Source: an optimization exercise on an open RTL-to-GDS flow (aim: small area, a short achievable clock period and few clock cycles per item). Production flows keep margins and buffers that such runs may drop.
At most, simulation tests tie the RTL to the original design; equivalence was not proved.
Not every run is shown, and edits may drop behaviour that the tests do not exercise.
Only the layout flow was run in runs 4 to 8; the RTL was not checked for function there.
Power is estimated from default activity; no workload was simulated.

--- flow/design.v: outline only ---
// module SequentialMultiplier128Bit: 3053 lines
module SequentialMultiplier128Bit(
    input [127:0] a,
    input [127:0] b,
    input reset_n,
    input clk,
    output [255:0] p,
    output done
    );
  // ...
==> flow/run.sh <==
#!/bin/bash
# synth_recipe.tcl (not shown) runs the flow's synth.tcl, then flattens the netlist and writes it again
# the make line also repeats each setting of config.mk as NAME=value (left out here)
make -C /OpenROAD-flow-scripts/flow DESIGN_CONFIG=/design/flow/config.mk WORK_HOME=/design/flow/orfs CLKGATE_MAP_FILE= SYNTH_SCRIPT=/design/flow/synth_recipe.tcl finish
==> flow/config.mk <==
export PLATFORM = sky130hd
export DESIGN_NAME = SequentialMultiplier128Bit
export DESIGN_NICKNAME = SequentialMultiplier128Bit
export VERILOG_FILES = /design/flow/design.v
export SDC_FILE = /design/flow/constraint.sdc
export NUM_CORES = 4
export LEC_CHECK = 0
export CAP_MARGIN = 20
export CORE_MARGIN = 2
export CORE_UTILIZATION = 50
export SETUP_SLACK_MARGIN = 2.8
export SLEW_MARGIN = 20
==> flow/constraint.sdc <==
create_clock -name core_clock -period 5.5 [get_ports {clk}]
set_input_delay 1.1000 -clock core_clock [delete_from_list [all_inputs] [get_ports {clk}]]
set_output_delay 1.1000 -clock core_clock [all_outputs]
set_load 0.01 [all_outputs]
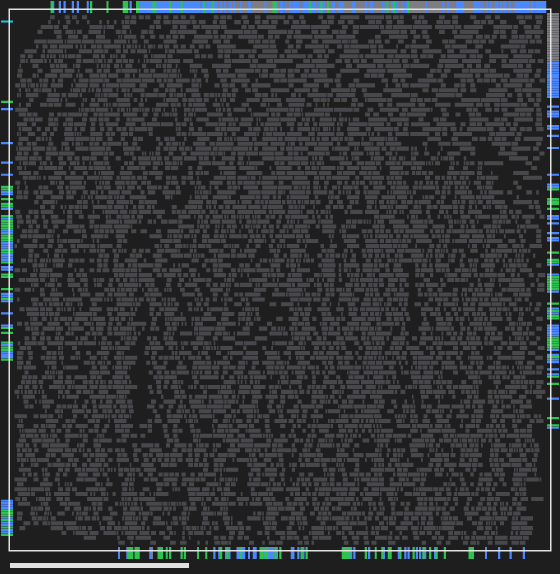
Figure 1: run 1, ports around the boundary.
Scale bar: 100 microns. Pins as bars across the die edge, other pins in grey.
| port | colour | pins | direction | edge |
|---|---|---|---|---|
| b | green | 128 | input | 45 south, 33 west, 28 east, 22 north |
| p | blue | 256 | output | 131 north, 50 east, 39 south, 36 west |
| clk | cyan | 1 | input | west |
all pins by edge: 262 north, 98 east, 85 south, 70 west

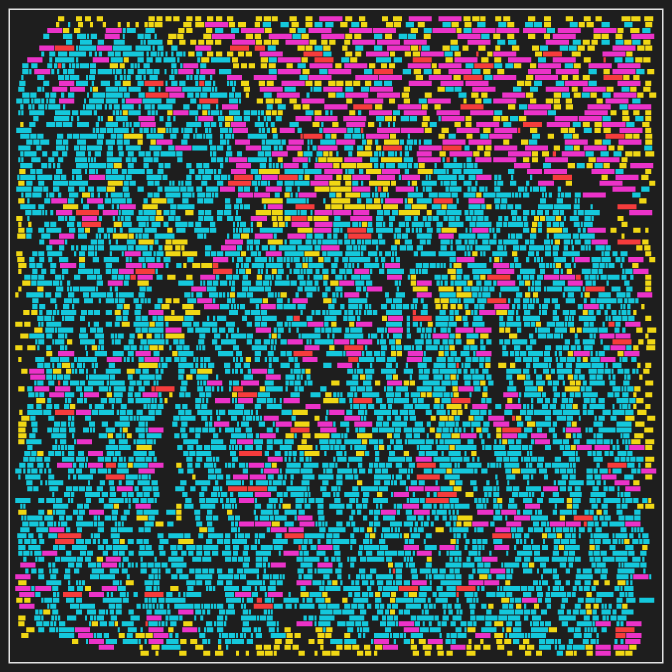
Figure 2: run 1, placement by cell class.
| class | colour | cells | share of their area |
|---|---|---|---|
| clock drivers and dummy loads | red | 102 | 3.5% |
| remaining logic cells | cyan | 4,155 | 64% |
| registers | magenta | 435 | 18% |
| remaining buffers and delay cells | yellow | 860 | 15% |

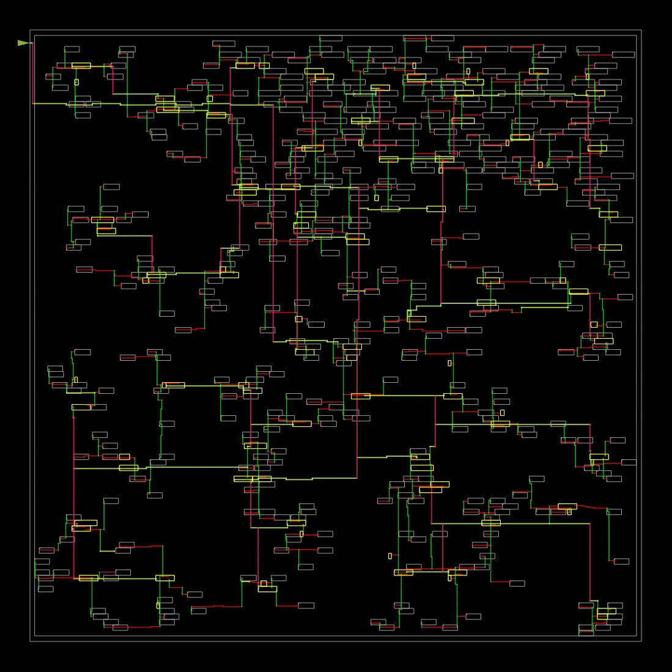
Figure 3: run 1, clock nets.
power in the clock group: 4.05 mW
FF+latch count: 435

==> flow_summary.json, run 1 <==
{
  "status": "timing/DRC/antenna clean",
  "cp.required_ps": 6050,
  "period_needed_ps": 3560,
  "cts_buffer_depth": 3,
  "root_buffer": "clkbuf_16",
  "tightest_slew_ps": 1080,
  "overflow": 0,
  "cts_buffers": 56,
  "final.period_utilization": 0.646,
  "die_w_microns": 302,
  "crit_type": "flop to flop",
  "synthesis.area_sq_um": 44400,
  "grt_max_degree": 151,
  "final_common_cell": "xnor2_1",
  "wire_per_inst_microns": 25.5,
  "portBuffers": 514,
  "wl_microns": 172000,
  "ys_async_sr_fraction": 0.0138,
  "cts_tree": "built",
  "clock_latency_ps": 670,
  "post-dp-hpwl_microns": 112000,
  "yosys_warnings": 1,
  "synthFlopType": "dfxtp_1",
  "hold_viol": 0,
  "grt_setup_unrepaired": "yes",
  "gr-max-usage-layer": "met2",
  "synth_area_leaders": "xnor2_1, dfxtp_1, fa_1",
  "synth_top_area_frac": 0.152,
  "met2_usage": 0.578,
  "ys_types": 81,
  "drt_iter0_drc": 3443,
  "cp-start-kind": "flop",
  "clock-sinks": 435,
  "setup_viol": 0,
  "drtPass1Iterations": 6,
  "core_sq_um": 88100,
  "placed_cell_area_sq_um": 50500,
  "syn-num-nets": 5691,
  "rows": 109,
  "ys_ff_latch": 435,
  "ir_worst_vdd_uv": 304,
  "maxCapViolations": 0,
  "fin_setup_tns_ps": 0,
  "area_growth_pct": 30.6,
  "initial_core_util": 0.504,
  "rrSetupSlack_ps": 1940,
  "worstPathMaxFanout": 5,
  "grtUsageMet3": 0.0664,
  "slew_violations": 0,
  "end_kind": "flop",
  "num_vias": 39958,
  "critical-path-max-stage-delay_ps": 480,
  "synth-edff-count": 128,
  "nets": 6169
}
Testbench counts for the RTL of run 1, summed over its fixed seeds: cycles 6,912, items 384.
-- run 1: critical path, delay by kind of cell (launching register included) --
kind | cells | cell delay (ps)
compound gates | 6 | 1190
fa+ha+maj | 1 | 250
buf+inv | 6 | 790
flops | 1 | 420
simple gates | 5 | 780
-- run 1: area by class of cell --
cell class,instances,area (sq um)
Inverter,378,1580
Antenna cell,3,7.51
Multi-Input combinational cell,3776,34300
Sequential cell,435,10200
Timing Repair inverter,1,11.3
Tap cell,1165,1460
Clock inverter,31,460
Clock buffer,71,1530
Timing Repair Buffer,860,8360
Fill cell,7389,30200
-- run 1: stage by stage --
step                worst slack (ps)  hold slack, ps  std cells  total power [mW]   util
finish                          1940             447       6720              21.3  0.658
global route                    1830             432       6719              22.5  0.658
CTS                             2050             399       6638              20.6  0.635
detailed placement              1490             484       6326              15.9  0.573
global placement                1480             477       6326              15.9  0.573
floorplan                       2380             459       5030              13.5      -
-- run 1: routing by layer --
layer / part of all wire / up-vias
met2: 0.46 / 1801
met3: 0.081 / 418
met4: 0.045 / 30
met5: 0.0012 / -
met1: 0.41 / 19671
li1: - / 18038
-- run 1: cell usage after synthesis, types with 36 or more instances --
cell type,number
a21o_1,36
clkbuf_1,223
buf_4,128
inv_1,375
o22ai_1,256
fa_1,256
xor2_1,354
buf_1,92
nand2_1,324
a21oi_1,224
ha_1,147
maj3_1,87
a22oi_1,329
mux2_2,121
xnor2_1,770
o21ai_0,214
edfxtp_1,128
nor2_1,241
dfxtp_1,301
-- run 1: cell families (layout without fill, tap and decap cells) --
| logic type | count (synthesis) | in the layout | share of synthesized area |
|---|---|---|---|
| compound gates | 1233 | 1233 | 0.181 |
| other cells | 0 | 3 | 0 |
| fa+ha+maj | 490 | 490 | 0.177 |
| xor+xnor | 1124 | 1124 | 0.222 |
| mux | 148 | 148 | 0.0368 |
| buf+inv | 821 | 1341 | 0.0803 |
| simple gates | 779 | 781 | 0.0778 |
| flops | 435 | 435 | 0.226 |
-- run 1: repair_timing --
| item | 4_1_cts | 5_1_grt |
|---|---|---|
| setup endpoints to repair | 610 | 317 |
| pin swaps | 186 | 201 |
| gates resized for setup | 909 | 404 |
| buffers inserted | 208 | 74 |
| cloned | 2 | 5 |
-- run 1: power by group --
part           internal, mW  switching, mW  leakage, nW  total [mW]
registers              3.51          0.323         3.83        3.84
clock network          2.40           1.65        0.955        4.05
logic                  6.42           6.96         17.5        13.4
total                  12.3           8.93         22.3        21.3
==> run 1 -> run 2 <==
--- a/flow/config.mk
+++ b/flow/config.mk
@@ -5,8 +5,10 @@
 export SDC_FILE = /design/flow/constraint.sdc
 export NUM_CORES = 4
 export LEC_CHECK = 0
+export ABC_AREA = 1
 export CAP_MARGIN = 20
 export CORE_MARGIN = 2
 export CORE_UTILIZATION = 50
-export SETUP_SLACK_MARGIN = 2.8
+export SETUP_SLACK_MARGIN = 3.0
 export SLEW_MARGIN = 20
+export TNS_END_PERCENT = 5
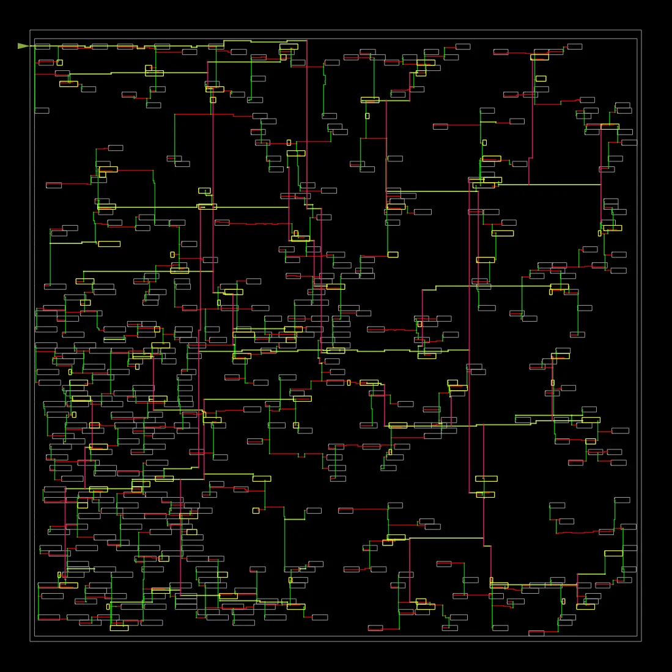
Figure 4: run 2, clock nets.
Clock Latency Late Sink: 720 ps
Sink Count: 435
power in the clock group: 3.97 mW

==> flow_summary.json, run 2 <==
{
  "layout_common_cells": "nand2_1, inv_1, xor2_1, a21oi_1, nor2_1",
  "portBuffers": 514,
  "internal-power_mw": 12.2,
  "seqPwrFrac": 0.171,
  "synth_compound_gate_area_share": 0.140,
  "cp.required_ps": 6080,
  "antenna_found_initial": 8,
  "clkSlewWorstSetupHoldPaths_ps": 60,
  "largest_register_ffs": 131,
  "slew_violations": 0,
  "min_path_type": "flop to flop",
  "worstPathMaxFanout": 7,
  "drtPass1Iterations": 6,
  "rrSetupSlack_ps": 2620,
  "finalPower_mw": 22.1,
  "yosys_warnings": 1,
  "hold_viol": 0,
  "overflow": 0,
  "cp-start-kind": "input pin",
  "grt_pass1_wl_microns": 290000,
  "tightest_slew_ps": 1030,
  "power_frac_comb": 0.649,
  "synth_xor_area_frac": 0.147,
  "syn_area_per_cell_sq_um": 7.06,
  "synth-edff-count": 128,
  "die_area_sq_um": 97200,
  "drt_iter0_drc": 5522,
  "placed_cell_area_sq_um": 53100,
  "p_clk_frac": 0.180,
  "wire_per_inst_microns": 23.1,
  "synth_top_family_by_area": "simple AND/OR/NAND/NOR gates",
  "synth_area_leaders": "dfxtp_1, nand2_1, fa_1",
  "cts_buffer_depth": 3,
  "fin_setup_tns_ps": 0,
  "ys_types": 57,
  "area_growth_pct": 34.5,
  "layout-drive-gt1-share": 0.244,
  "seq_area_frac_synth": 0.212,
  "cts_tree": "built",
  "ant_nets": 0,
  "final.period_utilization": 0.531,
  "finalInstanceArea_sq_um": 63700,
  "initial_core_util": 0.506,
  "nets": 7982,
  "ys_ff_latch": 435,
  "num_vias": 49377,
  "crit_type": "input pin to flop",
  "synth_cells": 6712,
  "muxShareOfSynthArea": 0.000423,
  "fmax_mhz": 343,
  "core_sq_um": 93600,
  "die_h_microns": 312,
  "grt_pass1_vias": 46707,
  "holdPathStages": 1,
  "syn-num-nets": 7373,
  "rows": 112,
  "yosysTopAreaCell": "dfxtp_1",
  "post-dp-hpwl_microns": 122000,
  "cts_buffers": 56,
  "route.detailed.drc": 0,
  "grt_util_all_layers": 0.388,
  "wl_microns": 200000,
  "arrival_ps": 3500,
  "die_w_microns": 312,
  "end_kind": "flop",
  "p_switching_mw": 9.84,
  "h-tree-depth": 2,
  "synthFlopType": "dfxtp_1",
  "skew_ps": 50.8,
  "period_needed_ps": 2920,
  "synthSimpleGateAreaFrac": 0.223,
  "root_buffer": "clkbuf_16",
  "gp_congestion": 0.915,
  "io_pins": 515,
  "swShare": 0.446,
  "maxCapViolations": 0,
  "max-slew-margin-rel": 0.311,
  "leakage_nw": 29.0,
  "status": "timing/DRC/antenna clean",
  "grt_max_degree": 129,
  "grt_setup_unrepaired": "yes",
  "synth.most_common_cell": "nand2_1",
  "ys_async_sr_fraction": 0.0138,
  "synthesis.area_sq_um": 47400,
  "avgViaCountPerCell": 5.72,
  "final_common_cell": "nand2_1",
  "synth_common_cells": "nand2_1, inv_1, xor2_1",
  "r2r_cells": 7,
  "powerDensity_nw_per_um2": 346,
  "synth_fa_ha_area_frac": 0.147,
  "synth_top_area_frac": 0.127,
  "setup_viol": 0,
  "ir_worst_vdd_uv": 306
}
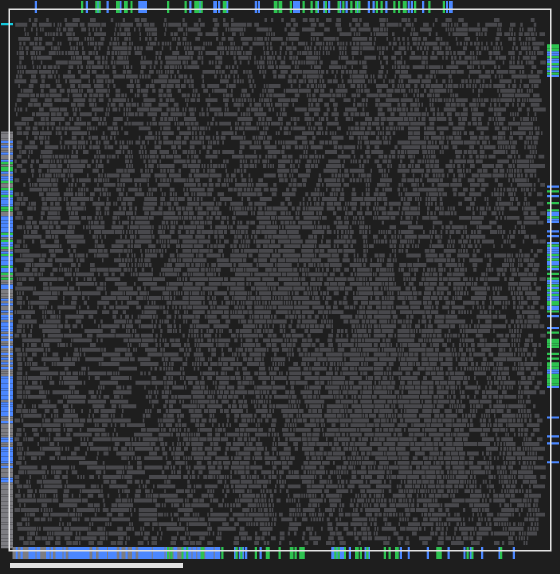
Figure 5: run 2, ports around the boundary.
Scale bar: 100 microns. Pins as bars across the die edge, other pins in grey.
| port | colour | pins | direction | edge |
|---|---|---|---|---|
| clk | cyan | 1 | input | west |
| p | blue | 256 | output | 102 south, 77 west, 40 east, 37 north |
| b | green | 128 | input | 39 north, 38 east, 36 south, 15 west |
all pins by edge: 183 south, 178 west, 78 east, 76 north

## run 2: final cells by class
class | instances | area [sq um]
tap | 1254 | 1570
timing repair inverter | 45 | 323
fill | 8048 | 29900
antenna | 5 | 12.5
sequential | 435 | 10300
timing repair buffer | 896 | 9100
clock buffer | 81 | 1650
inverter | 1088 | 4760
multi-input combinational | 4799 | 35700
clock inverter | 25 | 282
## run 2: logic make-up (layout without fill, tap and decap cells)
family,count (synthesis),count (layout)
AO/OA/AOI/OAI,1149,1149
XOR/XNOR,793,793
adder cells (fa/ha/maj),403,403
buffers and inverters,1484,2135
flip-flops,435,435
multiplexers,2,2
other,0,5
AND/OR/NAND/NOR,2446,2452
## run 2: per-stage QoR
stage	cells	util	hold WS (ps)	worst slack, ps
3_5_place_dp	8135	0.567	489	1510
4_1_cts	8536	0.645	502	2730
6_report	8628	0.680	526	2580
5_1_grt	8625	0.680	566	2560
2_1_floorplan	6712	-	467	2470
3_3_place_gp	8135	0.567	486	1520
## run 2: routing by layer
layer,part of all wire,wire length [microns],global-route usage
met4,0.052,10500,0.173
met2,0.44,87700,0.602
met5,0.00054,108,0
met3,0.11,22700,0.0936
met1,0.39,78700,0.513
## run 2: worst max-delay path, cell delays in order
cell	delay (ps)
buf_6	80
clkinvlp_4	240
buf_6	220
o22ai_2	140
xor2_1	210
fa_2	490
xnor2_2	180
xnor2_1	130
inv_1	80
buf_4	140
a21oi_2	140
nand2_2	90
nand2_1	80
nand2_1	50
o21ai_1	140
## run 2: power groups by stage
stage	logic, mW	clock network (mW)	registers [mW]
2_1_floorplan	9.07	0	3.68
3_3_place_gp	10.9	0	4.00
3_5_place_dp	11.1	0	4.00
4_1_cts	13.0	3.99	3.74
5_1_grt	15.6	4.11	3.78
6_report	14.3	3.97	3.77
## run 2: what timing repair did
action,in CTS,in global routing
pin swaps,334,210
gates resized for setup,1260,574
gates cloned,65,9
buffers inserted,230,78
endpoints found under the setup margin,721,638
hold buffers,0,0
==> run 2 -> run 3 <==
--- a/flow/config.mk
+++ b/flow/config.mk
@@ -5,7 +5,6 @@
 export SDC_FILE = /design/flow/constraint.sdc
 export NUM_CORES = 4
 export LEC_CHECK = 0
-export ABC_AREA = 1
 export CAP_MARGIN = 20
 export CORE_MARGIN = 2
 export CORE_UTILIZATION = 50
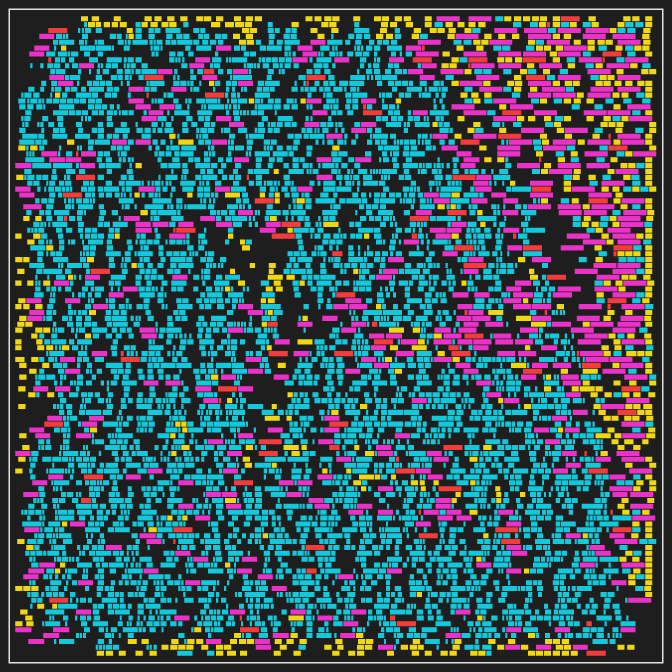
Figure 6: run 3, placement by cell class.
| class | colour | cells | share of their area |
|---|---|---|---|
| remaining logic cells | cyan | 4,152 | 64% |
| registers | magenta | 435 | 20% |
| clock drivers and dummy loads | red | 104 | 3.7% |
| remaining buffers and delay cells | yellow | 634 | 12% |

==> flow_summary.json, run 3 <==
{
  "critical-path-max-stage-delay_ps": 370,
  "setup_viol": 0,
  "final.period_utilization": 0.621,
  "worstPathMaxFanout": 6,
  "cp.required_ps": 5990,
  "synth_area_leaders": "xnor2_1, dfxtp_1, fa_1",
  "maxCapViolations": 0,
  "max-slew-margin-rel": 0.248,
  "die_w_microns": 302,
  "synth_top_area_frac": 0.152,
  "io_pins": 515,
  "status": "timing/DRC/antenna clean",
  "nets": 5940,
  "min_path_type": "input pin to async pin",
  "skew_ps": 31.4,
  "p_clk_frac": 0.197,
  "cp_common_cell": "buf_12",
  "ant_nets": 0,
  "tightest_slew_ps": 1130,
  "drtPass1Iterations": 6,
  "grt_pass1_wl_microns": 233000,
  "antenna_found_initial": 14,
  "end_kind": "flop",
  "synthesis.area_sq_um": 44400,
  "ctsHoldBuffers": 0,
  "wire_per_inst_microns": 24.2,
  "fmax_mhz": 293,
  "worstPathCellList": "ha_1 -> nand4_1 -> nor2_1 -> o311ai_2 -> nor2_4 -> a2bb2oi_4 -> buf_12 -> buf_6 -> buf_12 -> a21oi_4 -> buf_12 -> o21ai_4 -> buf_6 -> a21o_4 -> a21oi_4 -> mux2i_1 -> o21ai_1",
  "post-dp-hpwl_microns": 110000,
  "powerDensity_nw_per_um2": 370,
  "cp-start-kind": "flop",
  "clock-sinks": 435,
  "ys_async_sr_fraction": 0.0138,
  "seqPwrFrac": 0.200,
  "overflow": 0,
  "wl_microns": 157000,
  "grt_util_all_layers": 0.333,
  "arrival_ps": 3910,
  "avgViaCountPerCell": 5.86,
  "portBuffers": 514,
  "seq_area_frac_synth": 0.226,
  "die_h_microns": 302,
  "leakage_nw": 19.5,
  "clock_latency_ps": 660,
  "ir_worst_vdd_uv": 293,
  "finalInstanceArea_sq_um": 53300,
  "internal-power_mw": 11.4,
  "rows": 109,
  "num_vias": 38109,
  "crit_type": "flop to flop",
  "clkSlewWorstSetupHoldPaths_ps": 60,
  "synth_common_cells": "xnor2_1, inv_1, xor2_1",
  "r2r_cells": 17,
  "area_growth_pct": 20.0,
  "rrSetupSlack_ps": 2080,
  "synth.most_common_cell": "xnor2_1",
  "grt_setup_unrepaired": "yes",
  "cts_buffers": 56,
  "slew_violations": 0,
  "hold_viol": 0,
  "route.detailed.drc": 0,
  "synth-edff-count": 128,
  "drt_iter0_drc": 3177,
  "cpMaxStageDelayCell": "ha_1",
  "grt_pass1_vias": 37398,
  "final_common_cell": "xnor2_1",
  "synthFlopType": "dfxtp_1",
  "power_frac_comb": 0.602,
  "cts_tree": "built",
  "die_area_sq_um": 91100,
  "root_buffer": "clkbuf_16",
  "fin_setup_tns_ps": 0,
  "layout-drive-gt1-share": 0.117,
  "h-tree-depth": 2,
  "largest_register_ffs": 131,
  "gp_congestion": 0.909,
  "layout_common_cells": "xnor2_1, clkdlybuf4s50_1, xor2_1, inv_1, a22oi_1",
  "fill_cells": 7879,
  "swShare": 0.421,
  "period_needed_ps": 3420,
  "ys_types": 81,
  "p_switching_mw": 8.28,
  "core_sq_um": 88100,
  "yosysTopAreaCell": "xnor2_1",
  "yosys_warnings": 1,
  "syn_area_per_cell_sq_um": 8.82,
  "cts_buffer_depth": 3,
  "synth_cells": 5030,
  "grt_max_degree": 149,
  "initial_core_util": 0.504,
  "placed_cell_area_sq_um": 49400,
  "syn-num-nets": 5691
}
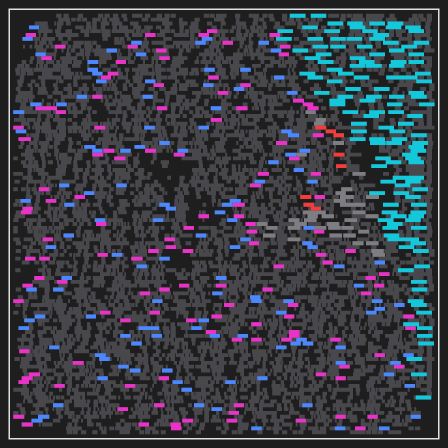
Figure 7: run 3, register map, names as in the netlist.
Other sequential cells in the stronger grey, the rest of the logic in the fainter grey.
| netlist name | colour | placed flops |
|---|---|---|
| C | magenta | 131 |
| S | blue | 129 |
| Sp | red | 8 |
| pl | cyan | 128 |
post-layout util: 0.605
register area: 10,200 sq um
register share of the cell area: 0.191
Sequential Power: 3.95 mW

==> run 3: cell count changes after synthesis, sizes merged, moves of 122 or more <==
cell	delta
a21oi	-212
a22oi	+330
inv	-656
mux2	+122
nand2	-1264
nand3	-248
o21ai	+127
o22ai	-256
or2	-123
xnor2	+553
xor2	-222
==> run 3: final cells by class <==
| cell class | count | area (sq um) | share of cell area |
|---|---|---|---|
| antenna | 10 | 25.0 | 0.000470 |
| clock buffer | 78 | 1580 | 0.0296 |
| inverter | 378 | 1440 | 0.0270 |
| sequential | 435 | 10200 | 0.191 |
| multi-input combinational | 3774 | 31900 | 0.600 |
| clock inverter | 26 | 337 | 0.00632 |
| tap | 1165 | 1460 | 0.0274 |
| timing repair buffer | 634 | 6340 | 0.119 |
==> run 3: kinds of logic after synthesis <==
family / share of synthesized area
XOR/XNOR: 0.222
flip-flops: 0.226
buffers and inverters: 0.0803
adder cells (fa/ha/maj): 0.177
AO/OA/AOI/OAI: 0.181
AND/OR/NAND/NOR: 0.0778
multiplexers: 0.0368
==> run 3: routing by layer <==
layer  share of wire  GRT usage
met5         0.00058          0
met4           0.037      0.116
met3           0.095     0.0745
met2            0.45      0.532
met1            0.41      0.444
==> run 3: through the flow <==
step	setup slack [ps]	hold WS, ps	power (mW)	utilization	std cells
after global placement	1490	479	15.4	0.560	6315
after global routing	1910	396	21.0	0.604	6493
after detailed placement	1450	490	15.5	0.560	6315
after floorplan	2370	459	13.1	-	5030
final	2080	421	19.7	0.605	6500
after CTS	2130	377	19.5	0.598	6472
==> run 3: power by group through the flow <==
stage | logic (mW) | registers (mW) | clock network, mW
global route | 13.0 | 3.96 | 4.06
global placement | 11.3 | 4.04 | 0
detailed placement | 11.4 | 4.03 | 0
CTS | 11.6 | 3.94 | 3.94
finish | 11.9 | 3.95 | 3.89
floorplan | 9.39 | 3.68 | 0
==> run 3: what timing repair did <==
action	4_1_cts	5_1_grt
pin swaps	68	47
setup buffers	53	18
endpoints found under the setup margin	665	672
gates resized for setup	240	99
hold endpoints to repair	0	0
==> run 3: worst max-delay path, delay by kind of cell, from the launching register on <==
kind	cells	cell delay [ps]
compound gates	7	930
simple gates	3	710
buf+inv	5	660
fa+ha+maj	1	370
flops	1	350
mux	1	210
==> run 3 -> run 4 <==
--- a/flow/design.v
+++ b/flow/design.v
@@ -9,16 +9,18 @@
     );
   reg [4:0] cnt;
   reg done_r;
+  reg shen;      
   reg [130:0] S, C;
   reg [127:0] pl;
   reg [7:0] Sp;
   reg [7:1] Cp;
-  reg n3p;
+  reg nlp;
   reg [1:0] cv;
   reg [3:0] one, two, neg;       
   reg [3:0] onen, twon, negn;    
   wire ld = ~reset_n;
-  wire fin = cnt[4];
+  wire fin = (cnt == 5'd16);
+  wire last = fin;
   wire [3:0] nneg = ~neg;
   wire [128:0] pp0;
   assign pp0[63:0] = (({64{one[0]}} & b[63:0]) | ({64{two[0]}} & {b[62:0], 1'b0})) ^ {64{neg[0]}};
@@ -804,10 +806,10 @@
   assign fs250 = 1'b1 ^ pp1[128] ^ pp2[126];
   assign fc250 = (1'b1 & pp1[128]) | (1'b1 & pp2[126]) | (pp1[128] & pp2[126]);
   wire cx1_0, cx2_0, cx_0, cs0, cc0, co0;
-  assign cx1_0 = neg[0] ^ hc0;
-  assign cx2_0 = hs1 ^ pp0[0];
+  assign cx1_0 = neg[0] ^ hs1;
+  assign cx2_0 = hc0 ^ pp0[0];
   assign cx_0 = cx1_0 ^ cx2_0;
-  assign co0 = cx1_0 ? hs1 : neg[0];
+  assign co0 = cx1_0 ? hc0 : neg[0];
   assign cs0 = cx_0 ^ 1'b0;
   assign cc0 = cx_0 ? 1'b0 : pp0[0];
   wire cx1_1, cx2_1, cx_1, cs1, cc1, co1;
@@ -2995,11 +2997,11 @@
   assign ad_c[135] = ad_n468_g;
   assign ad_c[136] = ad_n469_g;
   wire [135:0] X = ad_p ^ ad_c[135:0];
-  wire c8 = ad_c[8];
-  wire [7:0] Lb = {X[7] ^ n3p, X[6:0]};
-  wire [1:0] cvn = {X[7] & n3p, c8};
+  wire [7:0] Lb = {X[7] ^ nlp, X[6:0]};
+  wire [1:0] cvn = {X[7] & nlp, ad_c[8]};
   wire [127:0] H = X[135:8];
-  wire [8:0] wa = ld ? {a[8:1], 1'b0} : {pl[16] & (cnt != 5'd14), pl[15:8]};
+  wire lastw = (cnt == 5'd14);
+  wire [8:0] wa = ld ? {a[8:1], 1'b0} : {(pl[16] & ~lastw), pl[15], pl[14], pl[13], pl[12], pl[11], pl[10], pl[9], pl[8]};
   wire [3:0] one_n, two_n, neg_n;
   genvar g;
   generate for (g = 0; g < 4; g = g + 1) begin : bd
@@ -3011,9 +3013,11 @@
     if (!reset_n) begin
       cnt <= 5'd0;
       done_r <= 1'b0;
+      shen <= 1'b1;
     end else begin
-      if (!fin) cnt <= cnt + 5'd1;
-      if (fin) done_r <= 1'b1;
+      if (!last) cnt <= cnt + 5'd1;
+      if (last) done_r <= 1'b1;
+      if (fin) shen <= 1'b0;
     end
   end
   always @(posedge clk) begin
@@ -3028,7 +3032,7 @@
       C <= {3'b100, b & {128{a[0]}}};
       Sp <= 8'd0;
       Cp <= 7'd0;
-      n3p <= 1'b0;
+      nlp <= 1'b0;
       cv <= 2'd0;
       pl <= a;
     end else if (fin) begin
@@ -3036,17 +3040,17 @@
       C <= {3'b0, H};
       Sp <= 8'd0;
       Cp <= 7'd0;
-      n3p <= 1'b0;
+      nlp <= 1'b0;
       cv <= 2'd0;
-      if (!done_r) pl <= {Lb, pl[127:8]};
+      if (shen) pl <= {Lb, pl[127:8]};
     end else begin
       S <= Sn[138:8];
       C <= Cn[138:8];
       Sp <= Sn[7:0];
       Cp <= Cn[7:1];
-      n3p <= neg[3];
+      nlp <= neg[3];
       cv <= cvn;
-      pl <= {Lb, pl[127:8]};
+      if (shen) pl <= {Lb, pl[127:8]};
     end
   end
   assign p = {C[127:0], pl};
--- a/flow/config.mk
+++ b/flow/config.mk
@@ -5,9 +5,10 @@
 export SDC_FILE = /design/flow/constraint.sdc
 export NUM_CORES = 4
 export LEC_CHECK = 0
+export ABC_AREA = 1
 export CAP_MARGIN = 20
 export CORE_MARGIN = 2
 export CORE_UTILIZATION = 50
-export SETUP_SLACK_MARGIN = 3.0
+export SETUP_SLACK_MARGIN = 3.2
 export SLEW_MARGIN = 20
 export TNS_END_PERCENT = 5
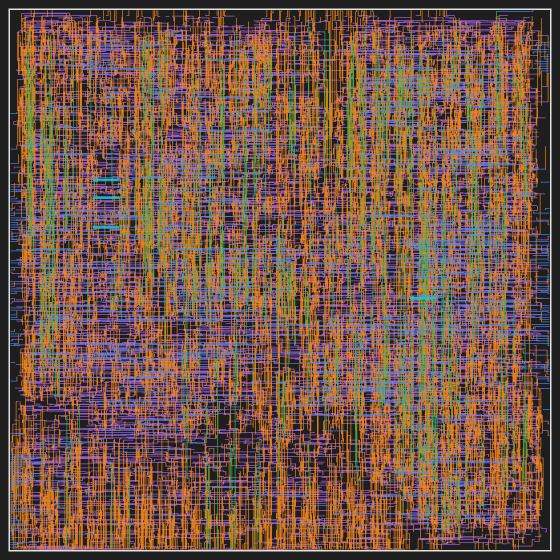
Figure 8: run 4, routed metal, one colour a layer.
| layer | colour | wire length |
|---|---|---|
| M2 | orange | 91.5 mm |
| M1 | purple | 77.5 mm |
| M4 | green | 13,700 microns |
| M3 | blue | 18,300 microns |
| M5 | cyan | 55.2 microns |
final wirelength: 201,000 microns
Vias: 48,697
GRT Resource Usage Total: 0.401
wire per inst: 23.4 microns

==> flow_summary.json, run 4 <==
{
  "tightest_slew_ps": 1040,
  "nets": 7928,
  "synthesis.area_sq_um": 46800,
  "overflow": 0,
  "min_path_type": "flop to flop",
  "grt_pass1_wl_microns": 291000,
  "core_sq_um": 93000,
  "crit_type": "flop to flop",
  "holdPathStages": 1,
  "end_kind": "flop",
  "gp_congestion": 0.914,
  "leakage_nw": 29.3,
  "finish.utilization": 0.685,
  "ys_ff_latch": 436,
  "period_needed_ps": 2840,
  "setup_viol": 0,
  "final.period_utilization": 0.517,
  "p_clk_frac": 0.175,
  "layout.cells.non_filler": 8571,
  "ir_worst_vdd_uv": 273,
  "yosys_warnings": 1,
  "yosysTopAreaCell": "dfxtp_1",
  "drt_iter0_drc": 4728,
  "die_h_microns": 310,
  "synth_common_cells": "nand2_1, inv_1, xor2_1",
  "largest_register_ffs": 131,
  "initial_core_util": 0.503,
  "seqPwrFrac": 0.167,
  "area_growth_pct": 36.1,
  "grt_pass1_vias": 46860,
  "finalPower_mw": 22.7,
  "rows": 112,
  "synth_top_area_frac": 0.129,
  "dpl.cell_count": 8040,
  "die_w_microns": 310,
  "portBuffers": 514,
  "fmax_mhz": 352,
  "io_pins": 515,
  "syn-num-nets": 7279,
  "die_area_sq_um": 96100,
  "p_switching_mw": 10.1,
  "avgViaCountPerCell": 5.68,
  "swShare": 0.444,
  "layout-drive-gt1-share": 0.248,
  "status": "timing/DRC/antenna clean",
  "cts_tree": "built",
  "antenna_found_initial": 10,
  "final_common_cell": "nand2_1",
  "clock-sinks": 436,
  "ys_async_sr_fraction": 0.0161,
  "route.detailed.drc": 0,
  "clock_latency_ps": 730,
  "cp-start-kind": "flop",
  "fin_setup_tns_ps": 0,
  "cts_buffer_depth": 3,
  "ant_nets": 0,
  "grt_max_degree": 129,
  "slew_violations": 0,
  "power_frac_comb": 0.659,
  "clkSlewWorstSetupHoldPaths_ps": 70,
  "seq_area_frac_synth": 0.215,
  "cts_buffers": 56,
  "internal-power_mw": 12.6,
  "drtPass1Iterations": 6,
  "finalInstanceArea_sq_um": 63700,
  "maxCapViolations": 0,
  "placed_cell_area_sq_um": 52600,
  "synth_cells": 6617,
  "synth_area_leaders": "dfxtp_1, nand2_1, xor2_1",
  "root_buffer": "clkbuf_16",
  "r2r_cells": 13,
  "multiInputGateArea_sq_um": 35400,
  "cp.required_ps": 6030,
  "powerDensity_nw_per_um2": 356,
  "h-tree-depth": 2,
  "hold_viol": 0,
  "fill_cells": 7828,
  "max-slew-margin-rel": 0.304,
  "rrSetupSlack_ps": 2660,
  "ctsHoldBuffers": 0,
  "synth.most_common_cell": "nand2_1",
  "synth-edff-count": 128,
  "regArea_sq_um": 10200,
  "syn_area_per_cell_sq_um": 7.08,
  "layout_common_cells": "nand2_1, inv_1, xor2_1, a21oi_1, nor2_1",
  "post-dp-hpwl_microns": 120000,
  "synthFlopType": "dfxtp_1",
  "ys_types": 63,
  "arrival_ps": 3380,
  "skew_ps": 63.1,
  "grt_setup_unrepaired": "yes",
  "worstPathMaxFanout": 7
}
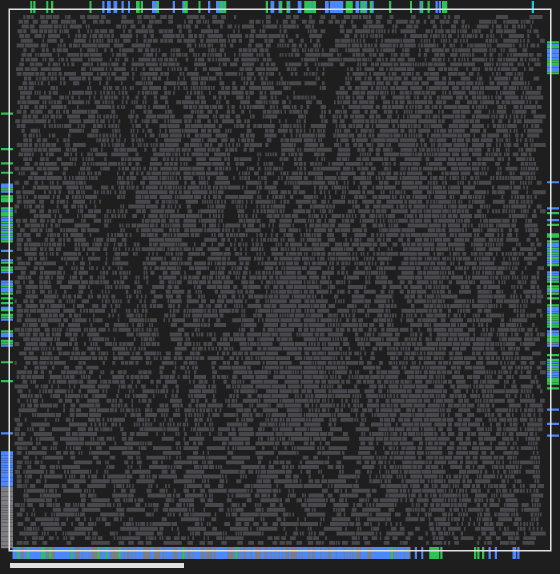
Figure 9: run 4, ports around the boundary.
Scale bar: 100 microns. Pins as bars across the die edge, other pins in grey.
| port | colour | pins | direction | edge |
|---|---|---|---|---|
| clk | cyan | 1 | input | north |
| p | blue | 256 | output | 140 south, 41 north, 38 west, 37 east |
| b | green | 128 | input | 38 north, 37 east, 31 west, 22 south |

run 4: layer usage:
metal / wire length, microns / up-vias / GRT usage
met4: 13700 / 8 / 0.218
met2: 91500 / 2510 / 0.657
met5: 55 / - / 0
li1: - / 22328 / -
met3: 18300 / 751 / 0.0717
met1: 77500 / 23100 / 0.502
run 4: cells by family (layout without fill, tap and decap cells):
logic type | Yosys count | count (layout) | synth area share
other cells | 0 | 5 | 0
xor+xnor | 798 | 798 | 0.149
flops | 436 | 436 | 0.215
compound gates | 1191 | 1191 | 0.148
mux | 3 | 3 | 0.000641
fa+ha+maj | 404 | 404 | 0.149
simple gates | 2341 | 2343 | 0.210
buf+inv | 1444 | 2137 | 0.128
run 4: power by group through the flow:
stage               registers, mW  logic [mW]  clock network [mW]
floorplan                    3.69        9.21                   0
global route                 3.79        16.2                4.12
detailed placement           3.96        11.3                   0
finish                       3.78        14.9                3.97
global placement             3.96        11.2                   0
CTS                          3.76        13.6                3.98
run 4: cell type report:
class                   instances  share of cell area
multi-input cells            4739               0.555
flip-flops and latches        436               0.161
repair buffers                938               0.151
inverters                    1048              0.0723
clock buffers                  80              0.0262
well taps                    1254              0.0246
repair inverters               47             0.00524
clock inverters                24             0.00444
diodes                          5            0.000196
run 4: metrics by stage:
| stage | setup slack [ps] | hold slack [ps] |
|---|---|---|
| final | 2660 | 460 |
| after global routing | 2590 | 500 |
| after CTS | 2780 | 466 |
| after detailed placement | 1460 | 455 |
| after global placement | 1480 | 453 |
| after floorplan | 2460 | 463 |
run 4: worst max-delay path, stage by stage (launching register included):
cell     delay (ps)
dfxtp_4         450
inv_16           90
buf_12          160
o22ai_2         170
xor2_1          300
fa_2            540
xnor2_2         160
xnor2_1         130
inv_1            70
or2_2           290
nand3_2          70
o21ai_1          70
nand2_1          50
o21ai_0         100
run 4: repair_timing:
action / CTS / global route
buffers inserted: 287 / 54
endpoints found under the hold margin: 0 / 0
pin swaps: 379 / 213
setup endpoints to repair: 750 / 752
gates resized for setup: 1474 / 435
cloned: 73 / 8
==> run 4 -> run 5 <==
==> flow/flow/run.sh (new file) <==
#!/bin/bash
# Own layout flow: the standard ORFS flow (standard.sh, unchanged synthesis) with two
# layout settings changed:
#  - the port buffers that buffer_ports inserts are sky130_fd_sc_hd__buf_2 instead of the
#    delay-type buffer it picks by default (every input and output port still gets a buffer);
#  - MATCH_CELL_FOOTPRINT=0, so the timing repair may resize a cell to one of another width.
# Each tool's full output goes to standard.log here and to ORFS's own logs under orfs/logs.
set -euo pipefail
export BUFFER_PORTS_ARGS="-buffer_cell sky130_fd_sc_hd__buf_2"
bash standard.sh MATCH_CELL_FOOTPRINT=0 "BUFFER_PORTS_ARGS=-buffer_cell sky130_fd_sc_hd__buf_2" finish > standard.log 2>&1
test -s out/final.def
==> flow/standard.sh (new file) <==
#!/bin/bash
# synth_recipe.tcl (not shown) runs the flow's synth.tcl, then flattens the netlist and writes it again
# the make line also repeats each setting of config.mk as NAME=value (left out here)
make -C /OpenROAD-flow-scripts/flow DESIGN_CONFIG=/design/flow/config.mk WORK_HOME=/design/flow/orfs CLKGATE_MAP_FILE= SYNTH_SCRIPT=/design/flow/synth_recipe.tcl "${@:-finish}"
--- a/flow/config.mk
+++ b/flow/config.mk
@@ -5,7 +5,6 @@
 export SDC_FILE = /design/flow/constraint.sdc
 export NUM_CORES = 4
 export LEC_CHECK = 0
-export ABC_AREA = 1
 export CAP_MARGIN = 20
 export CORE_MARGIN = 2
 export CORE_UTILIZATION = 50
removed: flow/run.sh
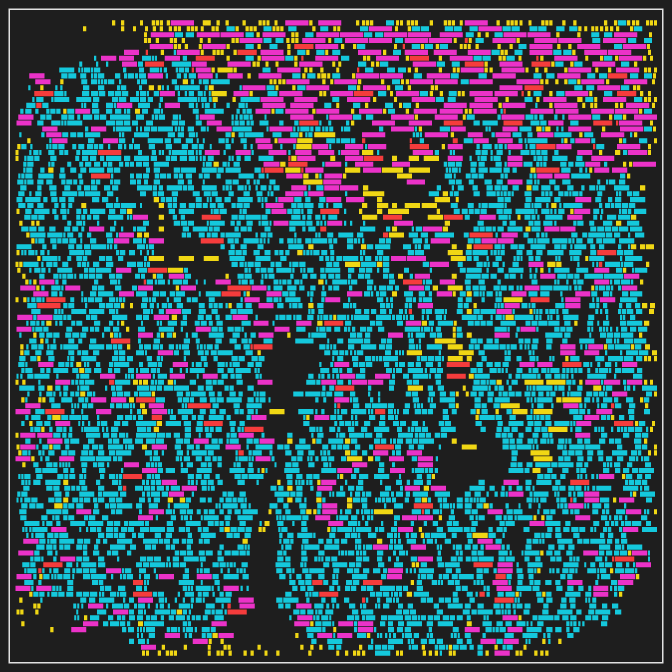
Figure 10: run 5, placement by cell class.
| class | colour | cells | share of their area |
|---|---|---|---|
| remaining logic cells | cyan | 4,074 | 66% |
| clock drivers and dummy loads | red | 105 | 3.8% |
| registers | magenta | 436 | 21% |
| remaining buffers and delay cells | yellow | 677 | 9.3% |

==> flow_summary.json, run 5 <==
{
  "post-dp-hpwl_microns": 109000,
  "die_h_microns": 301,
  "syn_area_per_cell_sq_um": 8.91,
  "critical-path-max-stage-delay_ps": 600,
  "worstPathMaxFanout": 5,
  "synth_fa_ha_area_frac": 0.181,
  "clock_latency_ps": 670,
  "synthFlopType": "dfxtp_1",
  "synth_top_family_by_area": "XOR/XNOR gates",
  "placed_cell_area_sq_um": 46800,
  "power_frac_comb": 0.607,
  "ys_ff_latch": 436,
  "setup_ws_ps": 1770,
  "drt_iter0_drc": 3857,
  "end_kind": "flop",
  "worstPathCellList": "ha_4 -> inv_2 -> fa_2 -> nand3b_1 -> nand3_2 -> a211oi_4 -> nor4_4 -> o211ai_1 -> o211ai_2 -> o2111a_2 -> nor2_4 -> inv_2 -> fa_2 -> xor2_1 -> a22oi_1 -> o21ai_1",
  "status": "timing/DRC/antenna clean",
  "wire_per_inst_microns": 24.8,
  "ir_worst_vdd_uv": 297,
  "tightest_slew_ps": 1120,
  "synth_xor_area_frac": 0.224,
  "crit_type": "flop to flop",
  "cp-start-kind": "flop",
  "dpl.cell_count": 6235,
  "synth_compound_gate_area_share": 0.179,
  "h-tree-depth": 2,
  "syn-num-nets": 5613,
  "fmax_mhz": 268,
  "synth.most_common_cell": "xnor2_1",
  "ant_nets": 0,
  "drtPass1Iterations": 8,
  "grt_pass1_wl_microns": 228000,
  "final_common_cell": "xnor2_1",
  "internal-power_mw": 11.3,
  "seqPwrFrac": 0.197,
  "ys_async_sr_fraction": 0.0161,
  "clock-sinks": 436,
  "cts_buffers": 56,
  "min_path_type": "input pin to async pin",
  "grt_pass1_vias": 37235,
  "leakage_nw": 19.9,
  "dpl_worst_slack_ps": 563,
  "period_needed_ps": 3730,
  "layout.cells.non_filler": 6451,
  "finalPower_mw": 19.7,
  "wl_microns": 160000,
  "setup_viol": 0,
  "maxCapViolations": 0,
  "arrival_ps": 4220,
  "layout-drive-gt1-share": 0.202,
  "die_area_sq_um": 90600,
  "max-slew-margin-rel": 0.255
}
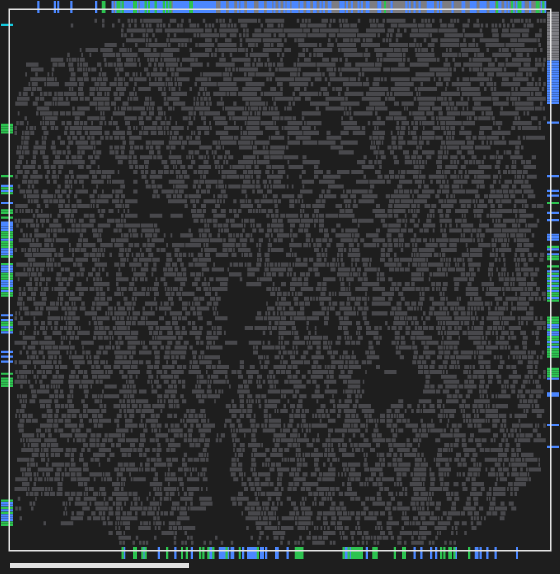
Figure 11: run 5, ports around the boundary.
Scale bar: 100 microns. Pins as bars across the die edge, other pins in grey.
| port | colour | pins | direction | edge |
|---|---|---|---|---|
| clk | cyan | 1 | input | west |
| b | green | 128 | input | 41 south, 37 west, 27 east, 23 north |
| p | blue | 256 | output | 137 north, 46 east, 42 south, 31 west |
all pins by edge: 270 north, 93 east, 83 south, 69 west

-- run 5: cell types whose count changed after synthesis, moves of 223 or more --
cell,previous run,this run
nand2_1,1492,303
inv_1,947,380
xnor2_1,205,748
a22oi_1,4,339
o22ai_1,520,256
a21oi_1,423,200
-- run 5: cell type report --
| type | count | area [sq um] | share of cell area |
|---|---|---|---|
| clock buffers | 74 | 1520 | 0.0299 |
| clock inverters | 31 | 367 | 0.00721 |
| well taps | 1155 | 1450 | 0.0284 |
| inverters | 382 | 1440 | 0.0283 |
| multi-input cells | 3692 | 31300 | 0.617 |
| repair buffers | 677 | 4590 | 0.0902 |
| flip-flops and latches | 436 | 10100 | 0.199 |
| diodes | 4 | 10.0 | 0.000197 |
-- run 5: power by group through the flow --
stage	logic [mW]	clock network (mW)	registers, mW
3_5_place_dp	11.2	0	4.03
5_1_grt	13.0	4.01	3.88
6_report	11.9	3.86	3.86
2_1_floorplan	9.35	0	3.69
3_3_place_gp	11.1	0	4.02
4_1_cts	11.3	3.88	3.96
-- run 5: routing by layer --
metal,GRT usage,vias to the layer above,wire (microns)
met5,0,-,203
met4,0.0993,26,5920
met3,0.0591,334,13400
met2,0.538,1619,75200
met1,0.436,18817,65500
li1,-,17419,-
-- run 5: logic make-up after synthesis --
| family | count (synthesis) |
|---|---|
| mux | 150 |
| xor+xnor | 1129 |
| fa+ha+maj | 504 |
| compound gates | 1214 |
| flops | 436 |
| simple gates | 695 |
| buf+inv | 823 |
-- run 5: repair_timing --
action,4_1_cts,5_1_grt
buffers inserted,26,68
endpoints found under the setup margin,555,598
gates cloned,0,13
pin swaps,43,51
gates resized for setup,100,113
-- run 5: critical path: cells and delay by family (launching register included) --
family	cells	cell delay (ps)
AO/OA/AOI/OAI	6	1860
adder cells (fa/ha/maj)	3	680
AND/OR/NAND/NOR	4	430
flip-flops	1	330
XOR/XNOR	1	160
buffers and inverters	2	100
-- run 5: per-stage QoR --
step,hold slack [ps],utilization
final,418,0.583
after detailed placement,453,0.537
after global placement,449,0.537
after CTS,385,0.565
after floorplan,452,-
after global routing,393,0.583
==> run 5 -> run 6 <==
--- a/flow/config.mk
+++ b/flow/config.mk
@@ -5,6 +5,7 @@
 export SDC_FILE = /design/flow/constraint.sdc
 export NUM_CORES = 4
 export LEC_CHECK = 0
+export ABC_AREA = 1
 export CAP_MARGIN = 20
 export CORE_MARGIN = 2
 export CORE_UTILIZATION = 50
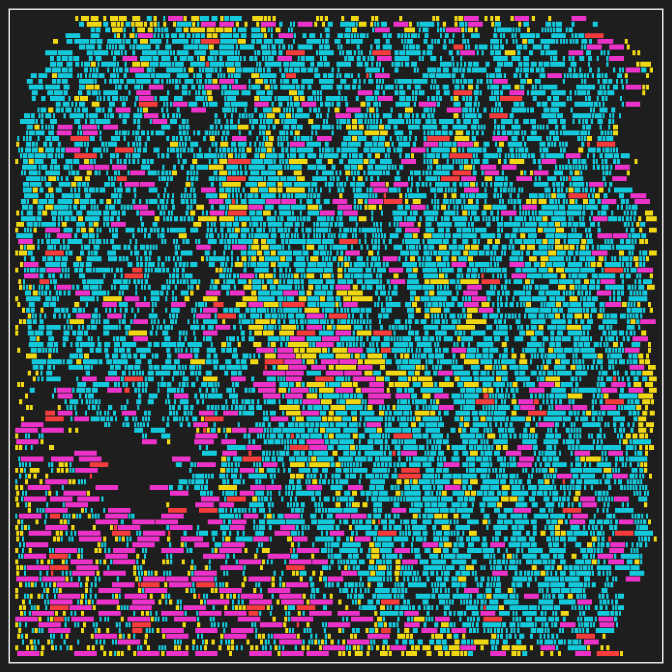
Figure 12: run 6, placement by cell class.
post-layout util: 0.666
num rows: 112
register share of the cell area: 0.165
final instance area: 62,000 sq um

==> flow_summary.json, run 6 <==
{
  "clock_latency_ps": 700,
  "min_path_type": "input pin to async pin",
  "post-dp-hpwl_microns": 122000,
  "maxCapViolations": 0,
  "regArea_sq_um": 10200,
  "final_common_cell": "nand2_1",
  "layout-drive-gt1-share": 0.300,
  "max-slew-margin-rel": 0.285,
  "cts_tree": "built",
  "drtPass1Iterations": 7,
  "seqPwrFrac": 0.165,
  "clock-sinks": 436,
  "leakage_nw": 28.6,
  "syn_area_per_cell_sq_um": 7.08,
  "h-tree-depth": 2,
  "dpl.cell_count": 8044,
  "synthFlopType": "dfxtp_1",
  "cp-start-kind": "input pin",
  "drt_iter0_drc": 5693,
  "internal-power_mw": 12.6,
  "setup_viol": 0,
  "tightest_slew_ps": 1070,
  "multiInputGateArea_sq_um": 35300,
  "cts_buffers": 57,
  "period_needed_ps": 2900,
  "status": "timing/DRC/antenna clean",
  "ant_nets": 0,
  "worstPathMaxFanout": 8,
  "wl_microns": 201000,
  "die_h_microns": 310,
  "syn-num-nets": 7279,
  "initial_core_util": 0.503,
  "ir_worst_vdd_uv": 288,
  "arrival_ps": 3470,
  "crit_type": "input pin to flop",
  "synth.most_common_cell": "nand2_1",
  "end_kind": "flop",
  "wire_per_inst_microns": 23.3,
  "fmax_mhz": 344,
  "grt_pass1_vias": 46616,
  "grt_pass1_wl_microns": 287000,
  "die_area_sq_um": 96100,
  "layout.cells.non_filler": 8644,
  "ys_async_sr_fraction": 0.0161,
  "ys_ff_latch": 436,
  "slew_violations": 0
}
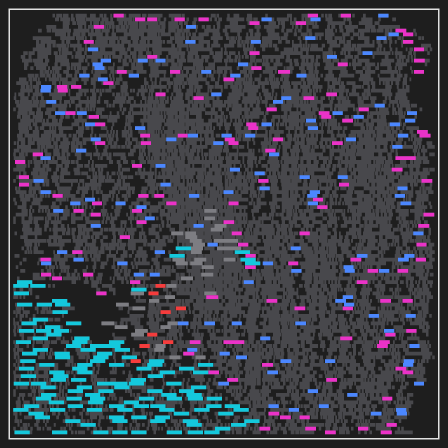
Figure 13: run 6, register map, names as in the netlist.
Other sequential cells in the stronger grey, the rest of the logic in the fainter grey.
| netlist name | colour | placed flops |
|---|---|---|
| S | blue | 129 |
| Sp | red | 8 |
| pl | cyan | 128 |
| C | magenta | 131 |
not coloured: 40

[run 6: changes by cell type in the layout (fill, tap and decap cells not counted), sizes merged, moves of 134 or more]
cell   change
xnor2    -543
inv      +570
nand2   +1216
a21oi    +230
nor2     +196
o22ai    +272
a22oi    -335
nand3    +175
or2      +134
buf      +337
xor2     +212
[run 6: kinds of logic (layout without fill, tap and decap cells)]
| group | after synthesis | count (layout) | share of synthesized area |
|---|---|---|---|
| adder cells (fa/ha/maj) | 404 | 404 | 0.149 |
| buffers and inverters | 1444 | 2204 | 0.128 |
| other | 0 | 9 | 0 |
| XOR/XNOR | 798 | 798 | 0.149 |
| multiplexers | 3 | 3 | 0.000641 |
| flip-flops | 436 | 436 | 0.215 |
| AO/OA/AOI/OAI | 1191 | 1191 | 0.148 |
| AND/OR/NAND/NOR | 2341 | 2345 | 0.210 |
[run 6: per-stage QoR]
stage               setup slack, ps  hold slack (ps)  instance area [sq um]   util
finish                         2600              343                  62000  0.666
global route                   2520              334                  62000  0.666
CTS                            2760              313                  58300  0.626
detailed placement             1780              458                  49600  0.533
global placement               1820              449                  49600  0.533
floorplan                      2390              463                  47000      -
[run 6: area by class of cell]
| class | count | share of cell area |
|---|---|---|
| Timing Repair Buffer | 1007 | 0.130 |
| Timing Repair inverter | 43 | 0.00587 |
| Inverter | 1048 | 0.0728 |
| Sequential cell | 436 | 0.165 |
| Clock buffer | 83 | 0.0267 |
| Tap cell | 1254 | 0.0253 |
| Antenna cell | 9 | 0.000363 |
| Multi-Input combinational cell | 4741 | 0.569 |
| Clock inverter | 23 | 0.00517 |
[run 6: repair_timing]
action	4_1_cts	5_1_grt
pin swaps	343	265
setup buffers	297	126
endpoints found under the setup margin	781	779
cloned	56	6
gates resized for setup	896	526
[run 6: per-layer routing]
metal	routed length, microns	track usage
met1	78200	0.523
met2	87400	0.601
met3	24500	0.101
met4	11300	0.175
met5	66	0
[run 6: worst max-delay path: stages]
cell and delay, ps:
buf_6 70, clkinvlp_4 250, buf_6 220, o22ai_2 160, xor2_1 280, fa_2 540, a21oi_2 150, inv_1 50
or2_2 300, nand3_1 70, o21ai_1 70, o21bai_1 180
[run 6: power groups by stage]
stage          clock, mW  combinational (mW)  sequential (mW)
6_report            4.03                14.9             3.76
2_1_floorplan          0                9.11             3.69
4_1_cts             4.06                13.0             3.74
5_1_grt             4.18                16.2             3.76
3_5_place_dp           0                11.1             3.89
3_3_place_gp           0                10.9             3.89
==> run 6 -> run 7 <==
--- a/flow/design.v
+++ b/flow/design.v
@@ -3001,14 +3001,21 @@
   wire [1:0] cvn = {X[7] & nlp, ad_c[8]};
   wire [127:0] H = X[135:8];
   wire lastw = (cnt == 5'd14);
-  wire [8:0] wa = ld ? {a[8:1], 1'b0} : {(pl[16] & ~lastw), pl[15], pl[14], pl[13], pl[12], pl[11], pl[10], pl[9], pl[8]};
-  wire [3:0] one_n, two_n, neg_n;
+  wire [8:0] wp = {(pl[16] & ~lastw), pl[15], pl[14], pl[13], pl[12], pl[11], pl[10], pl[9], pl[8]};
+  wire [8:0] wq = {a[8:1], 1'b0};
+  wire [3:0] one_p, two_p, neg_p, one_q, two_q, neg_q;
   genvar g;
   generate for (g = 0; g < 4; g = g + 1) begin : bd
-    assign neg_n[g] = wa[2*g+2] & ~(wa[2*g+1] & wa[2*g]);
-    assign one_n[g] = wa[2*g+1] ^ wa[2*g];
-    assign two_n[g] = (wa[2*g+2] & ~wa[2*g+1] & ~wa[2*g]) | (~wa[2*g+2] & wa[2*g+1] & wa[2*g]);
+    assign neg_p[g] = wp[2*g+2] & ~(wp[2*g+1] & wp[2*g]);
+    assign one_p[g] = wp[2*g+1] ^ wp[2*g];
+    assign two_p[g] = (wp[2*g+2] & ~wp[2*g+1] & ~wp[2*g]) | (~wp[2*g+2] & wp[2*g+1] & wp[2*g]);
+    assign neg_q[g] = wq[2*g+2] & ~(wq[2*g+1] & wq[2*g]);
+    assign one_q[g] = wq[2*g+1] ^ wq[2*g];
+    assign two_q[g] = (wq[2*g+2] & ~wq[2*g+1] & ~wq[2*g]) | (~wq[2*g+2] & wq[2*g+1] & wq[2*g]);
   end endgenerate
+  wire [3:0] one_n = ld ? one_q : one_p;
+  wire [3:0] two_n = ld ? two_q : two_p;
+  wire [3:0] neg_n = ld ? neg_q : neg_p;
   always @(posedge clk or negedge reset_n) begin
     if (!reset_n) begin
       cnt <= 5'd0;
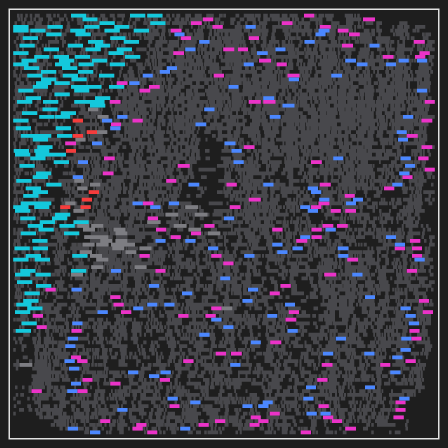
Figure 14: run 7, register map, names as in the netlist.
Other sequential cells in the stronger grey, the rest of the logic in the fainter grey.
| netlist name | colour | placed flops |
|---|---|---|
| pl | cyan | 128 |
| S | blue | 129 |
| C | magenta | 131 |
| Sp | red | 8 |
not coloured: 40
post-layout util: 0.657
register share of the cell area: 0.167
Sequential Power: 3.75 mW
register area: 10,200 sq um

==> flow_summary.json, run 7 <==
{
  "grt_pass1_wl_microns": 274000,
  "dpl_worst_slack_ps": 1880,
  "max-slew-margin-rel": 0.263,
  "period_needed_ps": 2900,
  "die_h_microns": 310,
  "min_path_type": "input pin to async pin",
  "leakage_nw": 28.2,
  "arrival_ps": 3490,
  "worstPathMaxFanout": 5,
  "die_area_sq_um": 96100,
  "cp-start-kind": "input pin",
  "syn-num-nets": 7297,
  "clock-sinks": 436,
  "initial_core_util": 0.503,
  "syn_area_per_cell_sq_um": 7.06,
  "drtPass1Iterations": 6,
  "wire_per_inst_microns": 22.3,
  "final_common_cell": "nand2_1",
  "crit_type": "input pin to flop",
  "tightest_slew_ps": 1110,
  "rows": 112,
  "dpl.cell_count": 8056,
  "holdWs_ps": 388,
  "setup_ws_ps": 2600,
  "cts_buffers": 55,
  "synthFlopType": "dfxtp_1",
  "synth.most_common_cell": "nand2_1",
  "setup_viol": 0,
  "status": "timing/DRC/antenna clean",
  "wl_microns": 192000,
  "grt_pass1_vias": 45539,
  "clock_latency_ps": 720,
  "end_kind": "flop",
  "ys_async_sr_fraction": 0.0161,
  "maxCapViolations": 0,
  "ant_nets": 0,
  "layout.cells.non_filler": 8608,
  "layout-drive-gt1-share": 0.287,
  "drt_iter0_drc": 4423,
  "ys_ff_latch": 436
}
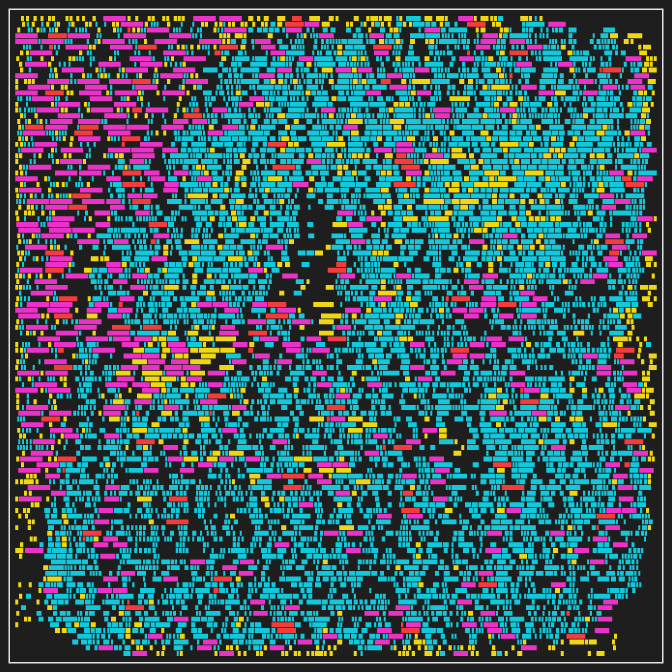
Figure 15: run 7, placement by cell class.
| class | colour | cells | share of their area |
|---|---|---|---|
| remaining logic cells | cyan | 5,850 | 67% |
| remaining buffers and delay cells | yellow | 958 | 12% |
| clock drivers and dummy loads | red | 104 | 3.4% |
| registers | magenta | 436 | 17% |
Core ar.: 93,000 sq um
final instance area: 61,100 sq um

==> run 7: cell type report <==
cell class                      instances  area, sq um
Antenna cell                            6         15.0
Clock buffer                           74         1640
Clock inverter                         30          369
Fill cell                            8157        31900
Inverter                             1067         4550
Multi-Input combinational cell       4739        34900
Sequential cell                       436        10200
Tap cell                             1254         1570
Timing Repair Buffer                  958         7430
Timing Repair inverter                 44          359
==> run 7: repair_timing <==
item | 4_1_cts | 5_1_grt
gates resized for setup | 525 | 716
buffers inserted | 200 | 177
setup endpoints to repair | 622 | 618
pin swaps | 207 | 341
cloned | 52 | 13
hold endpoints to repair | 0 | 0
==> run 7: logic make-up (layout without fill, tap and decap cells) <==
group,after synthesis,in the layout,synth area share
adder cells (fa/ha/maj),407,407,0.150
buffers and inverters,1461,2173,0.129
flip-flops,436,436,0.214
AND/OR/NAND/NOR,2345,2349,0.211
other,0,6,0
XOR/XNOR,792,792,0.148
AO/OA/AOI/OAI,1191,1191,0.148
==> run 7: critical path: stages <==
cell and delay (ps):
buf_4 130, clkinvlp_4 200, o22ai_1 300, xor2_1 290, fa_1 510, xnor2_1 210
xnor2_1 140, inv_1 80, or2_4 240, a32oi_2 230, nand2_1 80
==> run 7: routing by layer <==
layer	global-route usage	wire, microns
met1	0.490	77100
met3	0.0872	19200
met4	0.166	9600
met2	0.588	85600
met5	0	69
==> run 7: power by group <==
group,switching [mW],leakage (nW),internal (mW)
clock network,1.75,0.977,2.35
registers,0.244,3.85,3.50
logic,6.64,23.4,5.32
total,8.64,28.2,11.2
==> run 7: stage by stage <==
stage	utilization	area, sq um
after global placement	0.535	49700
after detailed placement	0.535	49700
after CTS	0.603	56100
after floorplan	-	47200
final	0.657	61100
after global routing	0.657	61100
==> run 7 -> run 8 <==
--- a/flow/config.mk
+++ b/flow/config.mk
@@ -9,6 +9,6 @@
 export CAP_MARGIN = 20
 export CORE_MARGIN = 2
 export CORE_UTILIZATION = 50
-export SETUP_SLACK_MARGIN = 3.2
+export SETUP_SLACK_MARGIN = 2.7
 export SLEW_MARGIN = 20
 export TNS_END_PERCENT = 5
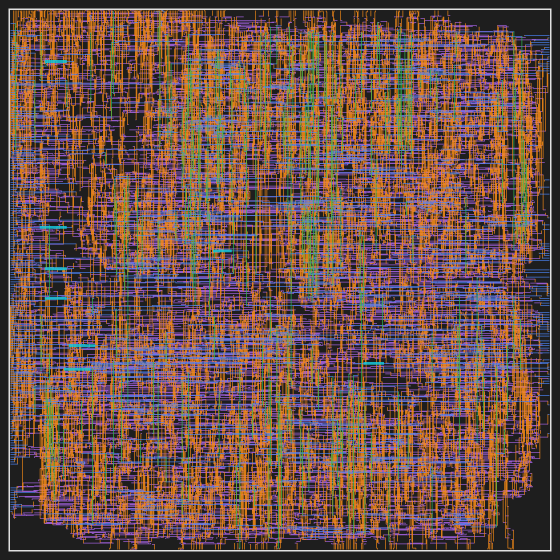
Figure 16: run 8, routed metal, one colour a layer.
| layer | colour | wire length |
|---|---|---|
| M5 | cyan | 93.8 microns |
| M2 | orange | 82.7 mm |
| M4 | green | 8,680 microns |
| M3 | blue | 19,300 microns |
| M1 | purple | 74.1 mm |
final wirelength: 185,000 microns
GRT Resource Usage Total: 0.362
Vias: 47,498
wire per inst: 21.9 microns

==> flow_summary.json, run 8 <==
{
  "core_sq_um": 93000,
  "arrival_ps": 3520,
  "min_path_type": "input pin to async pin",
  "ys_ff_latch": 436,
  "synthFlopType": "dfxtp_1",
  "rows": 112,
  "holdWs_ps": 401,
  "drt_iter0_drc": 4241,
  "tightest_slew_ps": 1120,
  "setup_ws_ps": 2590,
  "dpl_worst_slack_ps": 1880,
  "setup_viol": 0,
  "leakage_nw": 27.1,
  "crit_type": "input pin to flop",
  "max-slew-margin-rel": 0.255,
  "syn_area_per_cell_sq_um": 7.06,
  "clock_latency_ps": 730,
  "regArea_sq_um": 10200,
  "synthSimpleGateAreaFrac": 0.211,
  "met2_usage": 0.567,
  "ant_nets": 0,
  "layout-drive-gt1-share": 0.242,
  "synthesis.area_sq_um": 46800,
  "grtUsageMet3": 0.0832,
  "multiInputGateArea_sq_um": 33600,
  "synth_compound_gate_area_share": 0.148,
  "grt_pass1_wl_microns": 265000,
  "worstPathMaxFanout": 5,
  "status": "timing/DRC/antenna clean",
  "layout.cells.non_filler": 8452,
  "synth_xor_area_frac": 0.148,
  "ys_async_sr_fraction": 0.0161,
  "drtPass1Iterations": 6,
  "die_h_microns": 310,
  "gr-max-usage-layer": "met2",
  "synth_fa_ha_area_frac": 0.150,
  "cp-start-kind": "input pin",
  "grt_pass1_vias": 44051,
  "period_needed_ps": 2910,
  "maxCapViolations": 0,
  "dpl.cell_count": 8056,
  "die_area_sq_um": 96100,
  "muxShareOfSynthArea": 0,
  "cts_buffers": 55,
  "grt_use_met1": 0.480,
  "cpMaxStageDelayCell": "fa_2",
  "fill_cells": 8621
}
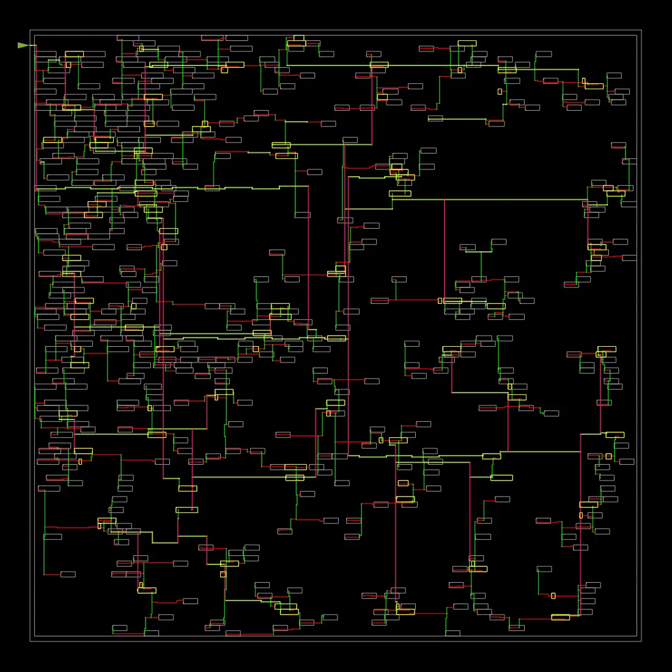
Figure 17: run 8, clock nets.
Sink Count: 436
power in the clock group: 4.09 mW

-- run 8: cell counts after synthesis --
No cell type changed its count.
-- run 8: routing by layer --
layer,wire (microns),vias to the layer above,share of wire
li1,-,22132,-
met1,74100,22388,0.40
met2,82700,2444,0.45
met3,19300,518,0.10
met4,8680,16,0.047
met5,93,-,0.00050
-- run 8: logic make-up (layout without fill, tap and decap cells) --
| family | after synthesis | after routing |
|---|---|---|
| adders and majority gates | 407 | 407 |
| and+or+nand+nor | 2345 | 2348 |
| AOI/OAI and AO/OA | 1191 | 1191 |
| xor gates and xnor gates | 792 | 792 |
| other | 0 | 5 |
| buffers and inverters | 1461 | 2019 |
| DFF | 436 | 436 |
-- run 8: critical path, delay by kind of cell --
family          cells  cell delay, ps
xor+xnor            3             540
fa+ha+maj           1             510
compound gates      3             300
simple gates        3             360
buf+inv             4             700
-- run 8: per-stage QoR --
step | utilization | power [mW] | cell area (sq um)
2_1_floorplan | - | 11.4 | 47200
3_3_place_gp | 0.535 | 13.2 | 49700
3_5_place_dp | 0.535 | 13.3 | 49700
4_1_cts | 0.578 | 17.8 | 53800
5_1_grt | 0.625 | 20.3 | 58100
6_report | 0.625 | 19.0 | 58100
-- run 8: area by class of cell --
class,instances,share of cell area
multi-input combinational,4738,0.579
sequential,436,0.175
timing repair buffer,813,0.102
inverter,1067,0.0772
clock buffer,74,0.0283
tap,1254,0.0270
clock inverter,30,0.00635
timing repair inverter,35,0.00456
antenna,5,0.000215
-- run 8: what timing repair did --
| item | CTS | global route |
|---|---|---|
| cloned | 21 | 28 |
| hold endpoints to repair | 0 | 0 |
| endpoints found under the setup margin | 257 | 186 |
| buffers inserted | 78 | 160 |
| pin swaps | 39 | 256 |
| gates resized for setup | 245 | 593 |
-- run 8: power by group --
group | internal, mW | total [mW] | switching (mW) | leakage, nW
combinational | 4.88 | 11.2 | 6.33 | 22.3
sequential | 3.50 | 3.74 | 0.240 | 3.84
clock | 2.35 | 4.09 | 1.74 | 0.977
==> run 9: too many edits to list; what changed since run 8 <==
flow/design.v: 3065 -> 3062 lines; modules unchanged: 0
  SequentialMultiplier128Bit: edited, 3064 -> 3061 lines
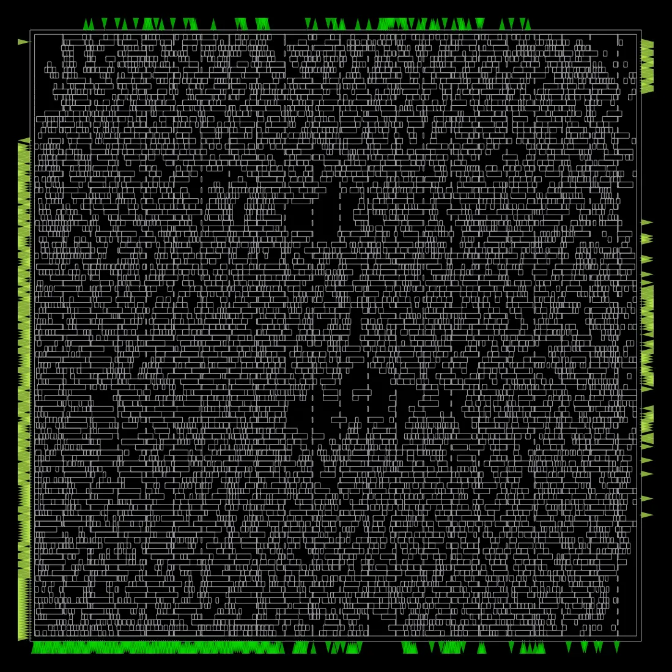
Figure 18: run 9, cell outlines without signal wires.
Finished Layout Cells: 7,578
Fillers: 8,542
register share of the cell area: 0.197

==> flow_summary.json, run 9 <==
{
  "ys_async_sr_fraction": 0.0206,
  "die_h_microns": 304,
  "max-slew-margin-rel": 0.274,
  "ctsHoldBuffers": 0,
  "synthesis.area_sq_um": 45000,
  "placed_cell_area_sq_um": 47400,
  "muxShareOfSynthArea": 0,
  "power_frac_comb": 0.613,
  "cts_buffers": 56,
  "wire_per_inst_microns": 21.9,
  "p_switching_mw": 10.6,
  "grt_pass1_vias": 40977,
  "synthSimpleGateAreaFrac": 0.182,
  "core_sq_um": 89600,
  "leakage_nw": 23.9,
  "synth_xor_area_frac": 0.168,
  "regArea_sq_um": 10200,
  "synth_top_area_frac": 0.133,
  "synth_fa_ha_area_frac": 0.156,
  "synthFlopType": "dfxtp_1",
  "skew_ps": 64.6,
  "drt_iter0_drc": 4119,
  "status": "timing/DRC/antenna clean",
  "num_vias": 43878,
  "hold_viol": 0,
  "arrival_ps": 3440,
  "seqPwrFrac": 0.215,
  "synth_area_leaders": "dfxtp_1, xor2_1, fa_1",
  "root_buffer": "clkbuf_16",
  "swShare": 0.472,
  "wl_microns": 166000,
  "r2r_cells": 13,
  "die_w_microns": 304,
  "grt_setup_unrepaired": "yes",
  "cp-start-kind": "input pin",
  "cp.required_ps": 6030,
  "multiInputGateArea_sq_um": 31500,
  "synth_top_family_by_area": "simple AND/OR/NAND/NOR gates",
  "ant_nets": 0,
  "period_needed_ps": 2910,
  "internal-power_mw": 11.9,
  "crit_type": "input pin to flop",
  "ys_ff_latch": 437,
  "grt_pass1_wl_microns": 244000,
  "cpMaxStageDelayCell": "fa_1",
  "syn-num-nets": 6716,
  "grt_max_degree": 129,
  "layout-drive-gt1-share": 0.155,
  "h-tree-depth": 2,
  "ir_worst_vdd_uv": 279,
  "largest_register_ffs": 129,
  "maxCapViolations": 0,
  "min_path_type": "input pin to async pin",
  "yosys_warnings": 1,
  "synth.most_common_cell": "nand2_1",
  "tightest_slew_ps": 1060,
  "clock_latency_ps": 690,
  "die_area_sq_um": 92500,
  "initial_core_util": 0.503,
  "syn_area_per_cell_sq_um": 7.45,
  "p_clk_frac": 0.172,
  "grt_util_all_layers": 0.336,
  "cp_common_cell": "inv_1",
  "clock-sinks": 437,
  "cts_tree": "built",
  "synth_compound_gate_area_share": 0.179,
  "slew_violations": 0,
  "powerDensity_nw_per_um2": 436,
  "setup_viol": 0,
  "final_common_cell": "nand2_1",
  "drtPass1Iterations": 6,
  "worstPathMaxFanout": 7
}
Testbench counts for the RTL of run 9, summed over its fixed seeds: cycles 6,912, items 384.
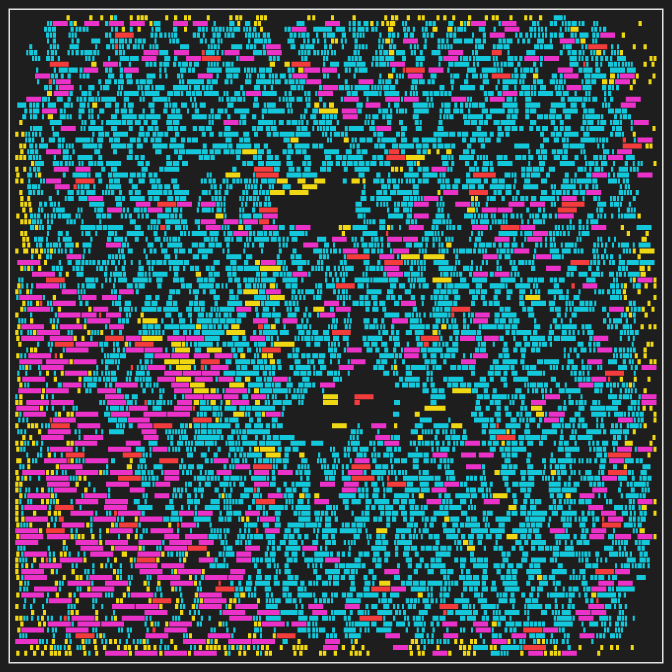
Figure 19: run 9, placement by cell class.
| class | colour | cells | share of their area |
|---|---|---|---|
| remaining logic cells | cyan | 5,211 | 68% |
| clock drivers and dummy loads | red | 106 | 3.8% |
| registers | magenta | 437 | 20% |
| remaining buffers and delay cells | yellow | 641 | 8.3% |
post-layout util: 0.577
final instance area: 51,700 sq um
num rows: 110

==> run 9: changes by cell type after synthesis, moves of 70 or more <==
| cell | previous run | this run |
|---|---|---|
| nand2_1 | 1491 | 1291 |
| or2_2 | 144 | 24 |
| inv_1 | 967 | 515 |
| xor2_1 | 580 | 666 |
| clkinv_1 | 73 | 3 |
| a22oi_1 | 4 | 124 |
==> run 9: power groups by stage <==
stage | Sequential [mW] | Combinational [mW] | Clock (mW)
floorplan | 4.37 | 10.5 | 0
global placement | 4.90 | 12.5 | 0
detailed placement | 4.89 | 12.6 | 0
CTS | 4.81 | 13.0 | 3.91
global route | 4.88 | 15.2 | 4.03
finish | 4.85 | 13.8 | 3.86
==> run 9: cell families after synthesis <==
kind of cell / count (synthesis)
xor+xnor: 863
compound gates: 1372
flops: 437
fa+ha+maj: 409
buf+inv: 953
other cells: 1
simple gates: 2014
==> run 9: layer usage <==
| layer | GRT usage | part of all wire |
|---|---|---|
| met1 | 0.463 | 0.42 |
| met2 | 0.534 | 0.45 |
| met3 | 0.0588 | 0.093 |
| met4 | 0.106 | 0.034 |
| met5 | 0 | 0.00024 |
==> run 9: worst max-delay path, delay by kind of cell <==
kind	cells	cell delay (ps)
and+or+nand+nor	3	370
buffers and inverters	4	550
adders and majority gates	1	500
AOI/OAI and AO/OA	3	600
xor gates and xnor gates	2	300
==> run 9: what timing repair did <==
item,CTS,global route
setup endpoints to repair,265,254
hold endpoints to repair,0,0
setup buffers,26,50
gates resized for setup,156,222
cloned,9,13
pin swaps,8,70
==> run 9: area by class of cell <==
class | instances | area share
Timing Repair Buffer | 641 | 0.0809
Timing Repair inverter | 10 | 0.00196
Clock buffer | 72 | 0.0288
Clock inverter | 34 | 0.00769
Inverter | 541 | 0.0454
Tap cell | 1176 | 0.0284
Sequential cell | 437 | 0.197
Antenna cell | 7 | 0.000339
Multi-Input combinational cell | 4660 | 0.610
==> run 9: metrics by stage <==
stage / std cells / total power, mW / util / setup WS (ps) / hold WS [ps]
6_report: 7578 / 22.5 / 0.577 / 2590 / 482
5_1_grt: 7576 / 24.1 / 0.577 / 2500 / 492
4_1_cts: 7508 / 21.7 / 0.561 / 2590 / 446
3_5_place_dp: 7367 / 17.5 / 0.529 / 1670 / 443
3_3_place_gp: 7367 / 17.4 / 0.529 / 1710 / 452
2_1_floorplan: 6049 / 14.9 / - / 2550 / 420
==> run 9 -> run 10 <==
--- a/flow/config.mk
+++ b/flow/config.mk
@@ -8,7 +8,8 @@
 export ABC_AREA = 1
 export CAP_MARGIN = 20
 export CORE_MARGIN = 2
-export CORE_UTILIZATION = 50
+export CORE_UTILIZATION = 65
+export PLACE_DENSITY = 0.7
 export SETUP_SLACK_MARGIN = 2.7
 export SLEW_MARGIN = 20
 export TNS_END_PERCENT = 5
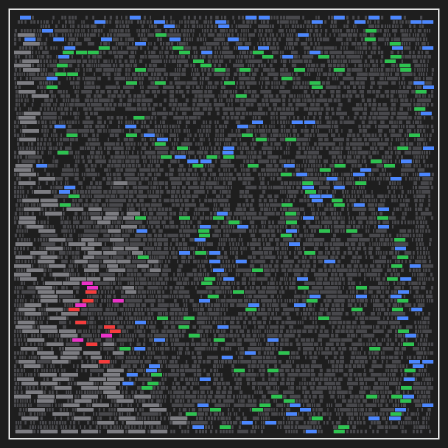
Figure 20: run 10, register map, names as in the netlist.
Other sequential cells in the stronger grey, the rest of the logic in the fainter grey.
| netlist name | colour | placed flops |
|---|---|---|
| p | blue | 128 |
| Sp | red | 8 |
| S | green | 129 |
| Cp | magenta | 6 |
not coloured: 166

==> flow_summary.json, run 10 <==
{
  "die_w_microns": 267,
  "setup_viol": 0,
  "drtPass1Iterations": 8,
  "grt_setup_unrepaired": "yes",
  "worstPathMaxFanout": 82,
  "layout-drive-gt1-share": 0.141,
  "h-tree-depth": 2,
  "rows": 96,
  "synth_top_area_frac": 0.133,
  "synth.most_common_cell": "nand2_1",
  "internal-power_mw": 11.6,
  "wl_microns": 155000,
  "swShare": 0.475,
  "syn_area_per_cell_sq_um": 7.45,
  "status": "timing/DRC/antenna clean",
  "cts_tree": "built",
  "finalInstanceArea_sq_um": 50700,
  "p_switching_mw": 10.5,
  "die_h_microns": 267,
  "grt_pass1_vias": 41669,
  "power_frac_comb": 0.611,
  "cts_buffers": 52,
  "grt_max_degree": 129,
  "min_path_type": "input pin to async pin",
  "grt_pass1_wl_microns": 233000,
  "synthFlopType": "dfxtp_1",
  "ctsHoldBuffers": 0,
  "grt_util_all_layers": 0.415,
  "maxCapViolations": 0,
  "clock-sinks": 437,
  "drt_iter0_drc": 5040,
  "yosys_warnings": 1,
  "die_area_sq_um": 71400,
  "cp.required_ps": 6030,
  "ys_async_sr_fraction": 0.0206,
  "num_vias": 44723,
  "cp-start-kind": "flop",
  "max-slew-margin-rel": 0.287,
  "p_clk_frac": 0.171,
  "initial_core_util": 0.657,
  "setup_ws_ps": 2550
}
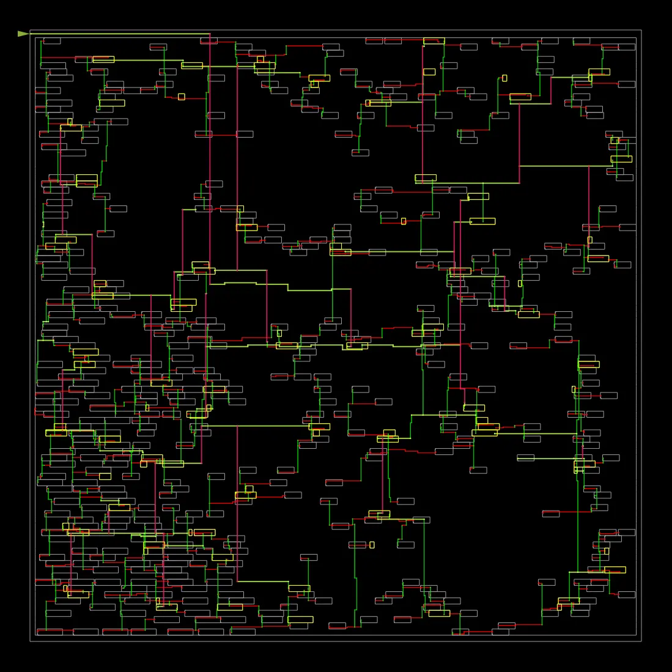
Figure 21: run 10, clock nets.
clock buf count: 70
Setup Skew: 53.0 ps

[run 10: cell count changes in the layout (fill, tap and decap cells not counted), sizes merged]
| cell | previous run | this run |
|---|---|---|
| nand2 | 1308 | 1313 |
| diode | 7 | 14 |
| clkbuf | 81 | 73 |
| bufinv | 12 | 8 |
| inv | 531 | 537 |
| buf | 632 | 614 |
| clkinvlp | 13 | 11 |
| clkinv | 29 | 16 |
[run 10: layer usage]
layer,vias to the layer above,GRT usage
met2,2749,0.662
met3,575,0.0832
met4,10,0.214
met1,20772,0.535
li1,20617,-
met5,-,0
[run 10: area by class of cell]
class / count / area (sq um)
multi-input combinational: 4665 / 31300
fill: 5547 / 17900
sequential: 437 / 10100
timing repair buffer: 617 / 3930
inverter: 541 / 2250
clock buffer: 70 / 1490
tap: 931 / 1160
clock inverter: 28 / 357
antenna: 14 / 35.0
timing repair inverter: 3 / 28.8
[run 10: logic make-up (layout without fill, tap and decap cells)]
group           count (synthesis)  after routing  synth area share
compound gates               1372           1372             0.179
xor+xnor                      863            863             0.168
fa+ha+maj                     409            409             0.156
buf+inv                       953           1259            0.0918
flops                         437            437             0.224
other cells                     1             15         0.0000833
simple gates                 2014           2020             0.182
[run 10: metrics by stage]
stage          total power, mW  hold slack, ps  instances   util
6_report                  22.2             426       7306  0.740
5_1_grt                   23.6             450       7302  0.740
4_1_cts                   21.5             419       7251  0.728
3_5_place_dp              17.4             444       7122  0.686
3_3_place_gp              17.2             432       7122  0.686
2_1_floorplan             14.9             420       6049      -
[run 10: timing repair]
item                                    in CTS  in global routing
gates resized for setup                    195                 85
endpoints found under the setup margin     255                215
buffers inserted                            25                 36
pin swaps                                   20                 35
cloned                                       6                  5
[run 10: power groups by stage]
stage	Sequential (mW)	Clock (mW)	Combinational (mW)
finish	4.83	3.79	13.5
global placement	4.87	0	12.3
global route	4.84	3.91	14.9
detailed placement	4.85	0	12.6
CTS	4.78	3.80	13.0
floorplan	4.37	0	10.5
[run 10: worst max-delay path, stage by stage, from the launching register on]
cell,delay [ps]
dfrtp_4,550
buf_4,180
buf_16,190
a22oi_2,390
fa_1,530
xnor2_1,260
xor2_1,290
nor2_1,90
o21ai_1,160
nand2_1,70
==> run 10 -> run 11 <==
--- a/flow/config.mk
+++ b/flow/config.mk
@@ -8,8 +8,7 @@
 export ABC_AREA = 1
 export CAP_MARGIN = 20
 export CORE_MARGIN = 2
-export CORE_UTILIZATION = 65
-export PLACE_DENSITY = 0.7
-export SETUP_SLACK_MARGIN = 2.7
+export CORE_UTILIZATION = 50
+export SETUP_SLACK_MARGIN = 3.2
 export SLEW_MARGIN = 20
 export TNS_END_PERCENT = 5
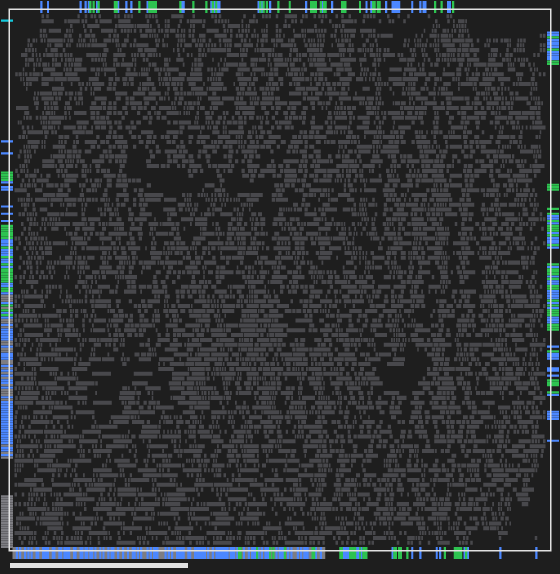
Figure 22: run 11, ports around the boundary.
Scale bar: 100 microns. Pins as bars across the die edge, other pins in grey.
| port | colour | pins | direction | edge |
|---|---|---|---|---|
| clk | cyan | 1 | input | west |
| b | green | 128 | input | 39 north, 35 east, 30 south, 24 west |
| p | blue | 256 | output | 115 south, 61 west, 44 east, 36 north |
all pins by edge: 229 south, 132 west, 79 east, 75 north

==> flow_summary.json, run 11 <==
{
  "wire_per_inst_microns": 22.8,
  "io_pins": 515,
  "largest_register_ffs": 129,
  "r2r_cells": 10,
  "maxCapViolations": 0,
  "ys_async_sr_fraction": 0.0206,
  "overflow": 0,
  "yosys_warnings": 1,
  "holdWs_ps": 359,
  "nets": 7056,
  "die_area_sq_um": 92500,
  "gp_congestion": 0.925,
  "status": "timing/DRC/antenna clean",
  "drt_iter0_drc": 3692,
  "clock_latency_ps": 700,
  "ant_nets": 0,
  "powerDensity_nw_per_um2": 440,
  "regArea_sq_um": 10200,
  "leakage_nw": 24.0,
  "synthFlopType": "dfxtp_1",
  "synthSimpleGateAreaFrac": 0.182,
  "syn-num-nets": 6716,
  "rrSetupSlack_ps": 2580,
  "min_path_type": "input pin to async pin",
  "route.detailed.drc": 0,
  "ir_worst_vdd_uv": 253,
  "fill_cells": 8426,
  "ctsHoldBuffers": 0,
  "cp.required_ps": 6050,
  "synth_fa_ha_area_frac": 0.156,
  "ys_ff_latch": 437,
  "synth_compound_gate_area_share": 0.179,
  "syn_area_per_cell_sq_um": 7.45,
  "grt_pass1_vias": 43358,
  "tightest_slew_ps": 1040,
  "synth_common_cells": "nand2_1, xor2_1, inv_1",
  "setup_viol": 0,
  "rows": 110,
  "worstPathMaxFanout": 14,
  "worstPathCellList": "nand2_8 -> clkinv_16 -> clkbuf_16 -> a22oi_1 -> fa_1 -> xnor2_1 -> xor2_1 -> o21ai_0 -> a21oi_1 -> nor2_1",
  "synth_xor_area_frac": 0.168,
  "muxShareOfSynthArea": 0,
  "h-tree-depth": 2,
  "skew_ps": 68.1,
  "fmax_mhz": 342,
  "drtPass1Iterations": 6,
  "die_h_microns": 304,
  "cts_buffer_depth": 3,
  "grt_setup_unrepaired": "yes",
  "clkSlewWorstSetupHoldPaths_ps": 60,
  "synth_top_area_frac": 0.133,
  "area_growth_pct": 17.2,
  "max-slew-margin-rel": 0.309,
  "synth.most_common_cell": "nand2_1",
  "avgViaCountPerCell": 5.82,
  "initial_core_util": 0.503,
  "wl_microns": 174000,
  "cp-start-kind": "flop",
  "cpMaxStageDelayCell": "edfxtp_1",
  "num_vias": 44352,
  "final.period_utilization": 0.531,
  "multiInputGateArea_sq_um": 32000,
  "grt_max_degree": 129,
  "arrival_ps": 3470,
  "layout-drive-gt1-share": 0.180,
  "fin_setup_tns_ps": 0,
  "period_needed_ps": 2920,
  "cts_buffers": 55,
  "grt_pass1_wl_microns": 259000,
  "slew_violations": 0,
  "ys_types": 58,
  "antenna_found_initial": 9,
  "grt_util_all_layers": 0.360,
  "clock-sinks": 437,
  "die_w_microns": 304,
  "critical-path-max-stage-delay_ps": 530,
  "crit_type": "flop to flop",
  "cts_tree": "built",
  "synth_top_family_by_area": "simple AND/OR/NAND/NOR gates",
  "post-dp-hpwl_microns": 113000
}
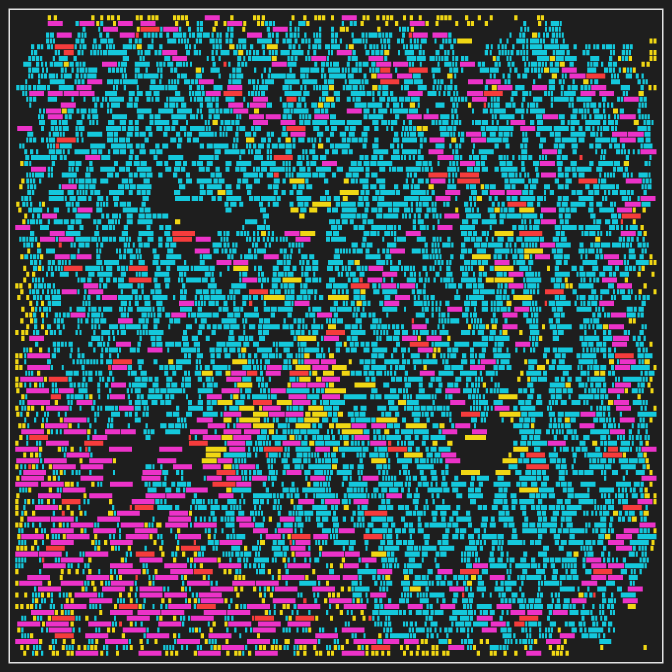
Figure 23: run 11, placement by cell class.
| class | colour | cells | share of their area |
|---|---|---|---|
| remaining logic cells | cyan | 5,210 | 67% |
| clock drivers and dummy loads | red | 101 | 3.6% |
| registers | magenta | 437 | 20% |
| remaining buffers and delay cells | yellow | 685 | 9.3% |
final instance area: 52,800 sq um
post-layout util: 0.589
Core ar.: 89,600 sq um

run 11: cell counts after synthesis:
Identical to the previous run, type by type.
run 11: worst max-delay path: cells and delay by family (launching register included):
family                   cells  cell delay [ps]
AO/OA/AOI/OAI                3              550
XOR/XNOR                     2              520
adder cells (fa/ha/maj)      1              500
buffers and inverters        2              360
flip-flops                   1              530
AND/OR/NAND/NOR              2              290
run 11: cell families (layout without fill, tap and decap cells):
| logic type | count (synthesis) | after routing |
|---|---|---|
| AOI/OAI and AO/OA | 1372 | 1372 |
| xor gates and xnor gates | 863 | 863 |
| adders and majority gates | 409 | 409 |
| buffers and inverters | 953 | 1335 |
| DFF | 437 | 437 |
| other | 1 | 8 |
| and+or+nand+nor | 2014 | 2016 |
run 11: timing repair:
| action | 4_1_cts | 5_1_grt |
|---|---|---|
| setup buffers | 82 | 28 |
| gates cloned | 23 | 7 |
| gates resized for setup | 343 | 92 |
| endpoints found under the setup margin | 558 | 590 |
| pin swaps | 111 | 61 |
run 11: final cells by class:
class                           instances  share of cell area
Multi-Input combinational cell       4661               0.606
Sequential cell                       437               0.193
Timing Repair Buffer                  685              0.0899
Inverter                              541              0.0458
Clock buffer                           74              0.0287
Tap cell                             1176              0.0279
Clock inverter                         27             0.00633
Timing Repair inverter                  8             0.00137
Antenna cell                            7            0.000332
run 11: layer usage:
metal | up-vias | share of wire | track usage
met4 | 4 | 0.049 | 0.164
met5 | - | 0.00013 | 0
met3 | 429 | 0.082 | 0.0559
met2 | 2019 | 0.47 | 0.610
li1 | 20740 | - | -
met1 | 21160 | 0.40 | 0.450
run 11: stage by stage:
stage / cells / cell area [sq um] / setup slack, ps / utilization / total power, mW
detailed placement: 7368 / 47600 / 1920 / 0.531 / 17.6
finish: 7616 / 52800 / 2580 / 0.589 / 23.2
global route: 7612 / 52800 / 2480 / 0.589 / 24.8
floorplan: 6049 / 45300 / 2600 / - / 14.9
CTS: 7574 / 52000 / 2750 / 0.581 / 22.6
global placement: 7367 / 47600 / 1970 / 0.531 / 17.4
run 11: report_power, final:
part           switching, mW  internal [mW]
Combinational           8.37           6.21
Sequential             0.875           3.96
Clock                   1.65           2.18
==> run 11 -> run 12 <==
==> flow/flow/run.sh (replaced) <==
#!/bin/bash
# Own layout flow: the standard ORFS flow (standard.sh, unchanged synthesis) with two
# layout settings changed:
#  - the port buffers that buffer_ports inserts are sky130_fd_sc_hd__buf_1 instead of the
#    delay-type buffer it picks by default (every input and output port still gets a buffer);
#  - MATCH_CELL_FOOTPRINT=0, so the timing repair may resize a cell to one of another width.
# Each tool's full output goes to standard.log here and to ORFS's own logs under orfs/logs.
set -euo pipefail
export BUFFER_PORTS_ARGS="-buffer_cell sky130_fd_sc_hd__buf_1"
bash standard.sh MATCH_CELL_FOOTPRINT=0 "BUFFER_PORTS_ARGS=-buffer_cell sky130_fd_sc_hd__buf_1" finish > standard.log 2>&1
test -s out/final.def
--- a/flow/config.mk
+++ b/flow/config.mk
@@ -9,6 +9,6 @@
 export CAP_MARGIN = 20
 export CORE_MARGIN = 2
 export CORE_UTILIZATION = 50
-export SETUP_SLACK_MARGIN = 3.2
+export SETUP_SLACK_MARGIN = 2.7
 export SLEW_MARGIN = 20
 export TNS_END_PERCENT = 5
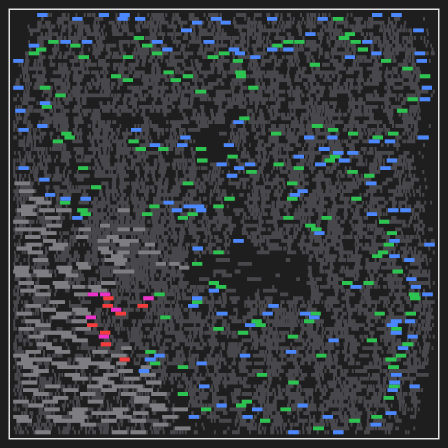
Figure 24: run 12, register map, names as in the netlist.
Other sequential cells in the stronger grey, the rest of the logic in the fainter grey.
register area: 10,200 sq um
post-layout util: 0.580
register share of the cell area: 0.196
Sequential Power: 4.82 mW

==> flow_summary.json, run 12 <==
{
  "syn_area_per_cell_sq_um": 7.45,
  "crit_type": "flop to flop",
  "cts_tree": "built",
  "avgViaCountPerCell": 5.83,
  "status": "timing/DRC/antenna clean",
  "grt_pass1_wl_microns": 247000,
  "grt_setup_unrepaired": "yes",
  "finalInstanceArea_sq_um": 51900,
  "ys_async_sr_fraction": 0.0206,
  "cp.required_ps": 6130,
  "h-tree-depth": 2,
  "ys_ff_latch": 437,
  "grt_use_met1": 0.456,
  "powerDensity_nw_per_um2": 446,
  "tightest_slew_ps": 1070,
  "skew_ps": 70.4,
  "grt_max_degree": 129,
  "antenna_found_initial": 7,
  "synthSimpleGateAreaFrac": 0.182,
  "initial_core_util": 0.503,
  "leakage_nw": 22.9,
  "final.period_utilization": 0.522,
  "ant_nets": 0,
  "worstPathCellList": "inv_4 -> nand2_8 -> clkinv_16 -> buf_12 -> clkbuf_16 -> a22oi_1 -> fa_1 -> xnor2_1 -> xor2_1 -> xnor2_2 -> nand2_1 -> nand2_1",
  "holdWs_ps": 408,
  "period_needed_ps": 2870,
  "synth_compound_gate_area_share": 0.179,
  "met2_usage": 0.551,
  "syn-num-nets": 6716,
  "setup_viol": 0,
  "yosys_warnings": 1,
  "synth.most_common_cell": "nand2_1",
  "max-slew-margin-rel": 0.267,
  "synth_common_cells": "nand2_1, xor2_1, inv_1",
  "synth_fa_ha_area_frac": 0.156,
  "ir_worst_vdd_uv": 289,
  "cpMaxStageDelayCell": "dfrtp_4",
  "rows": 110,
  "fmax_mhz": 348,
  "synth_xor_area_frac": 0.168,
  "io_pins": 515,
  "route.detailed.drc": 0,
  "root_buffer": "clkbuf_16",
  "die_h_microns": 304,
  "synth_top_area_frac": 0.133,
  "gr-max-usage-layer": "met2",
  "die_w_microns": 304,
  "cts_buffers": 55,
  "gp_congestion": 0.925,
  "arrival_ps": 3500,
  "r2r_cells": 12,
  "dpl.cell_count": 7365,
  "overflow": 0,
  "placed_cell_area_sq_um": 46800,
  "maxCapViolations": 0,
  "die_area_sq_um": 92500,
  "drtPass1Iterations": 6,
  "muxShareOfSynthArea": 0,
  "nets": 7059,
  "synthFlopType": "dfxtp_1",
  "rrSetupSlack_ps": 2630,
  "area_growth_pct": 15.3,
  "clkSlewWorstSetupHoldPaths_ps": 60,
  "slew_violations": 0,
  "ys_types": 58,
  "layout-drive-gt1-share": 0.0944,
  "synth_top_family_by_area": "simple AND/OR/NAND/NOR gates",
  "layout.cells.non_filler": 7620
}
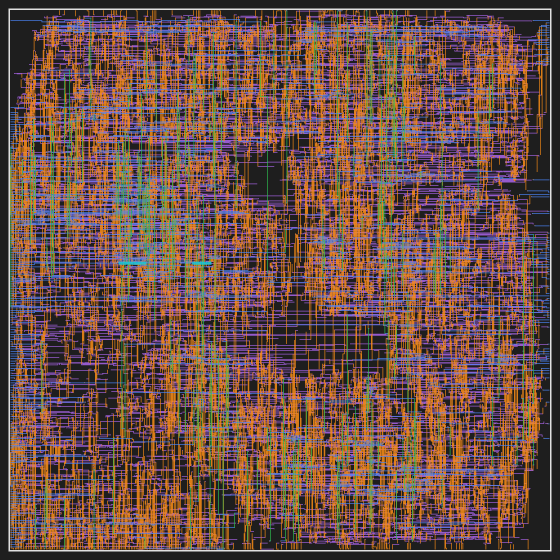
Figure 25: run 12, routed metal, one colour a layer.
| layer | colour | wire length |
|---|---|---|
| M2 | orange | 77.4 mm |
| M4 | green | 7,990 microns |
| M1 | purple | 70.6 mm |
| M3 | blue | 16,000 microns |
| M5 | cyan | 23.0 microns |
final wirelength: 172,000 microns
GRT Resource Usage Total: 0.340
wire per inst: 22.6 microns
Vias: 44,442

run 12: layout make-up:
| class | count | share of cell area |
|---|---|---|
| Antenna cell | 5 | 0.000241 |
| Clock buffer | 72 | 0.0307 |
| Clock inverter | 32 | 0.00831 |
| Inverter | 541 | 0.0440 |
| Multi-Input combinational cell | 4665 | 0.613 |
| Sequential cell | 437 | 0.196 |
| Tap cell | 1176 | 0.0283 |
| Timing Repair Buffer | 687 | 0.0781 |
| Timing Repair inverter | 5 | 0.00108 |
run 12: cells by family (layout without fill, tap and decap cells):
family / count (synthesis) / in the layout
AOI/OAI and AO/OA: 1372 / 1372
xor gates and xnor gates: 863 / 863
adders and majority gates: 409 / 409
buffers and inverters: 953 / 1337
DFF: 437 / 437
other: 1 / 6
and+or+nand+nor: 2014 / 2020
run 12: per-layer routing:
layer / vias to the layer above / share of wire / wire [microns]
li1: 20752 / - / -
met2: 2120 / 0.45 / 77400
met1: 21145 / 0.41 / 70600
met3: 421 / 0.093 / 16000
met4: 4 / 0.046 / 7990
met5: - / 0.00013 / 23
run 12: what timing repair did:
| action | 4_1_cts | 5_1_grt |
|---|---|---|
| setup buffers | 33 | 89 |
| pin swaps | 19 | 91 |
| gates cloned | 8 | 16 |
| setup endpoints to repair | 256 | 254 |
| resized for setup | 147 | 282 |
run 12: metrics by stage:
stage / power (mW) / setup WS (ps) / util
3_3_place_gp: 17.3 / 1890 / 0.522
4_1_cts: 21.9 / 2620 / 0.556
3_5_place_dp: 17.4 / 1820 / 0.522
5_1_grt: 24.8 / 2400 / 0.580
2_1_floorplan: 14.9 / 2550 / -
6_report: 23.2 / 2630 / 0.580
run 12: report_power, final:
group	internal [mW]	total, mW	switching, mW
registers	3.95	4.82	0.863
logic	5.88	14.2	8.33
clock network	2.39	4.13	1.74
total	12.2	23.2	10.9
run 12: critical path: cells and delay by family (launching register included):
family                     cells  cell delay [ps]
and+or+nand+nor                3              290
adders and majority gates      1              490
AOI/OAI and AO/OA              1              180
buffers and inverters          4              540
DFF                            1              500
xor gates and xnor gates       3              760
==> run 12 -> run 13 <==
--- a/flow/design.v
+++ b/flow/design.v
@@ -18,23 +18,23 @@
   reg nlp;
   reg [1:0] cv;
   reg [3:0] one, two, neg;       
-  reg [3:0] onen, twon, negn;    
+  reg [3:0] negn;    
   wire ld = ~reset_n;
   reg fin;       
   wire last = fin;
   wire [3:0] nneg = ~neg;
   wire [128:0] pp0;
   assign pp0[63:0] = (({64{one[0]}} & b[63:0]) | ({64{two[0]}} & {b[62:0], 1'b0})) ^ {64{neg[0]}};
-  assign pp0[128:64] = ~(({65{onen[0]}} | {1'b1, ~b[127:64]}) & ({65{twon[0]}} | ~b[127:63])) ^ ~{65{negn[0]}};
+  assign pp0[128:64] = ~(({65{one[0]}} & {1'b0, b[127:64]}) | ({65{two[0]}} & b[127:63])) ^ {65{negn[0]}};
   wire [128:0] pp1;
   assign pp1[63:0] = (({64{one[1]}} & b[63:0]) | ({64{two[1]}} & {b[62:0], 1'b0})) ^ {64{neg[1]}};
-  assign pp1[128:64] = ~(({65{onen[1]}} | {1'b1, ~b[127:64]}) & ({65{twon[1]}} | ~b[127:63])) ^ ~{65{negn[1]}};
+  assign pp1[128:64] = ~(({65{one[1]}} & {1'b0, b[127:64]}) | ({65{two[1]}} & b[127:63])) ^ {65{negn[1]}};
   wire [128:0] pp2;
   assign pp2[63:0] = (({64{one[2]}} & b[63:0]) | ({64{two[2]}} & {b[62:0], 1'b0})) ^ {64{neg[2]}};
-  assign pp2[128:64] = ~(({65{onen[2]}} | {1'b1, ~b[127:64]}) & ({65{twon[2]}} | ~b[127:63])) ^ ~{65{negn[2]}};
+  assign pp2[128:64] = ~(({65{one[2]}} & {1'b0, b[127:64]}) | ({65{two[2]}} & b[127:63])) ^ {65{negn[2]}};
   wire [128:0] pp3;
   assign pp3[63:0] = (({64{one[3]}} & b[63:0]) | ({64{two[3]}} & {b[62:0], 1'b0})) ^ {64{neg[3]}};
-  assign pp3[128:64] = ~(({65{onen[3]}} | {1'b1, ~b[127:64]}) & ({65{twon[3]}} | ~b[127:63])) ^ ~{65{negn[3]}};
+  assign pp3[128:64] = ~(({65{one[3]}} & {1'b0, b[127:64]}) | ({65{two[3]}} & b[127:63])) ^ {65{negn[3]}};
   wire [130:0] Sg = nz ? S : {3'b0, b & {128{pl[0]}}};
   wire [130:0] Cg = nz ? C : (131'd1 << 130);
   wire hs0, hc0;
@@ -3038,8 +3038,6 @@
     one <= one_n;
     two <= two_n;
     neg <= neg_n;
-    onen <= ~one_n;
-    twon <= ~two_n;
     negn <= ~neg_n;
     S <= Sn[138:8] & {131{~fin}};
     C <= fin ? {3'b0, H} : Cn[138:8];
--- a/flow/config.mk
+++ b/flow/config.mk
@@ -9,6 +9,6 @@
 export CAP_MARGIN = 20
 export CORE_MARGIN = 2
 export CORE_UTILIZATION = 50
-export SETUP_SLACK_MARGIN = 2.7
+export SETUP_SLACK_MARGIN = 2.5
 export SLEW_MARGIN = 20
 export TNS_END_PERCENT = 5
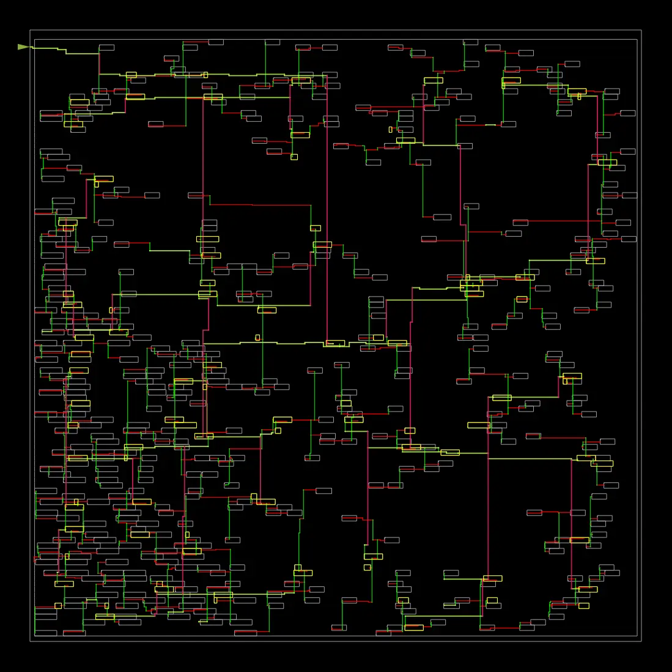
Figure 26: run 13, clock nets.
CTS Buf Count: 54
Setup Skew: 65.1 ps

==> flow_summary.json, run 13 <==
{
  "status": "timing/DRC/antenna clean",
  "powerDensity_nw_per_um2": 439,
  "max-slew-margin-rel": 0.245,
  "grt_util_all_layers": 0.332,
  "overflow": 0,
  "tightest_slew_ps": 1130,
  "final.period_utilization": 0.541,
  "cts_tree": "built",
  "area_growth_pct": 12.0,
  "path_depth": 11,
  "synth_top_family_by_area": "simple AND/OR/NAND/NOR gates",
  "ys_ff_latch": 429,
  "wl_met1_microns": 70100,
  "nets": 6952,
  "top_layer": "met5",
  "wl_microns": 171000,
  "finalPower_mw": 22.1,
  "crit_type": "input pin to flop",
  "drtPass1Iterations": 8,
  "r2r_cells": 11,
  "synth_compound_gate_area_share": 0.176,
  "setup_viol": 0,
  "syn_area_per_cell_sq_um": 7.47,
  "synth_common_cells": "nand2_1, xor2_1, o22ai_1",
  "muxShareOfSynthArea": 0,
  "cp.required_ps": 5990,
  "die_h_microns": 304,
  "root_buffer": "clkbuf_16",
  "synth.most_common_cell": "nand2_1",
  "finalInstanceArea_sq_um": 50300,
  "synthFlopType": "dfxtp_1",
  "grt_pass1_wl_microns": 242000,
  "dpl.cell_count": 7320,
  "period_needed_ps": 2980,
  "arrival_ps": 3470,
  "slew_violations": 0,
  "ys_types": 67,
  "ir_worst_vdd_uv": 273,
  "leakage_nw": 22.3,
  "dpl_worst_slack_ps": 1820,
  "initial_core_util": 0.506,
  "finish.utilization": 0.567
}
Testbench counts for the RTL of run 13, summed over its fixed seeds: cycles 6,912, items 384.
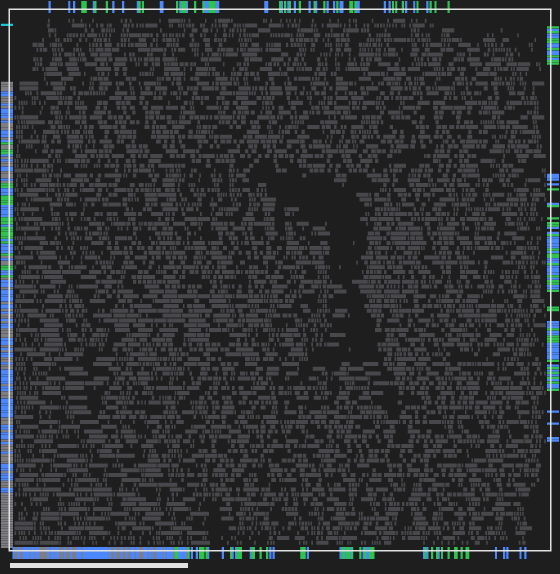
Figure 27: run 13, ports around the boundary.
Scale bar: 100 microns. Pins as bars across the die edge, other pins in grey.
| port | colour | pins | direction | edge |
|---|---|---|---|---|
| p | blue | 256 | output | 86 west, 84 south, 52 east, 34 north |
| clk | cyan | 1 | input | west |
| b | green | 128 | input | 38 south, 34 north, 34 east, 22 west |
all pins by edge: 194 west, 167 south, 86 east, 68 north

==> run 13: cells by family after synthesis <==
group / after synthesis
DFF: 429
xor gates and xnor gates: 882
AOI/OAI and AO/OA: 1340
adders and majority gates: 410
other: 1
and+or+nand+nor: 2020
buffers and inverters: 940
==> run 13: final cells by class <==
cell class	instances	area, sq um	area share
clock buffers	77	1650	0.0327
multi-input cells	4658	31200	0.620
diodes	2	5.00	0.0000994
inverters	525	2210	0.0438
clock inverters	22	270	0.00537
flip-flops and latches	429	9970	0.198
repair inverters	9	81.3	0.00162
repair buffers	608	3470	0.0688
well taps	1165	1460	0.0290
==> run 13: repair_timing <==
| item | in CTS | in global routing |
|---|---|---|
| pin swaps | 5 | 20 |
| resized for setup | 103 | 90 |
| gates cloned | 11 | 32 |
| endpoints found under the setup margin | 240 | 192 |
| buffers inserted | 13 | 18 |
==> run 13: power by group <==
part	internal, mW	switching (mW)	leakage [nW]
sequential	3.88	0.841	3.79
combinational	5.34	8.17	17.6
clock	2.24	1.66	0.944
total	11.5	10.7	22.3
==> run 13: layer usage <==
layer,vias up,global-route usage
met5,-,0
met4,12,0.108
met3,408,0.0595
met2,2234,0.537
met1,20840,0.448
li1,20453,-
==> run 13 -> run 14 <==
--- a/flow/config.mk
+++ b/flow/config.mk
@@ -5,10 +5,9 @@
 export SDC_FILE = /design/flow/constraint.sdc
 export NUM_CORES = 4
 export LEC_CHECK = 0
-export ABC_AREA = 1
 export CAP_MARGIN = 20
 export CORE_MARGIN = 2
 export CORE_UTILIZATION = 50
-export SETUP_SLACK_MARGIN = 2.5
+export SETUP_SLACK_MARGIN = 2.7
 export SLEW_MARGIN = 20
 export TNS_END_PERCENT = 5
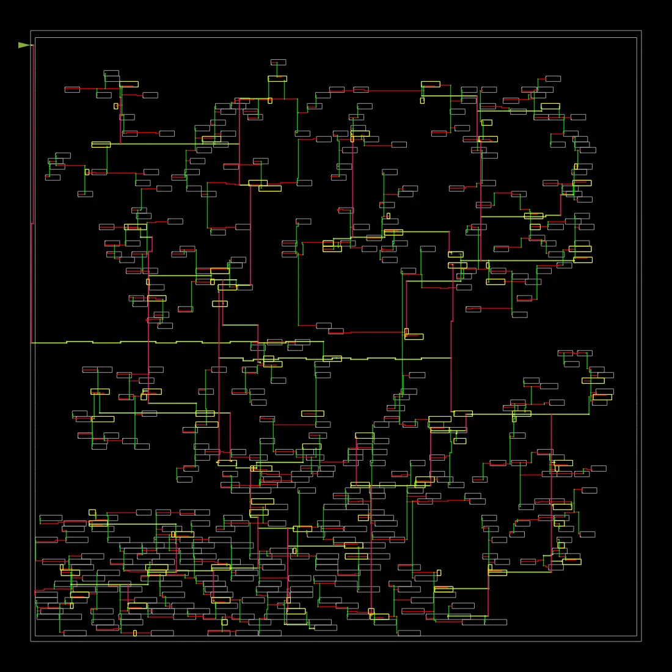
Figure 28: run 14, clock nets.
clock buf count: 69
Sink Count: 429
power in the clock group: 3.99 mW
FF+latch count: 429

==> flow_summary.json, run 14 <==
{
  "status": "timing/DRC/antenna clean",
  "overflow": 0,
  "synth.most_common_cell": "xnor2_1",
  "dpl_worst_slack_ps": 1660,
  "grt_pass1_wl_microns": 238000,
  "skew_ps": 27.5,
  "die_area_sq_um": 91600,
  "ctsHoldBuffers": 0,
  "cp_common_cell": "o2111a_2",
  "r2r_cells": 12,
  "cts_tree": "built",
  "initial_core_util": 0.505,
  "arrival_ps": 3910,
  "die_h_microns": 303,
  "h-tree-depth": 2,
  "grt_setup_unrepaired": "yes",
  "fill_cells": 8200,
  "regArea_sq_um": 10000,
  "period_needed_ps": 3420,
  "cp.required_ps": 6000,
  "cts_buffers": 54,
  "synth_common_cells": "xnor2_1, a22oi_1, nand2_1",
  "portBuffers": 514,
  "core_sq_um": 88400,
  "setup_ws_ps": 2080,
  "tightest_slew_ps": 963,
  "leakage_nw": 18.4,
  "ant_nets": 0,
  "setup_viol": 0,
  "grt_max_degree": 162,
  "area_growth_pct": 12.0,
  "crit_type": "flop to flop",
  "synthFlopType": "dfxtp_1",
  "largest_register_ffs": 129,
  "powerDensity_nw_per_um2": 464,
  "end_kind": "flop",
  "ys_types": 81,
  "worstPathCellList": "inv_2 -> fa_2 -> and3b_2 -> o221ai_4 -> nor4_4 -> o2111a_2 -> o2111a_2 -> o211a_4 -> o21ai_4 -> a21boi_0 -> o21a_1 -> o311ai_0",
  "clock_latency_ps": 640,
  "slew_violations": 0,
  "root_buffer": "clkbuf_16",
  "layout_common_cells": "xnor2_1, a22oi_1, buf_1, nand2_1, xor2_1",
  "ir_worst_vdd_uv": 282,
  "max-slew-margin-rel": 0.358,
  "ys_ff_latch": 429,
  "syn_area_per_cell_sq_um": 8.95,
  "nets": 5810,
  "hold_viol": 0,
  "worstPathMaxFanout": 5,
  "synth-edff-count": 128,
  "post-dp-hpwl_microns": 109000,
  "synth_area_leaders": "xnor2_1, dfxtp_1, fa_1",
  "yosysTopAreaCell": "xnor2_1",
  "drtPass1Iterations": 6,
  "ys_async_sr_fraction": 0.0210,
  "final.period_utilization": 0.621,
  "multiInputGateArea_sq_um": 32800,
  "finalPower_mw": 23.2
}
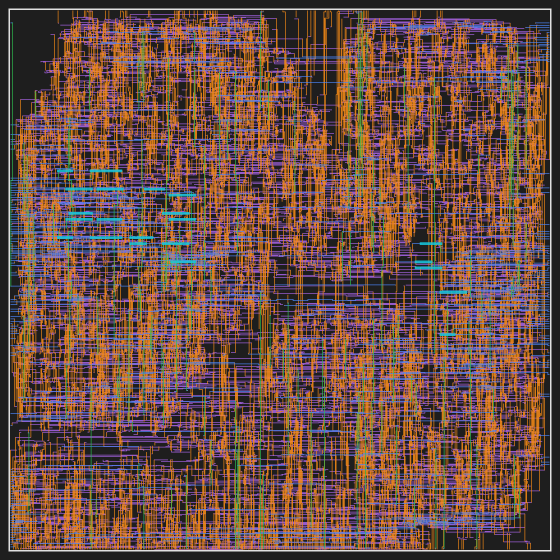
Figure 29: run 14, routed metal, one colour a layer.
| layer | colour | wire length |
|---|---|---|
| M2 | orange | 74.8 mm |
| M5 | cyan | 267 microns |
| M4 | green | 5,550 microns |
| M1 | purple | 66.2 mm |
| M3 | blue | 13,000 microns |
final wirelength: 160,000 microns
GRT Resource Usage Total: 0.338
wire per inst: 25.1 microns
Vias: 38,881

[run 14: cell count changes in the layout (fill, tap and decap cells not counted), sizes merged, moves of 326 or more]
cell / change
o22ai: -504
nand2: -951
a22oi: +507
xor2: -326
xnor2: +464
inv: -432
[run 14: through the flow]
step / std cells / area (sq um) / utilization
global route: 6356 / 49900 / 0.565
CTS: 6316 / 49100 / 0.555
global placement: 6174 / 46400 / 0.525
floorplan: 4982 / 44900 / -
finish: 6356 / 49900 / 0.565
detailed placement: 6174 / 46400 / 0.525
[run 14: layout make-up]
cell class | instances | share of cell area
Antenna cell | 2 | 0.000100
Clock buffer | 69 | 0.0297
Clock inverter | 33 | 0.00929
Inverter | 92 | 0.00706
Multi-Input combinational cell | 3927 | 0.656
Sequential cell | 429 | 0.201
Tap cell | 1165 | 0.0292
Timing Repair Buffer | 639 | 0.0674
[run 14: cells by family after synthesis]
kind of cell,synth area share
other,0.0000841
buffers and inverters,0.0635
AO/OA/AOI/OAI,0.194
adder cells (fa/ha/maj),0.188
flip-flops,0.222
multiplexers,0.0319
AND/OR/NAND/NOR,0.0997
XOR/XNOR,0.200
[run 14: timing repair]
item / 4_1_cts / 5_1_grt
buffers inserted: 38 / 38
cloned: 2 / 0
resized for setup: 66 / 111
pin swaps: 37 / 38
endpoints found under the hold margin: 0 / 0
endpoints found under the setup margin: 259 / 251
[run 14: worst max-delay path, delay by kind of cell, from the launching register on]
family | cells | cell delay, ps
fa+ha+maj | 1 | 380
flops | 1 | 320
buf+inv | 1 | 30
simple gates | 2 | 530
compound gates | 8 | 2000
[run 14: routing by layer]
layer	global-route usage	wire length [microns]	up-vias
met3	0.0668	13000	331
met1	0.447	66200	19255
li1	-	-	17703
met5	0	266	-
met4	0.107	5550	44
met2	0.555	74800	1548
[run 14: power by group]
group	total [mW]	internal (mW)	leakage, nW	switching, mW
Clock	3.99	2.38	0.959	1.61
Sequential	4.76	3.86	3.78	0.897
Combinational	14.4	6.44	13.7	7.96
==> run 14 -> run 15 <==
--- a/flow/config.mk
+++ b/flow/config.mk
@@ -5,9 +5,11 @@
 export SDC_FILE = /design/flow/constraint.sdc
 export NUM_CORES = 4
 export LEC_CHECK = 0
+export ABC_AREA = 1
 export CAP_MARGIN = 20
 export CORE_MARGIN = 2
 export CORE_UTILIZATION = 50
+export CTS_BUF_LIST = sky130_fd_sc_hd__clkbuf_8
 export SETUP_SLACK_MARGIN = 2.7
 export SLEW_MARGIN = 20
 export TNS_END_PERCENT = 5
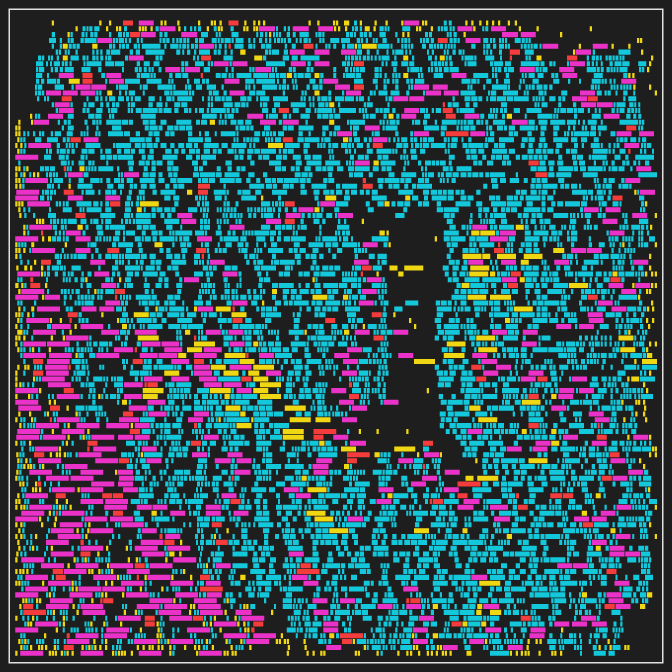
Figure 30: run 15, placement by cell class.
| class | colour | cells | share of their area |
|---|---|---|---|
| remaining logic cells | cyan | 5,200 | 68% |
| remaining buffers and delay cells | yellow | 665 | 8.2% |
| registers | magenta | 429 | 20% |
| clock drivers and dummy loads | red | 153 | 3.7% |

==> flow_summary.json, run 15 <==
{
  "status": "timing/DRC/antenna clean",
  "synth-edff-count": 128,
  "setup_viol": 0,
  "crit_type": "flop to flop",
  "worstPathMaxFanout": 13,
  "syn_area_per_cell_sq_um": 7.47,
  "num_vias": 44464,
  "wl_microns": 172000,
  "yosysTopAreaCell": "xor2_1",
  "end_kind": "flop",
  "overflow": 0,
  "period_needed_ps": 2850,
  "arrival_ps": 3510,
  "tightest_slew_ps": 1030,
  "gr-max-usage-layer": "met2",
  "drtPass1Iterations": 8,
  "fill_cells": 8431,
  "grt_pass1_wl_microns": 251000,
  "largest_register_ffs": 129,
  "clock-sinks": 429,
  "ir_worst_vdd_uv": 220,
  "setup_ws_ps": 2650,
  "final.period_utilization": 0.519,
  "dpl.cell_count": 7324,
  "multiInputGateArea_sq_um": 32100,
  "ys_ff_latch": 429,
  "post-dp-hpwl_microns": 110000,
  "layout_common_cells": "nand2_1, xor2_1, inv_1, buf_1, o22ai_1",
  "met2_usage": 0.555,
  "max-slew-margin-rel": 0.316,
  "clock_latency_ps": 800,
  "grt_use_met1": 0.455,
  "leakage_nw": 23.0,
  "skew_ps": 65.8,
  "dpl_worst_slack_ps": 1560,
  "ys_async_sr_fraction": 0.0210,
  "grt_setup_unrepaired": "yes",
  "ant_nets": 0,
  "synth_area_leaders": "xor2_1, dfxtp_1, fa_1",
  "hold_viol": 0,
  "root_buffer": "clkbuf_8",
  "cts_tree": "built",
  "slew_violations": 0,
  "nets": 7049,
  "grt_util_all_layers": 0.346,
  "area_growth_pct": 15.6,
  "r2r_cells": 11,
  "initial_core_util": 0.506
}
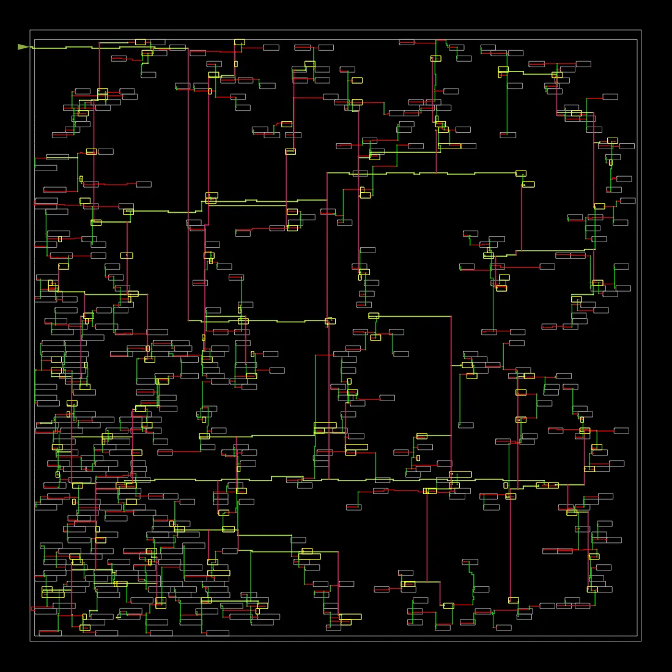
Figure 31: run 15, clock nets.
CTS Buf Count: 86
power in the clock group: 3.72 mW

[run 15: cell families after synthesis]
logic type | synth area share
DFF | 0.221
xor gates and xnor gates | 0.172
AOI/OAI and AO/OA | 0.176
adders and majority gates | 0.157
and+or+nand+nor | 0.184
buffers and inverters | 0.0912
other | 0.0000834
[run 15: critical path: stages, from the launching register on]
cell        delay [ps]
dfrtp_4            450
clkinvlp_4         160
nand2_8            160
clkinv_16          120
buf_16             190
a22oi_1            210
fa_1               500
xnor2_1            230
xor2_1             290
o21ai_0            170
a21oi_1            170
a21oi_1             50
[run 15: layout make-up]
class	instances	share of cell area
Antenna cell	4	0.000193
Clock buffer	102	0.0270
Clock inverter	51	0.00919
Inverter	525	0.0424
Multi-Input combinational cell	4659	0.617
Sequential cell	429	0.193
Tap cell	1165	0.0280
Timing Repair Buffer	665	0.0801
Timing Repair inverter	16	0.00330
[run 15: per-stage QoR]
| step | cell area [sq um] | power (mW) |
|---|---|---|
| after floorplan | 45000 | 15.0 |
| after global placement | 46700 | 17.3 |
| after detailed placement | 46700 | 17.4 |
| after CTS | 50000 | 21.6 |
| after global routing | 52000 | 24.4 |
| final | 52000 | 22.8 |
[run 15: where the power goes]
group	switching (mW)	internal (mW)	leakage (nW)
Clock	1.72	2.00	1.06
Sequential	0.822	3.89	3.80
Combinational	8.45	5.92	18.1
Total	11.0	11.8	23.0
[run 15: timing repair]
item	in CTS	in global routing
hold buffers	0	0
gates resized for setup	188	261
pin swaps	17	131
gates cloned	23	27
endpoints found under the setup margin	267	210
buffers inserted	29	56
[run 15: metal layers]
metal	up-vias	wire, microns
met5	-	70
met4	12	8210
met3	489	16700
met2	2226	76900
met1	21064	70100
li1	20673	-

==> notes/layouts.md <==
Pictures saved along the way, in no particular order.

Routed metal, one colour a layer.
picture 1
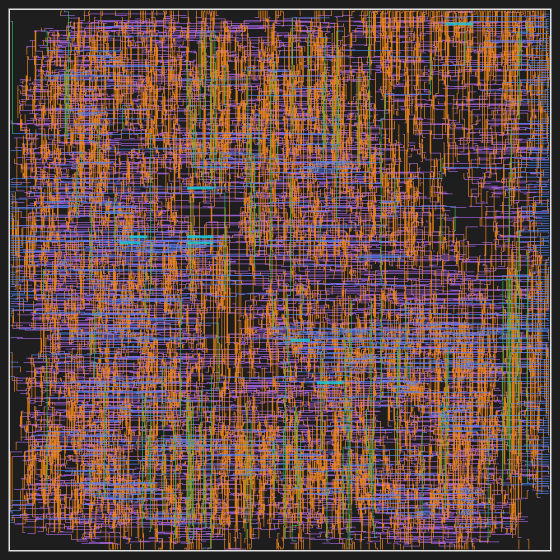
picture 2
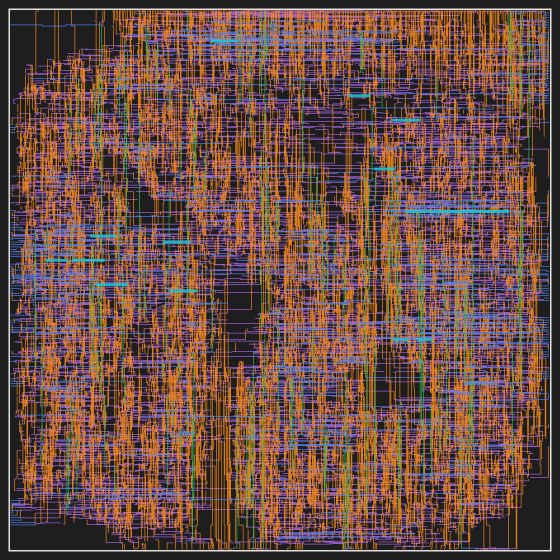
picture 3
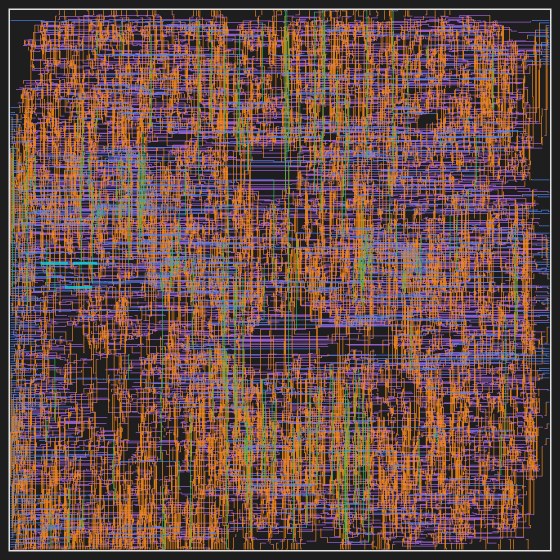
picture 4
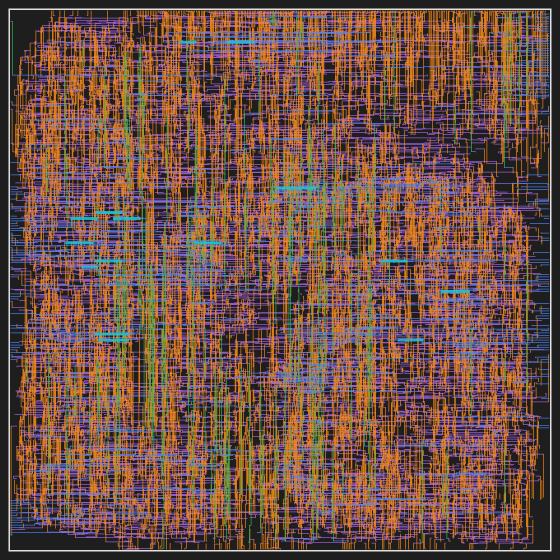
picture 5
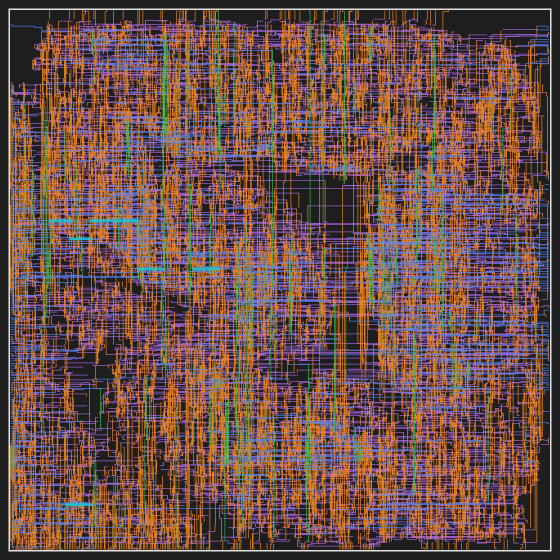
picture 6
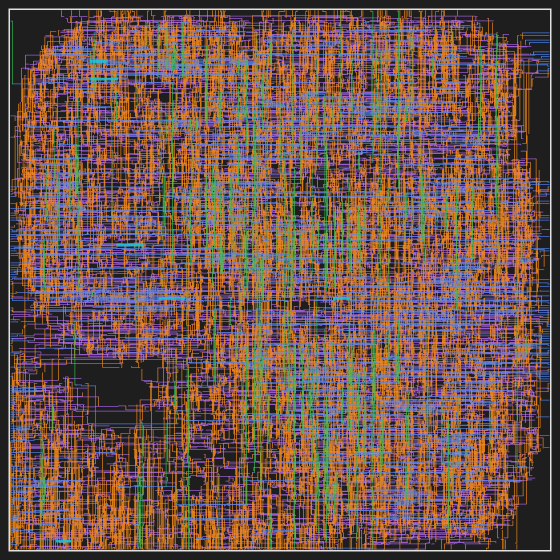
run 9 -> picture 3
run 5 -> picture 2
run 13 -> picture 5
run 3 -> picture 1
run 6 -> picture 6
run 1 -> picture 4

Key to picture 1:
| layer | colour | wire length |
|---|---|---|
| M5 | cyan | 92.9 microns |
| M4 | green | 5,750 microns |
| M2 | orange | 71.4 mm |
| M3 | blue | 15,000 microns |
| M1 | purple | 65.1 mm |


==> notes/layouts.md <==
Pictures saved along the way, in no particular order.

Cell outlines without signal wires.
image #1
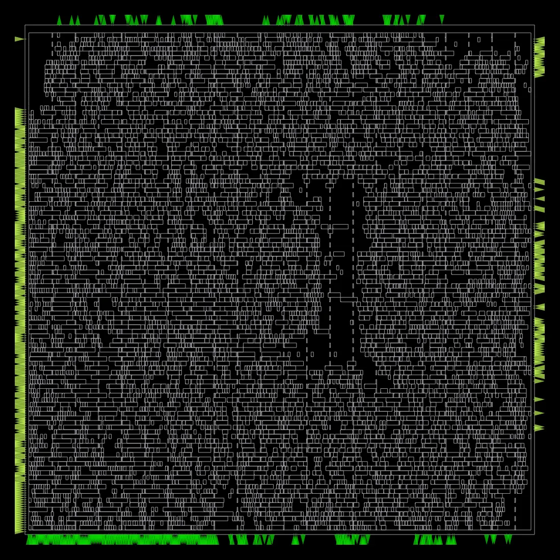
image #2
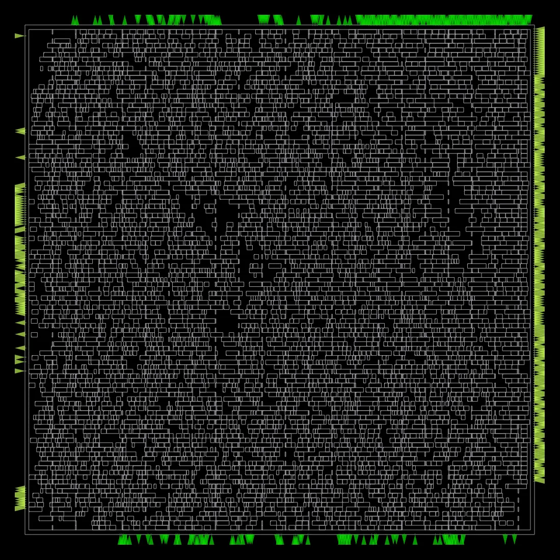
image #3
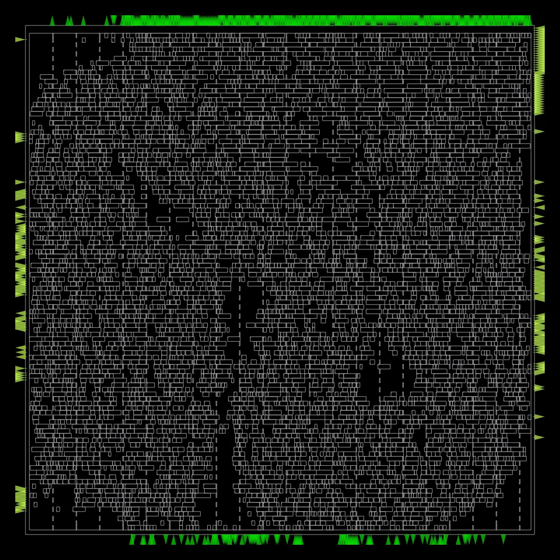
image #4
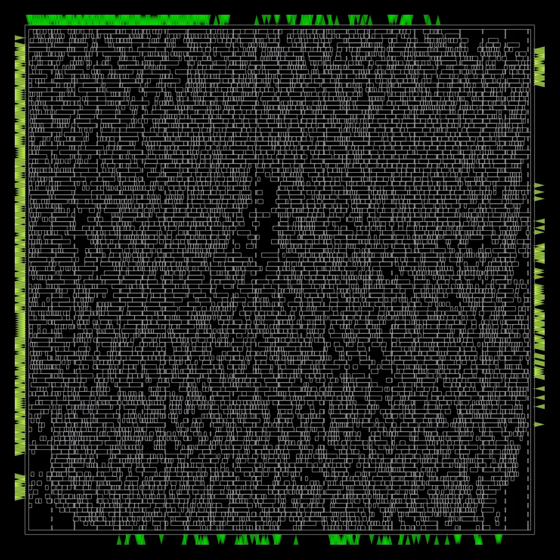
image #2: run 3
image #3: run 5
image #4: run 7
image #1: run 15

what the ideal ports hide:
No port has a modelled driver above. Below, the same layouts with a new extraction and two added sets of constraints.
Step 1: set_driving_cell puts a clkbuf_16 on clk and a buf_2 on each other input, an assumption about the parent block.
Step 2 times the ports against the registers' clock, not the clock port: input delays grow and output delays shrink by t, the midpoint of the rising clock arrivals with the driver on.
Three values: ideal, step 1, step 2; two values: the first two.
| run | shift t [ns] | setup slack, ns | clock arrival spread, ns |
|---|---|---|---|
| run 1 | 0.718 | 1.945 / 1.945 / 1.682 | 0.056 / 0.055 |
| run 2 | 0.772 | 2.582 / 2.622 / 1.850 | 0.051 / 0.051 |
| run 3 | 0.721 | 2.083 / 2.083 / 1.401 | 0.035 / 0.036 |
| run 4 | 0.772 | 2.656 / 2.656 / 1.891 | 0.063 / 0.063 |
| run 5 | 0.722 | 1.770 / 1.770 / 1.741 | 0.043 / 0.044 |
| run 6 | 0.735 | 2.597 / 2.585 / 1.850 | 0.070 / 0.070 |
| run 7 | 0.778 | 2.601 / 2.645 / 1.867 | 0.050 / 0.050 |
| run 8 | 0.778 | 2.588 / 2.640 / 1.863 | 0.063 / 0.063 |
| run 9 | 0.732 | 2.590 / 2.624 / 1.906 | 0.067 / 0.067 |
| run 10 | 0.707 | 2.550 / 2.550 / 1.979 | 0.054 / 0.054 |
| run 11 | 0.740 | 2.579 / 2.579 / 1.985 | 0.068 / 0.068 |
| run 12 | 0.751 | 2.628 / 2.628 / 1.960 | 0.070 / 0.070 |
| run 13 | 0.728 | 2.524 / 2.544 / 1.818 | 0.065 / 0.065 |
| run 14 | 0.698 | 2.084 / 2.084 / 1.711 | 0.028 / 0.028 |
| run 15 | 0.837 | 2.647 / 2.647 / 1.926 | 0.066 / 0.066 |
After both steps every run listed still meets setup and hold. The setup slack of run 4, which loses most, moves by 0.000 ns with the drivers and by -0.765 ns with both steps.
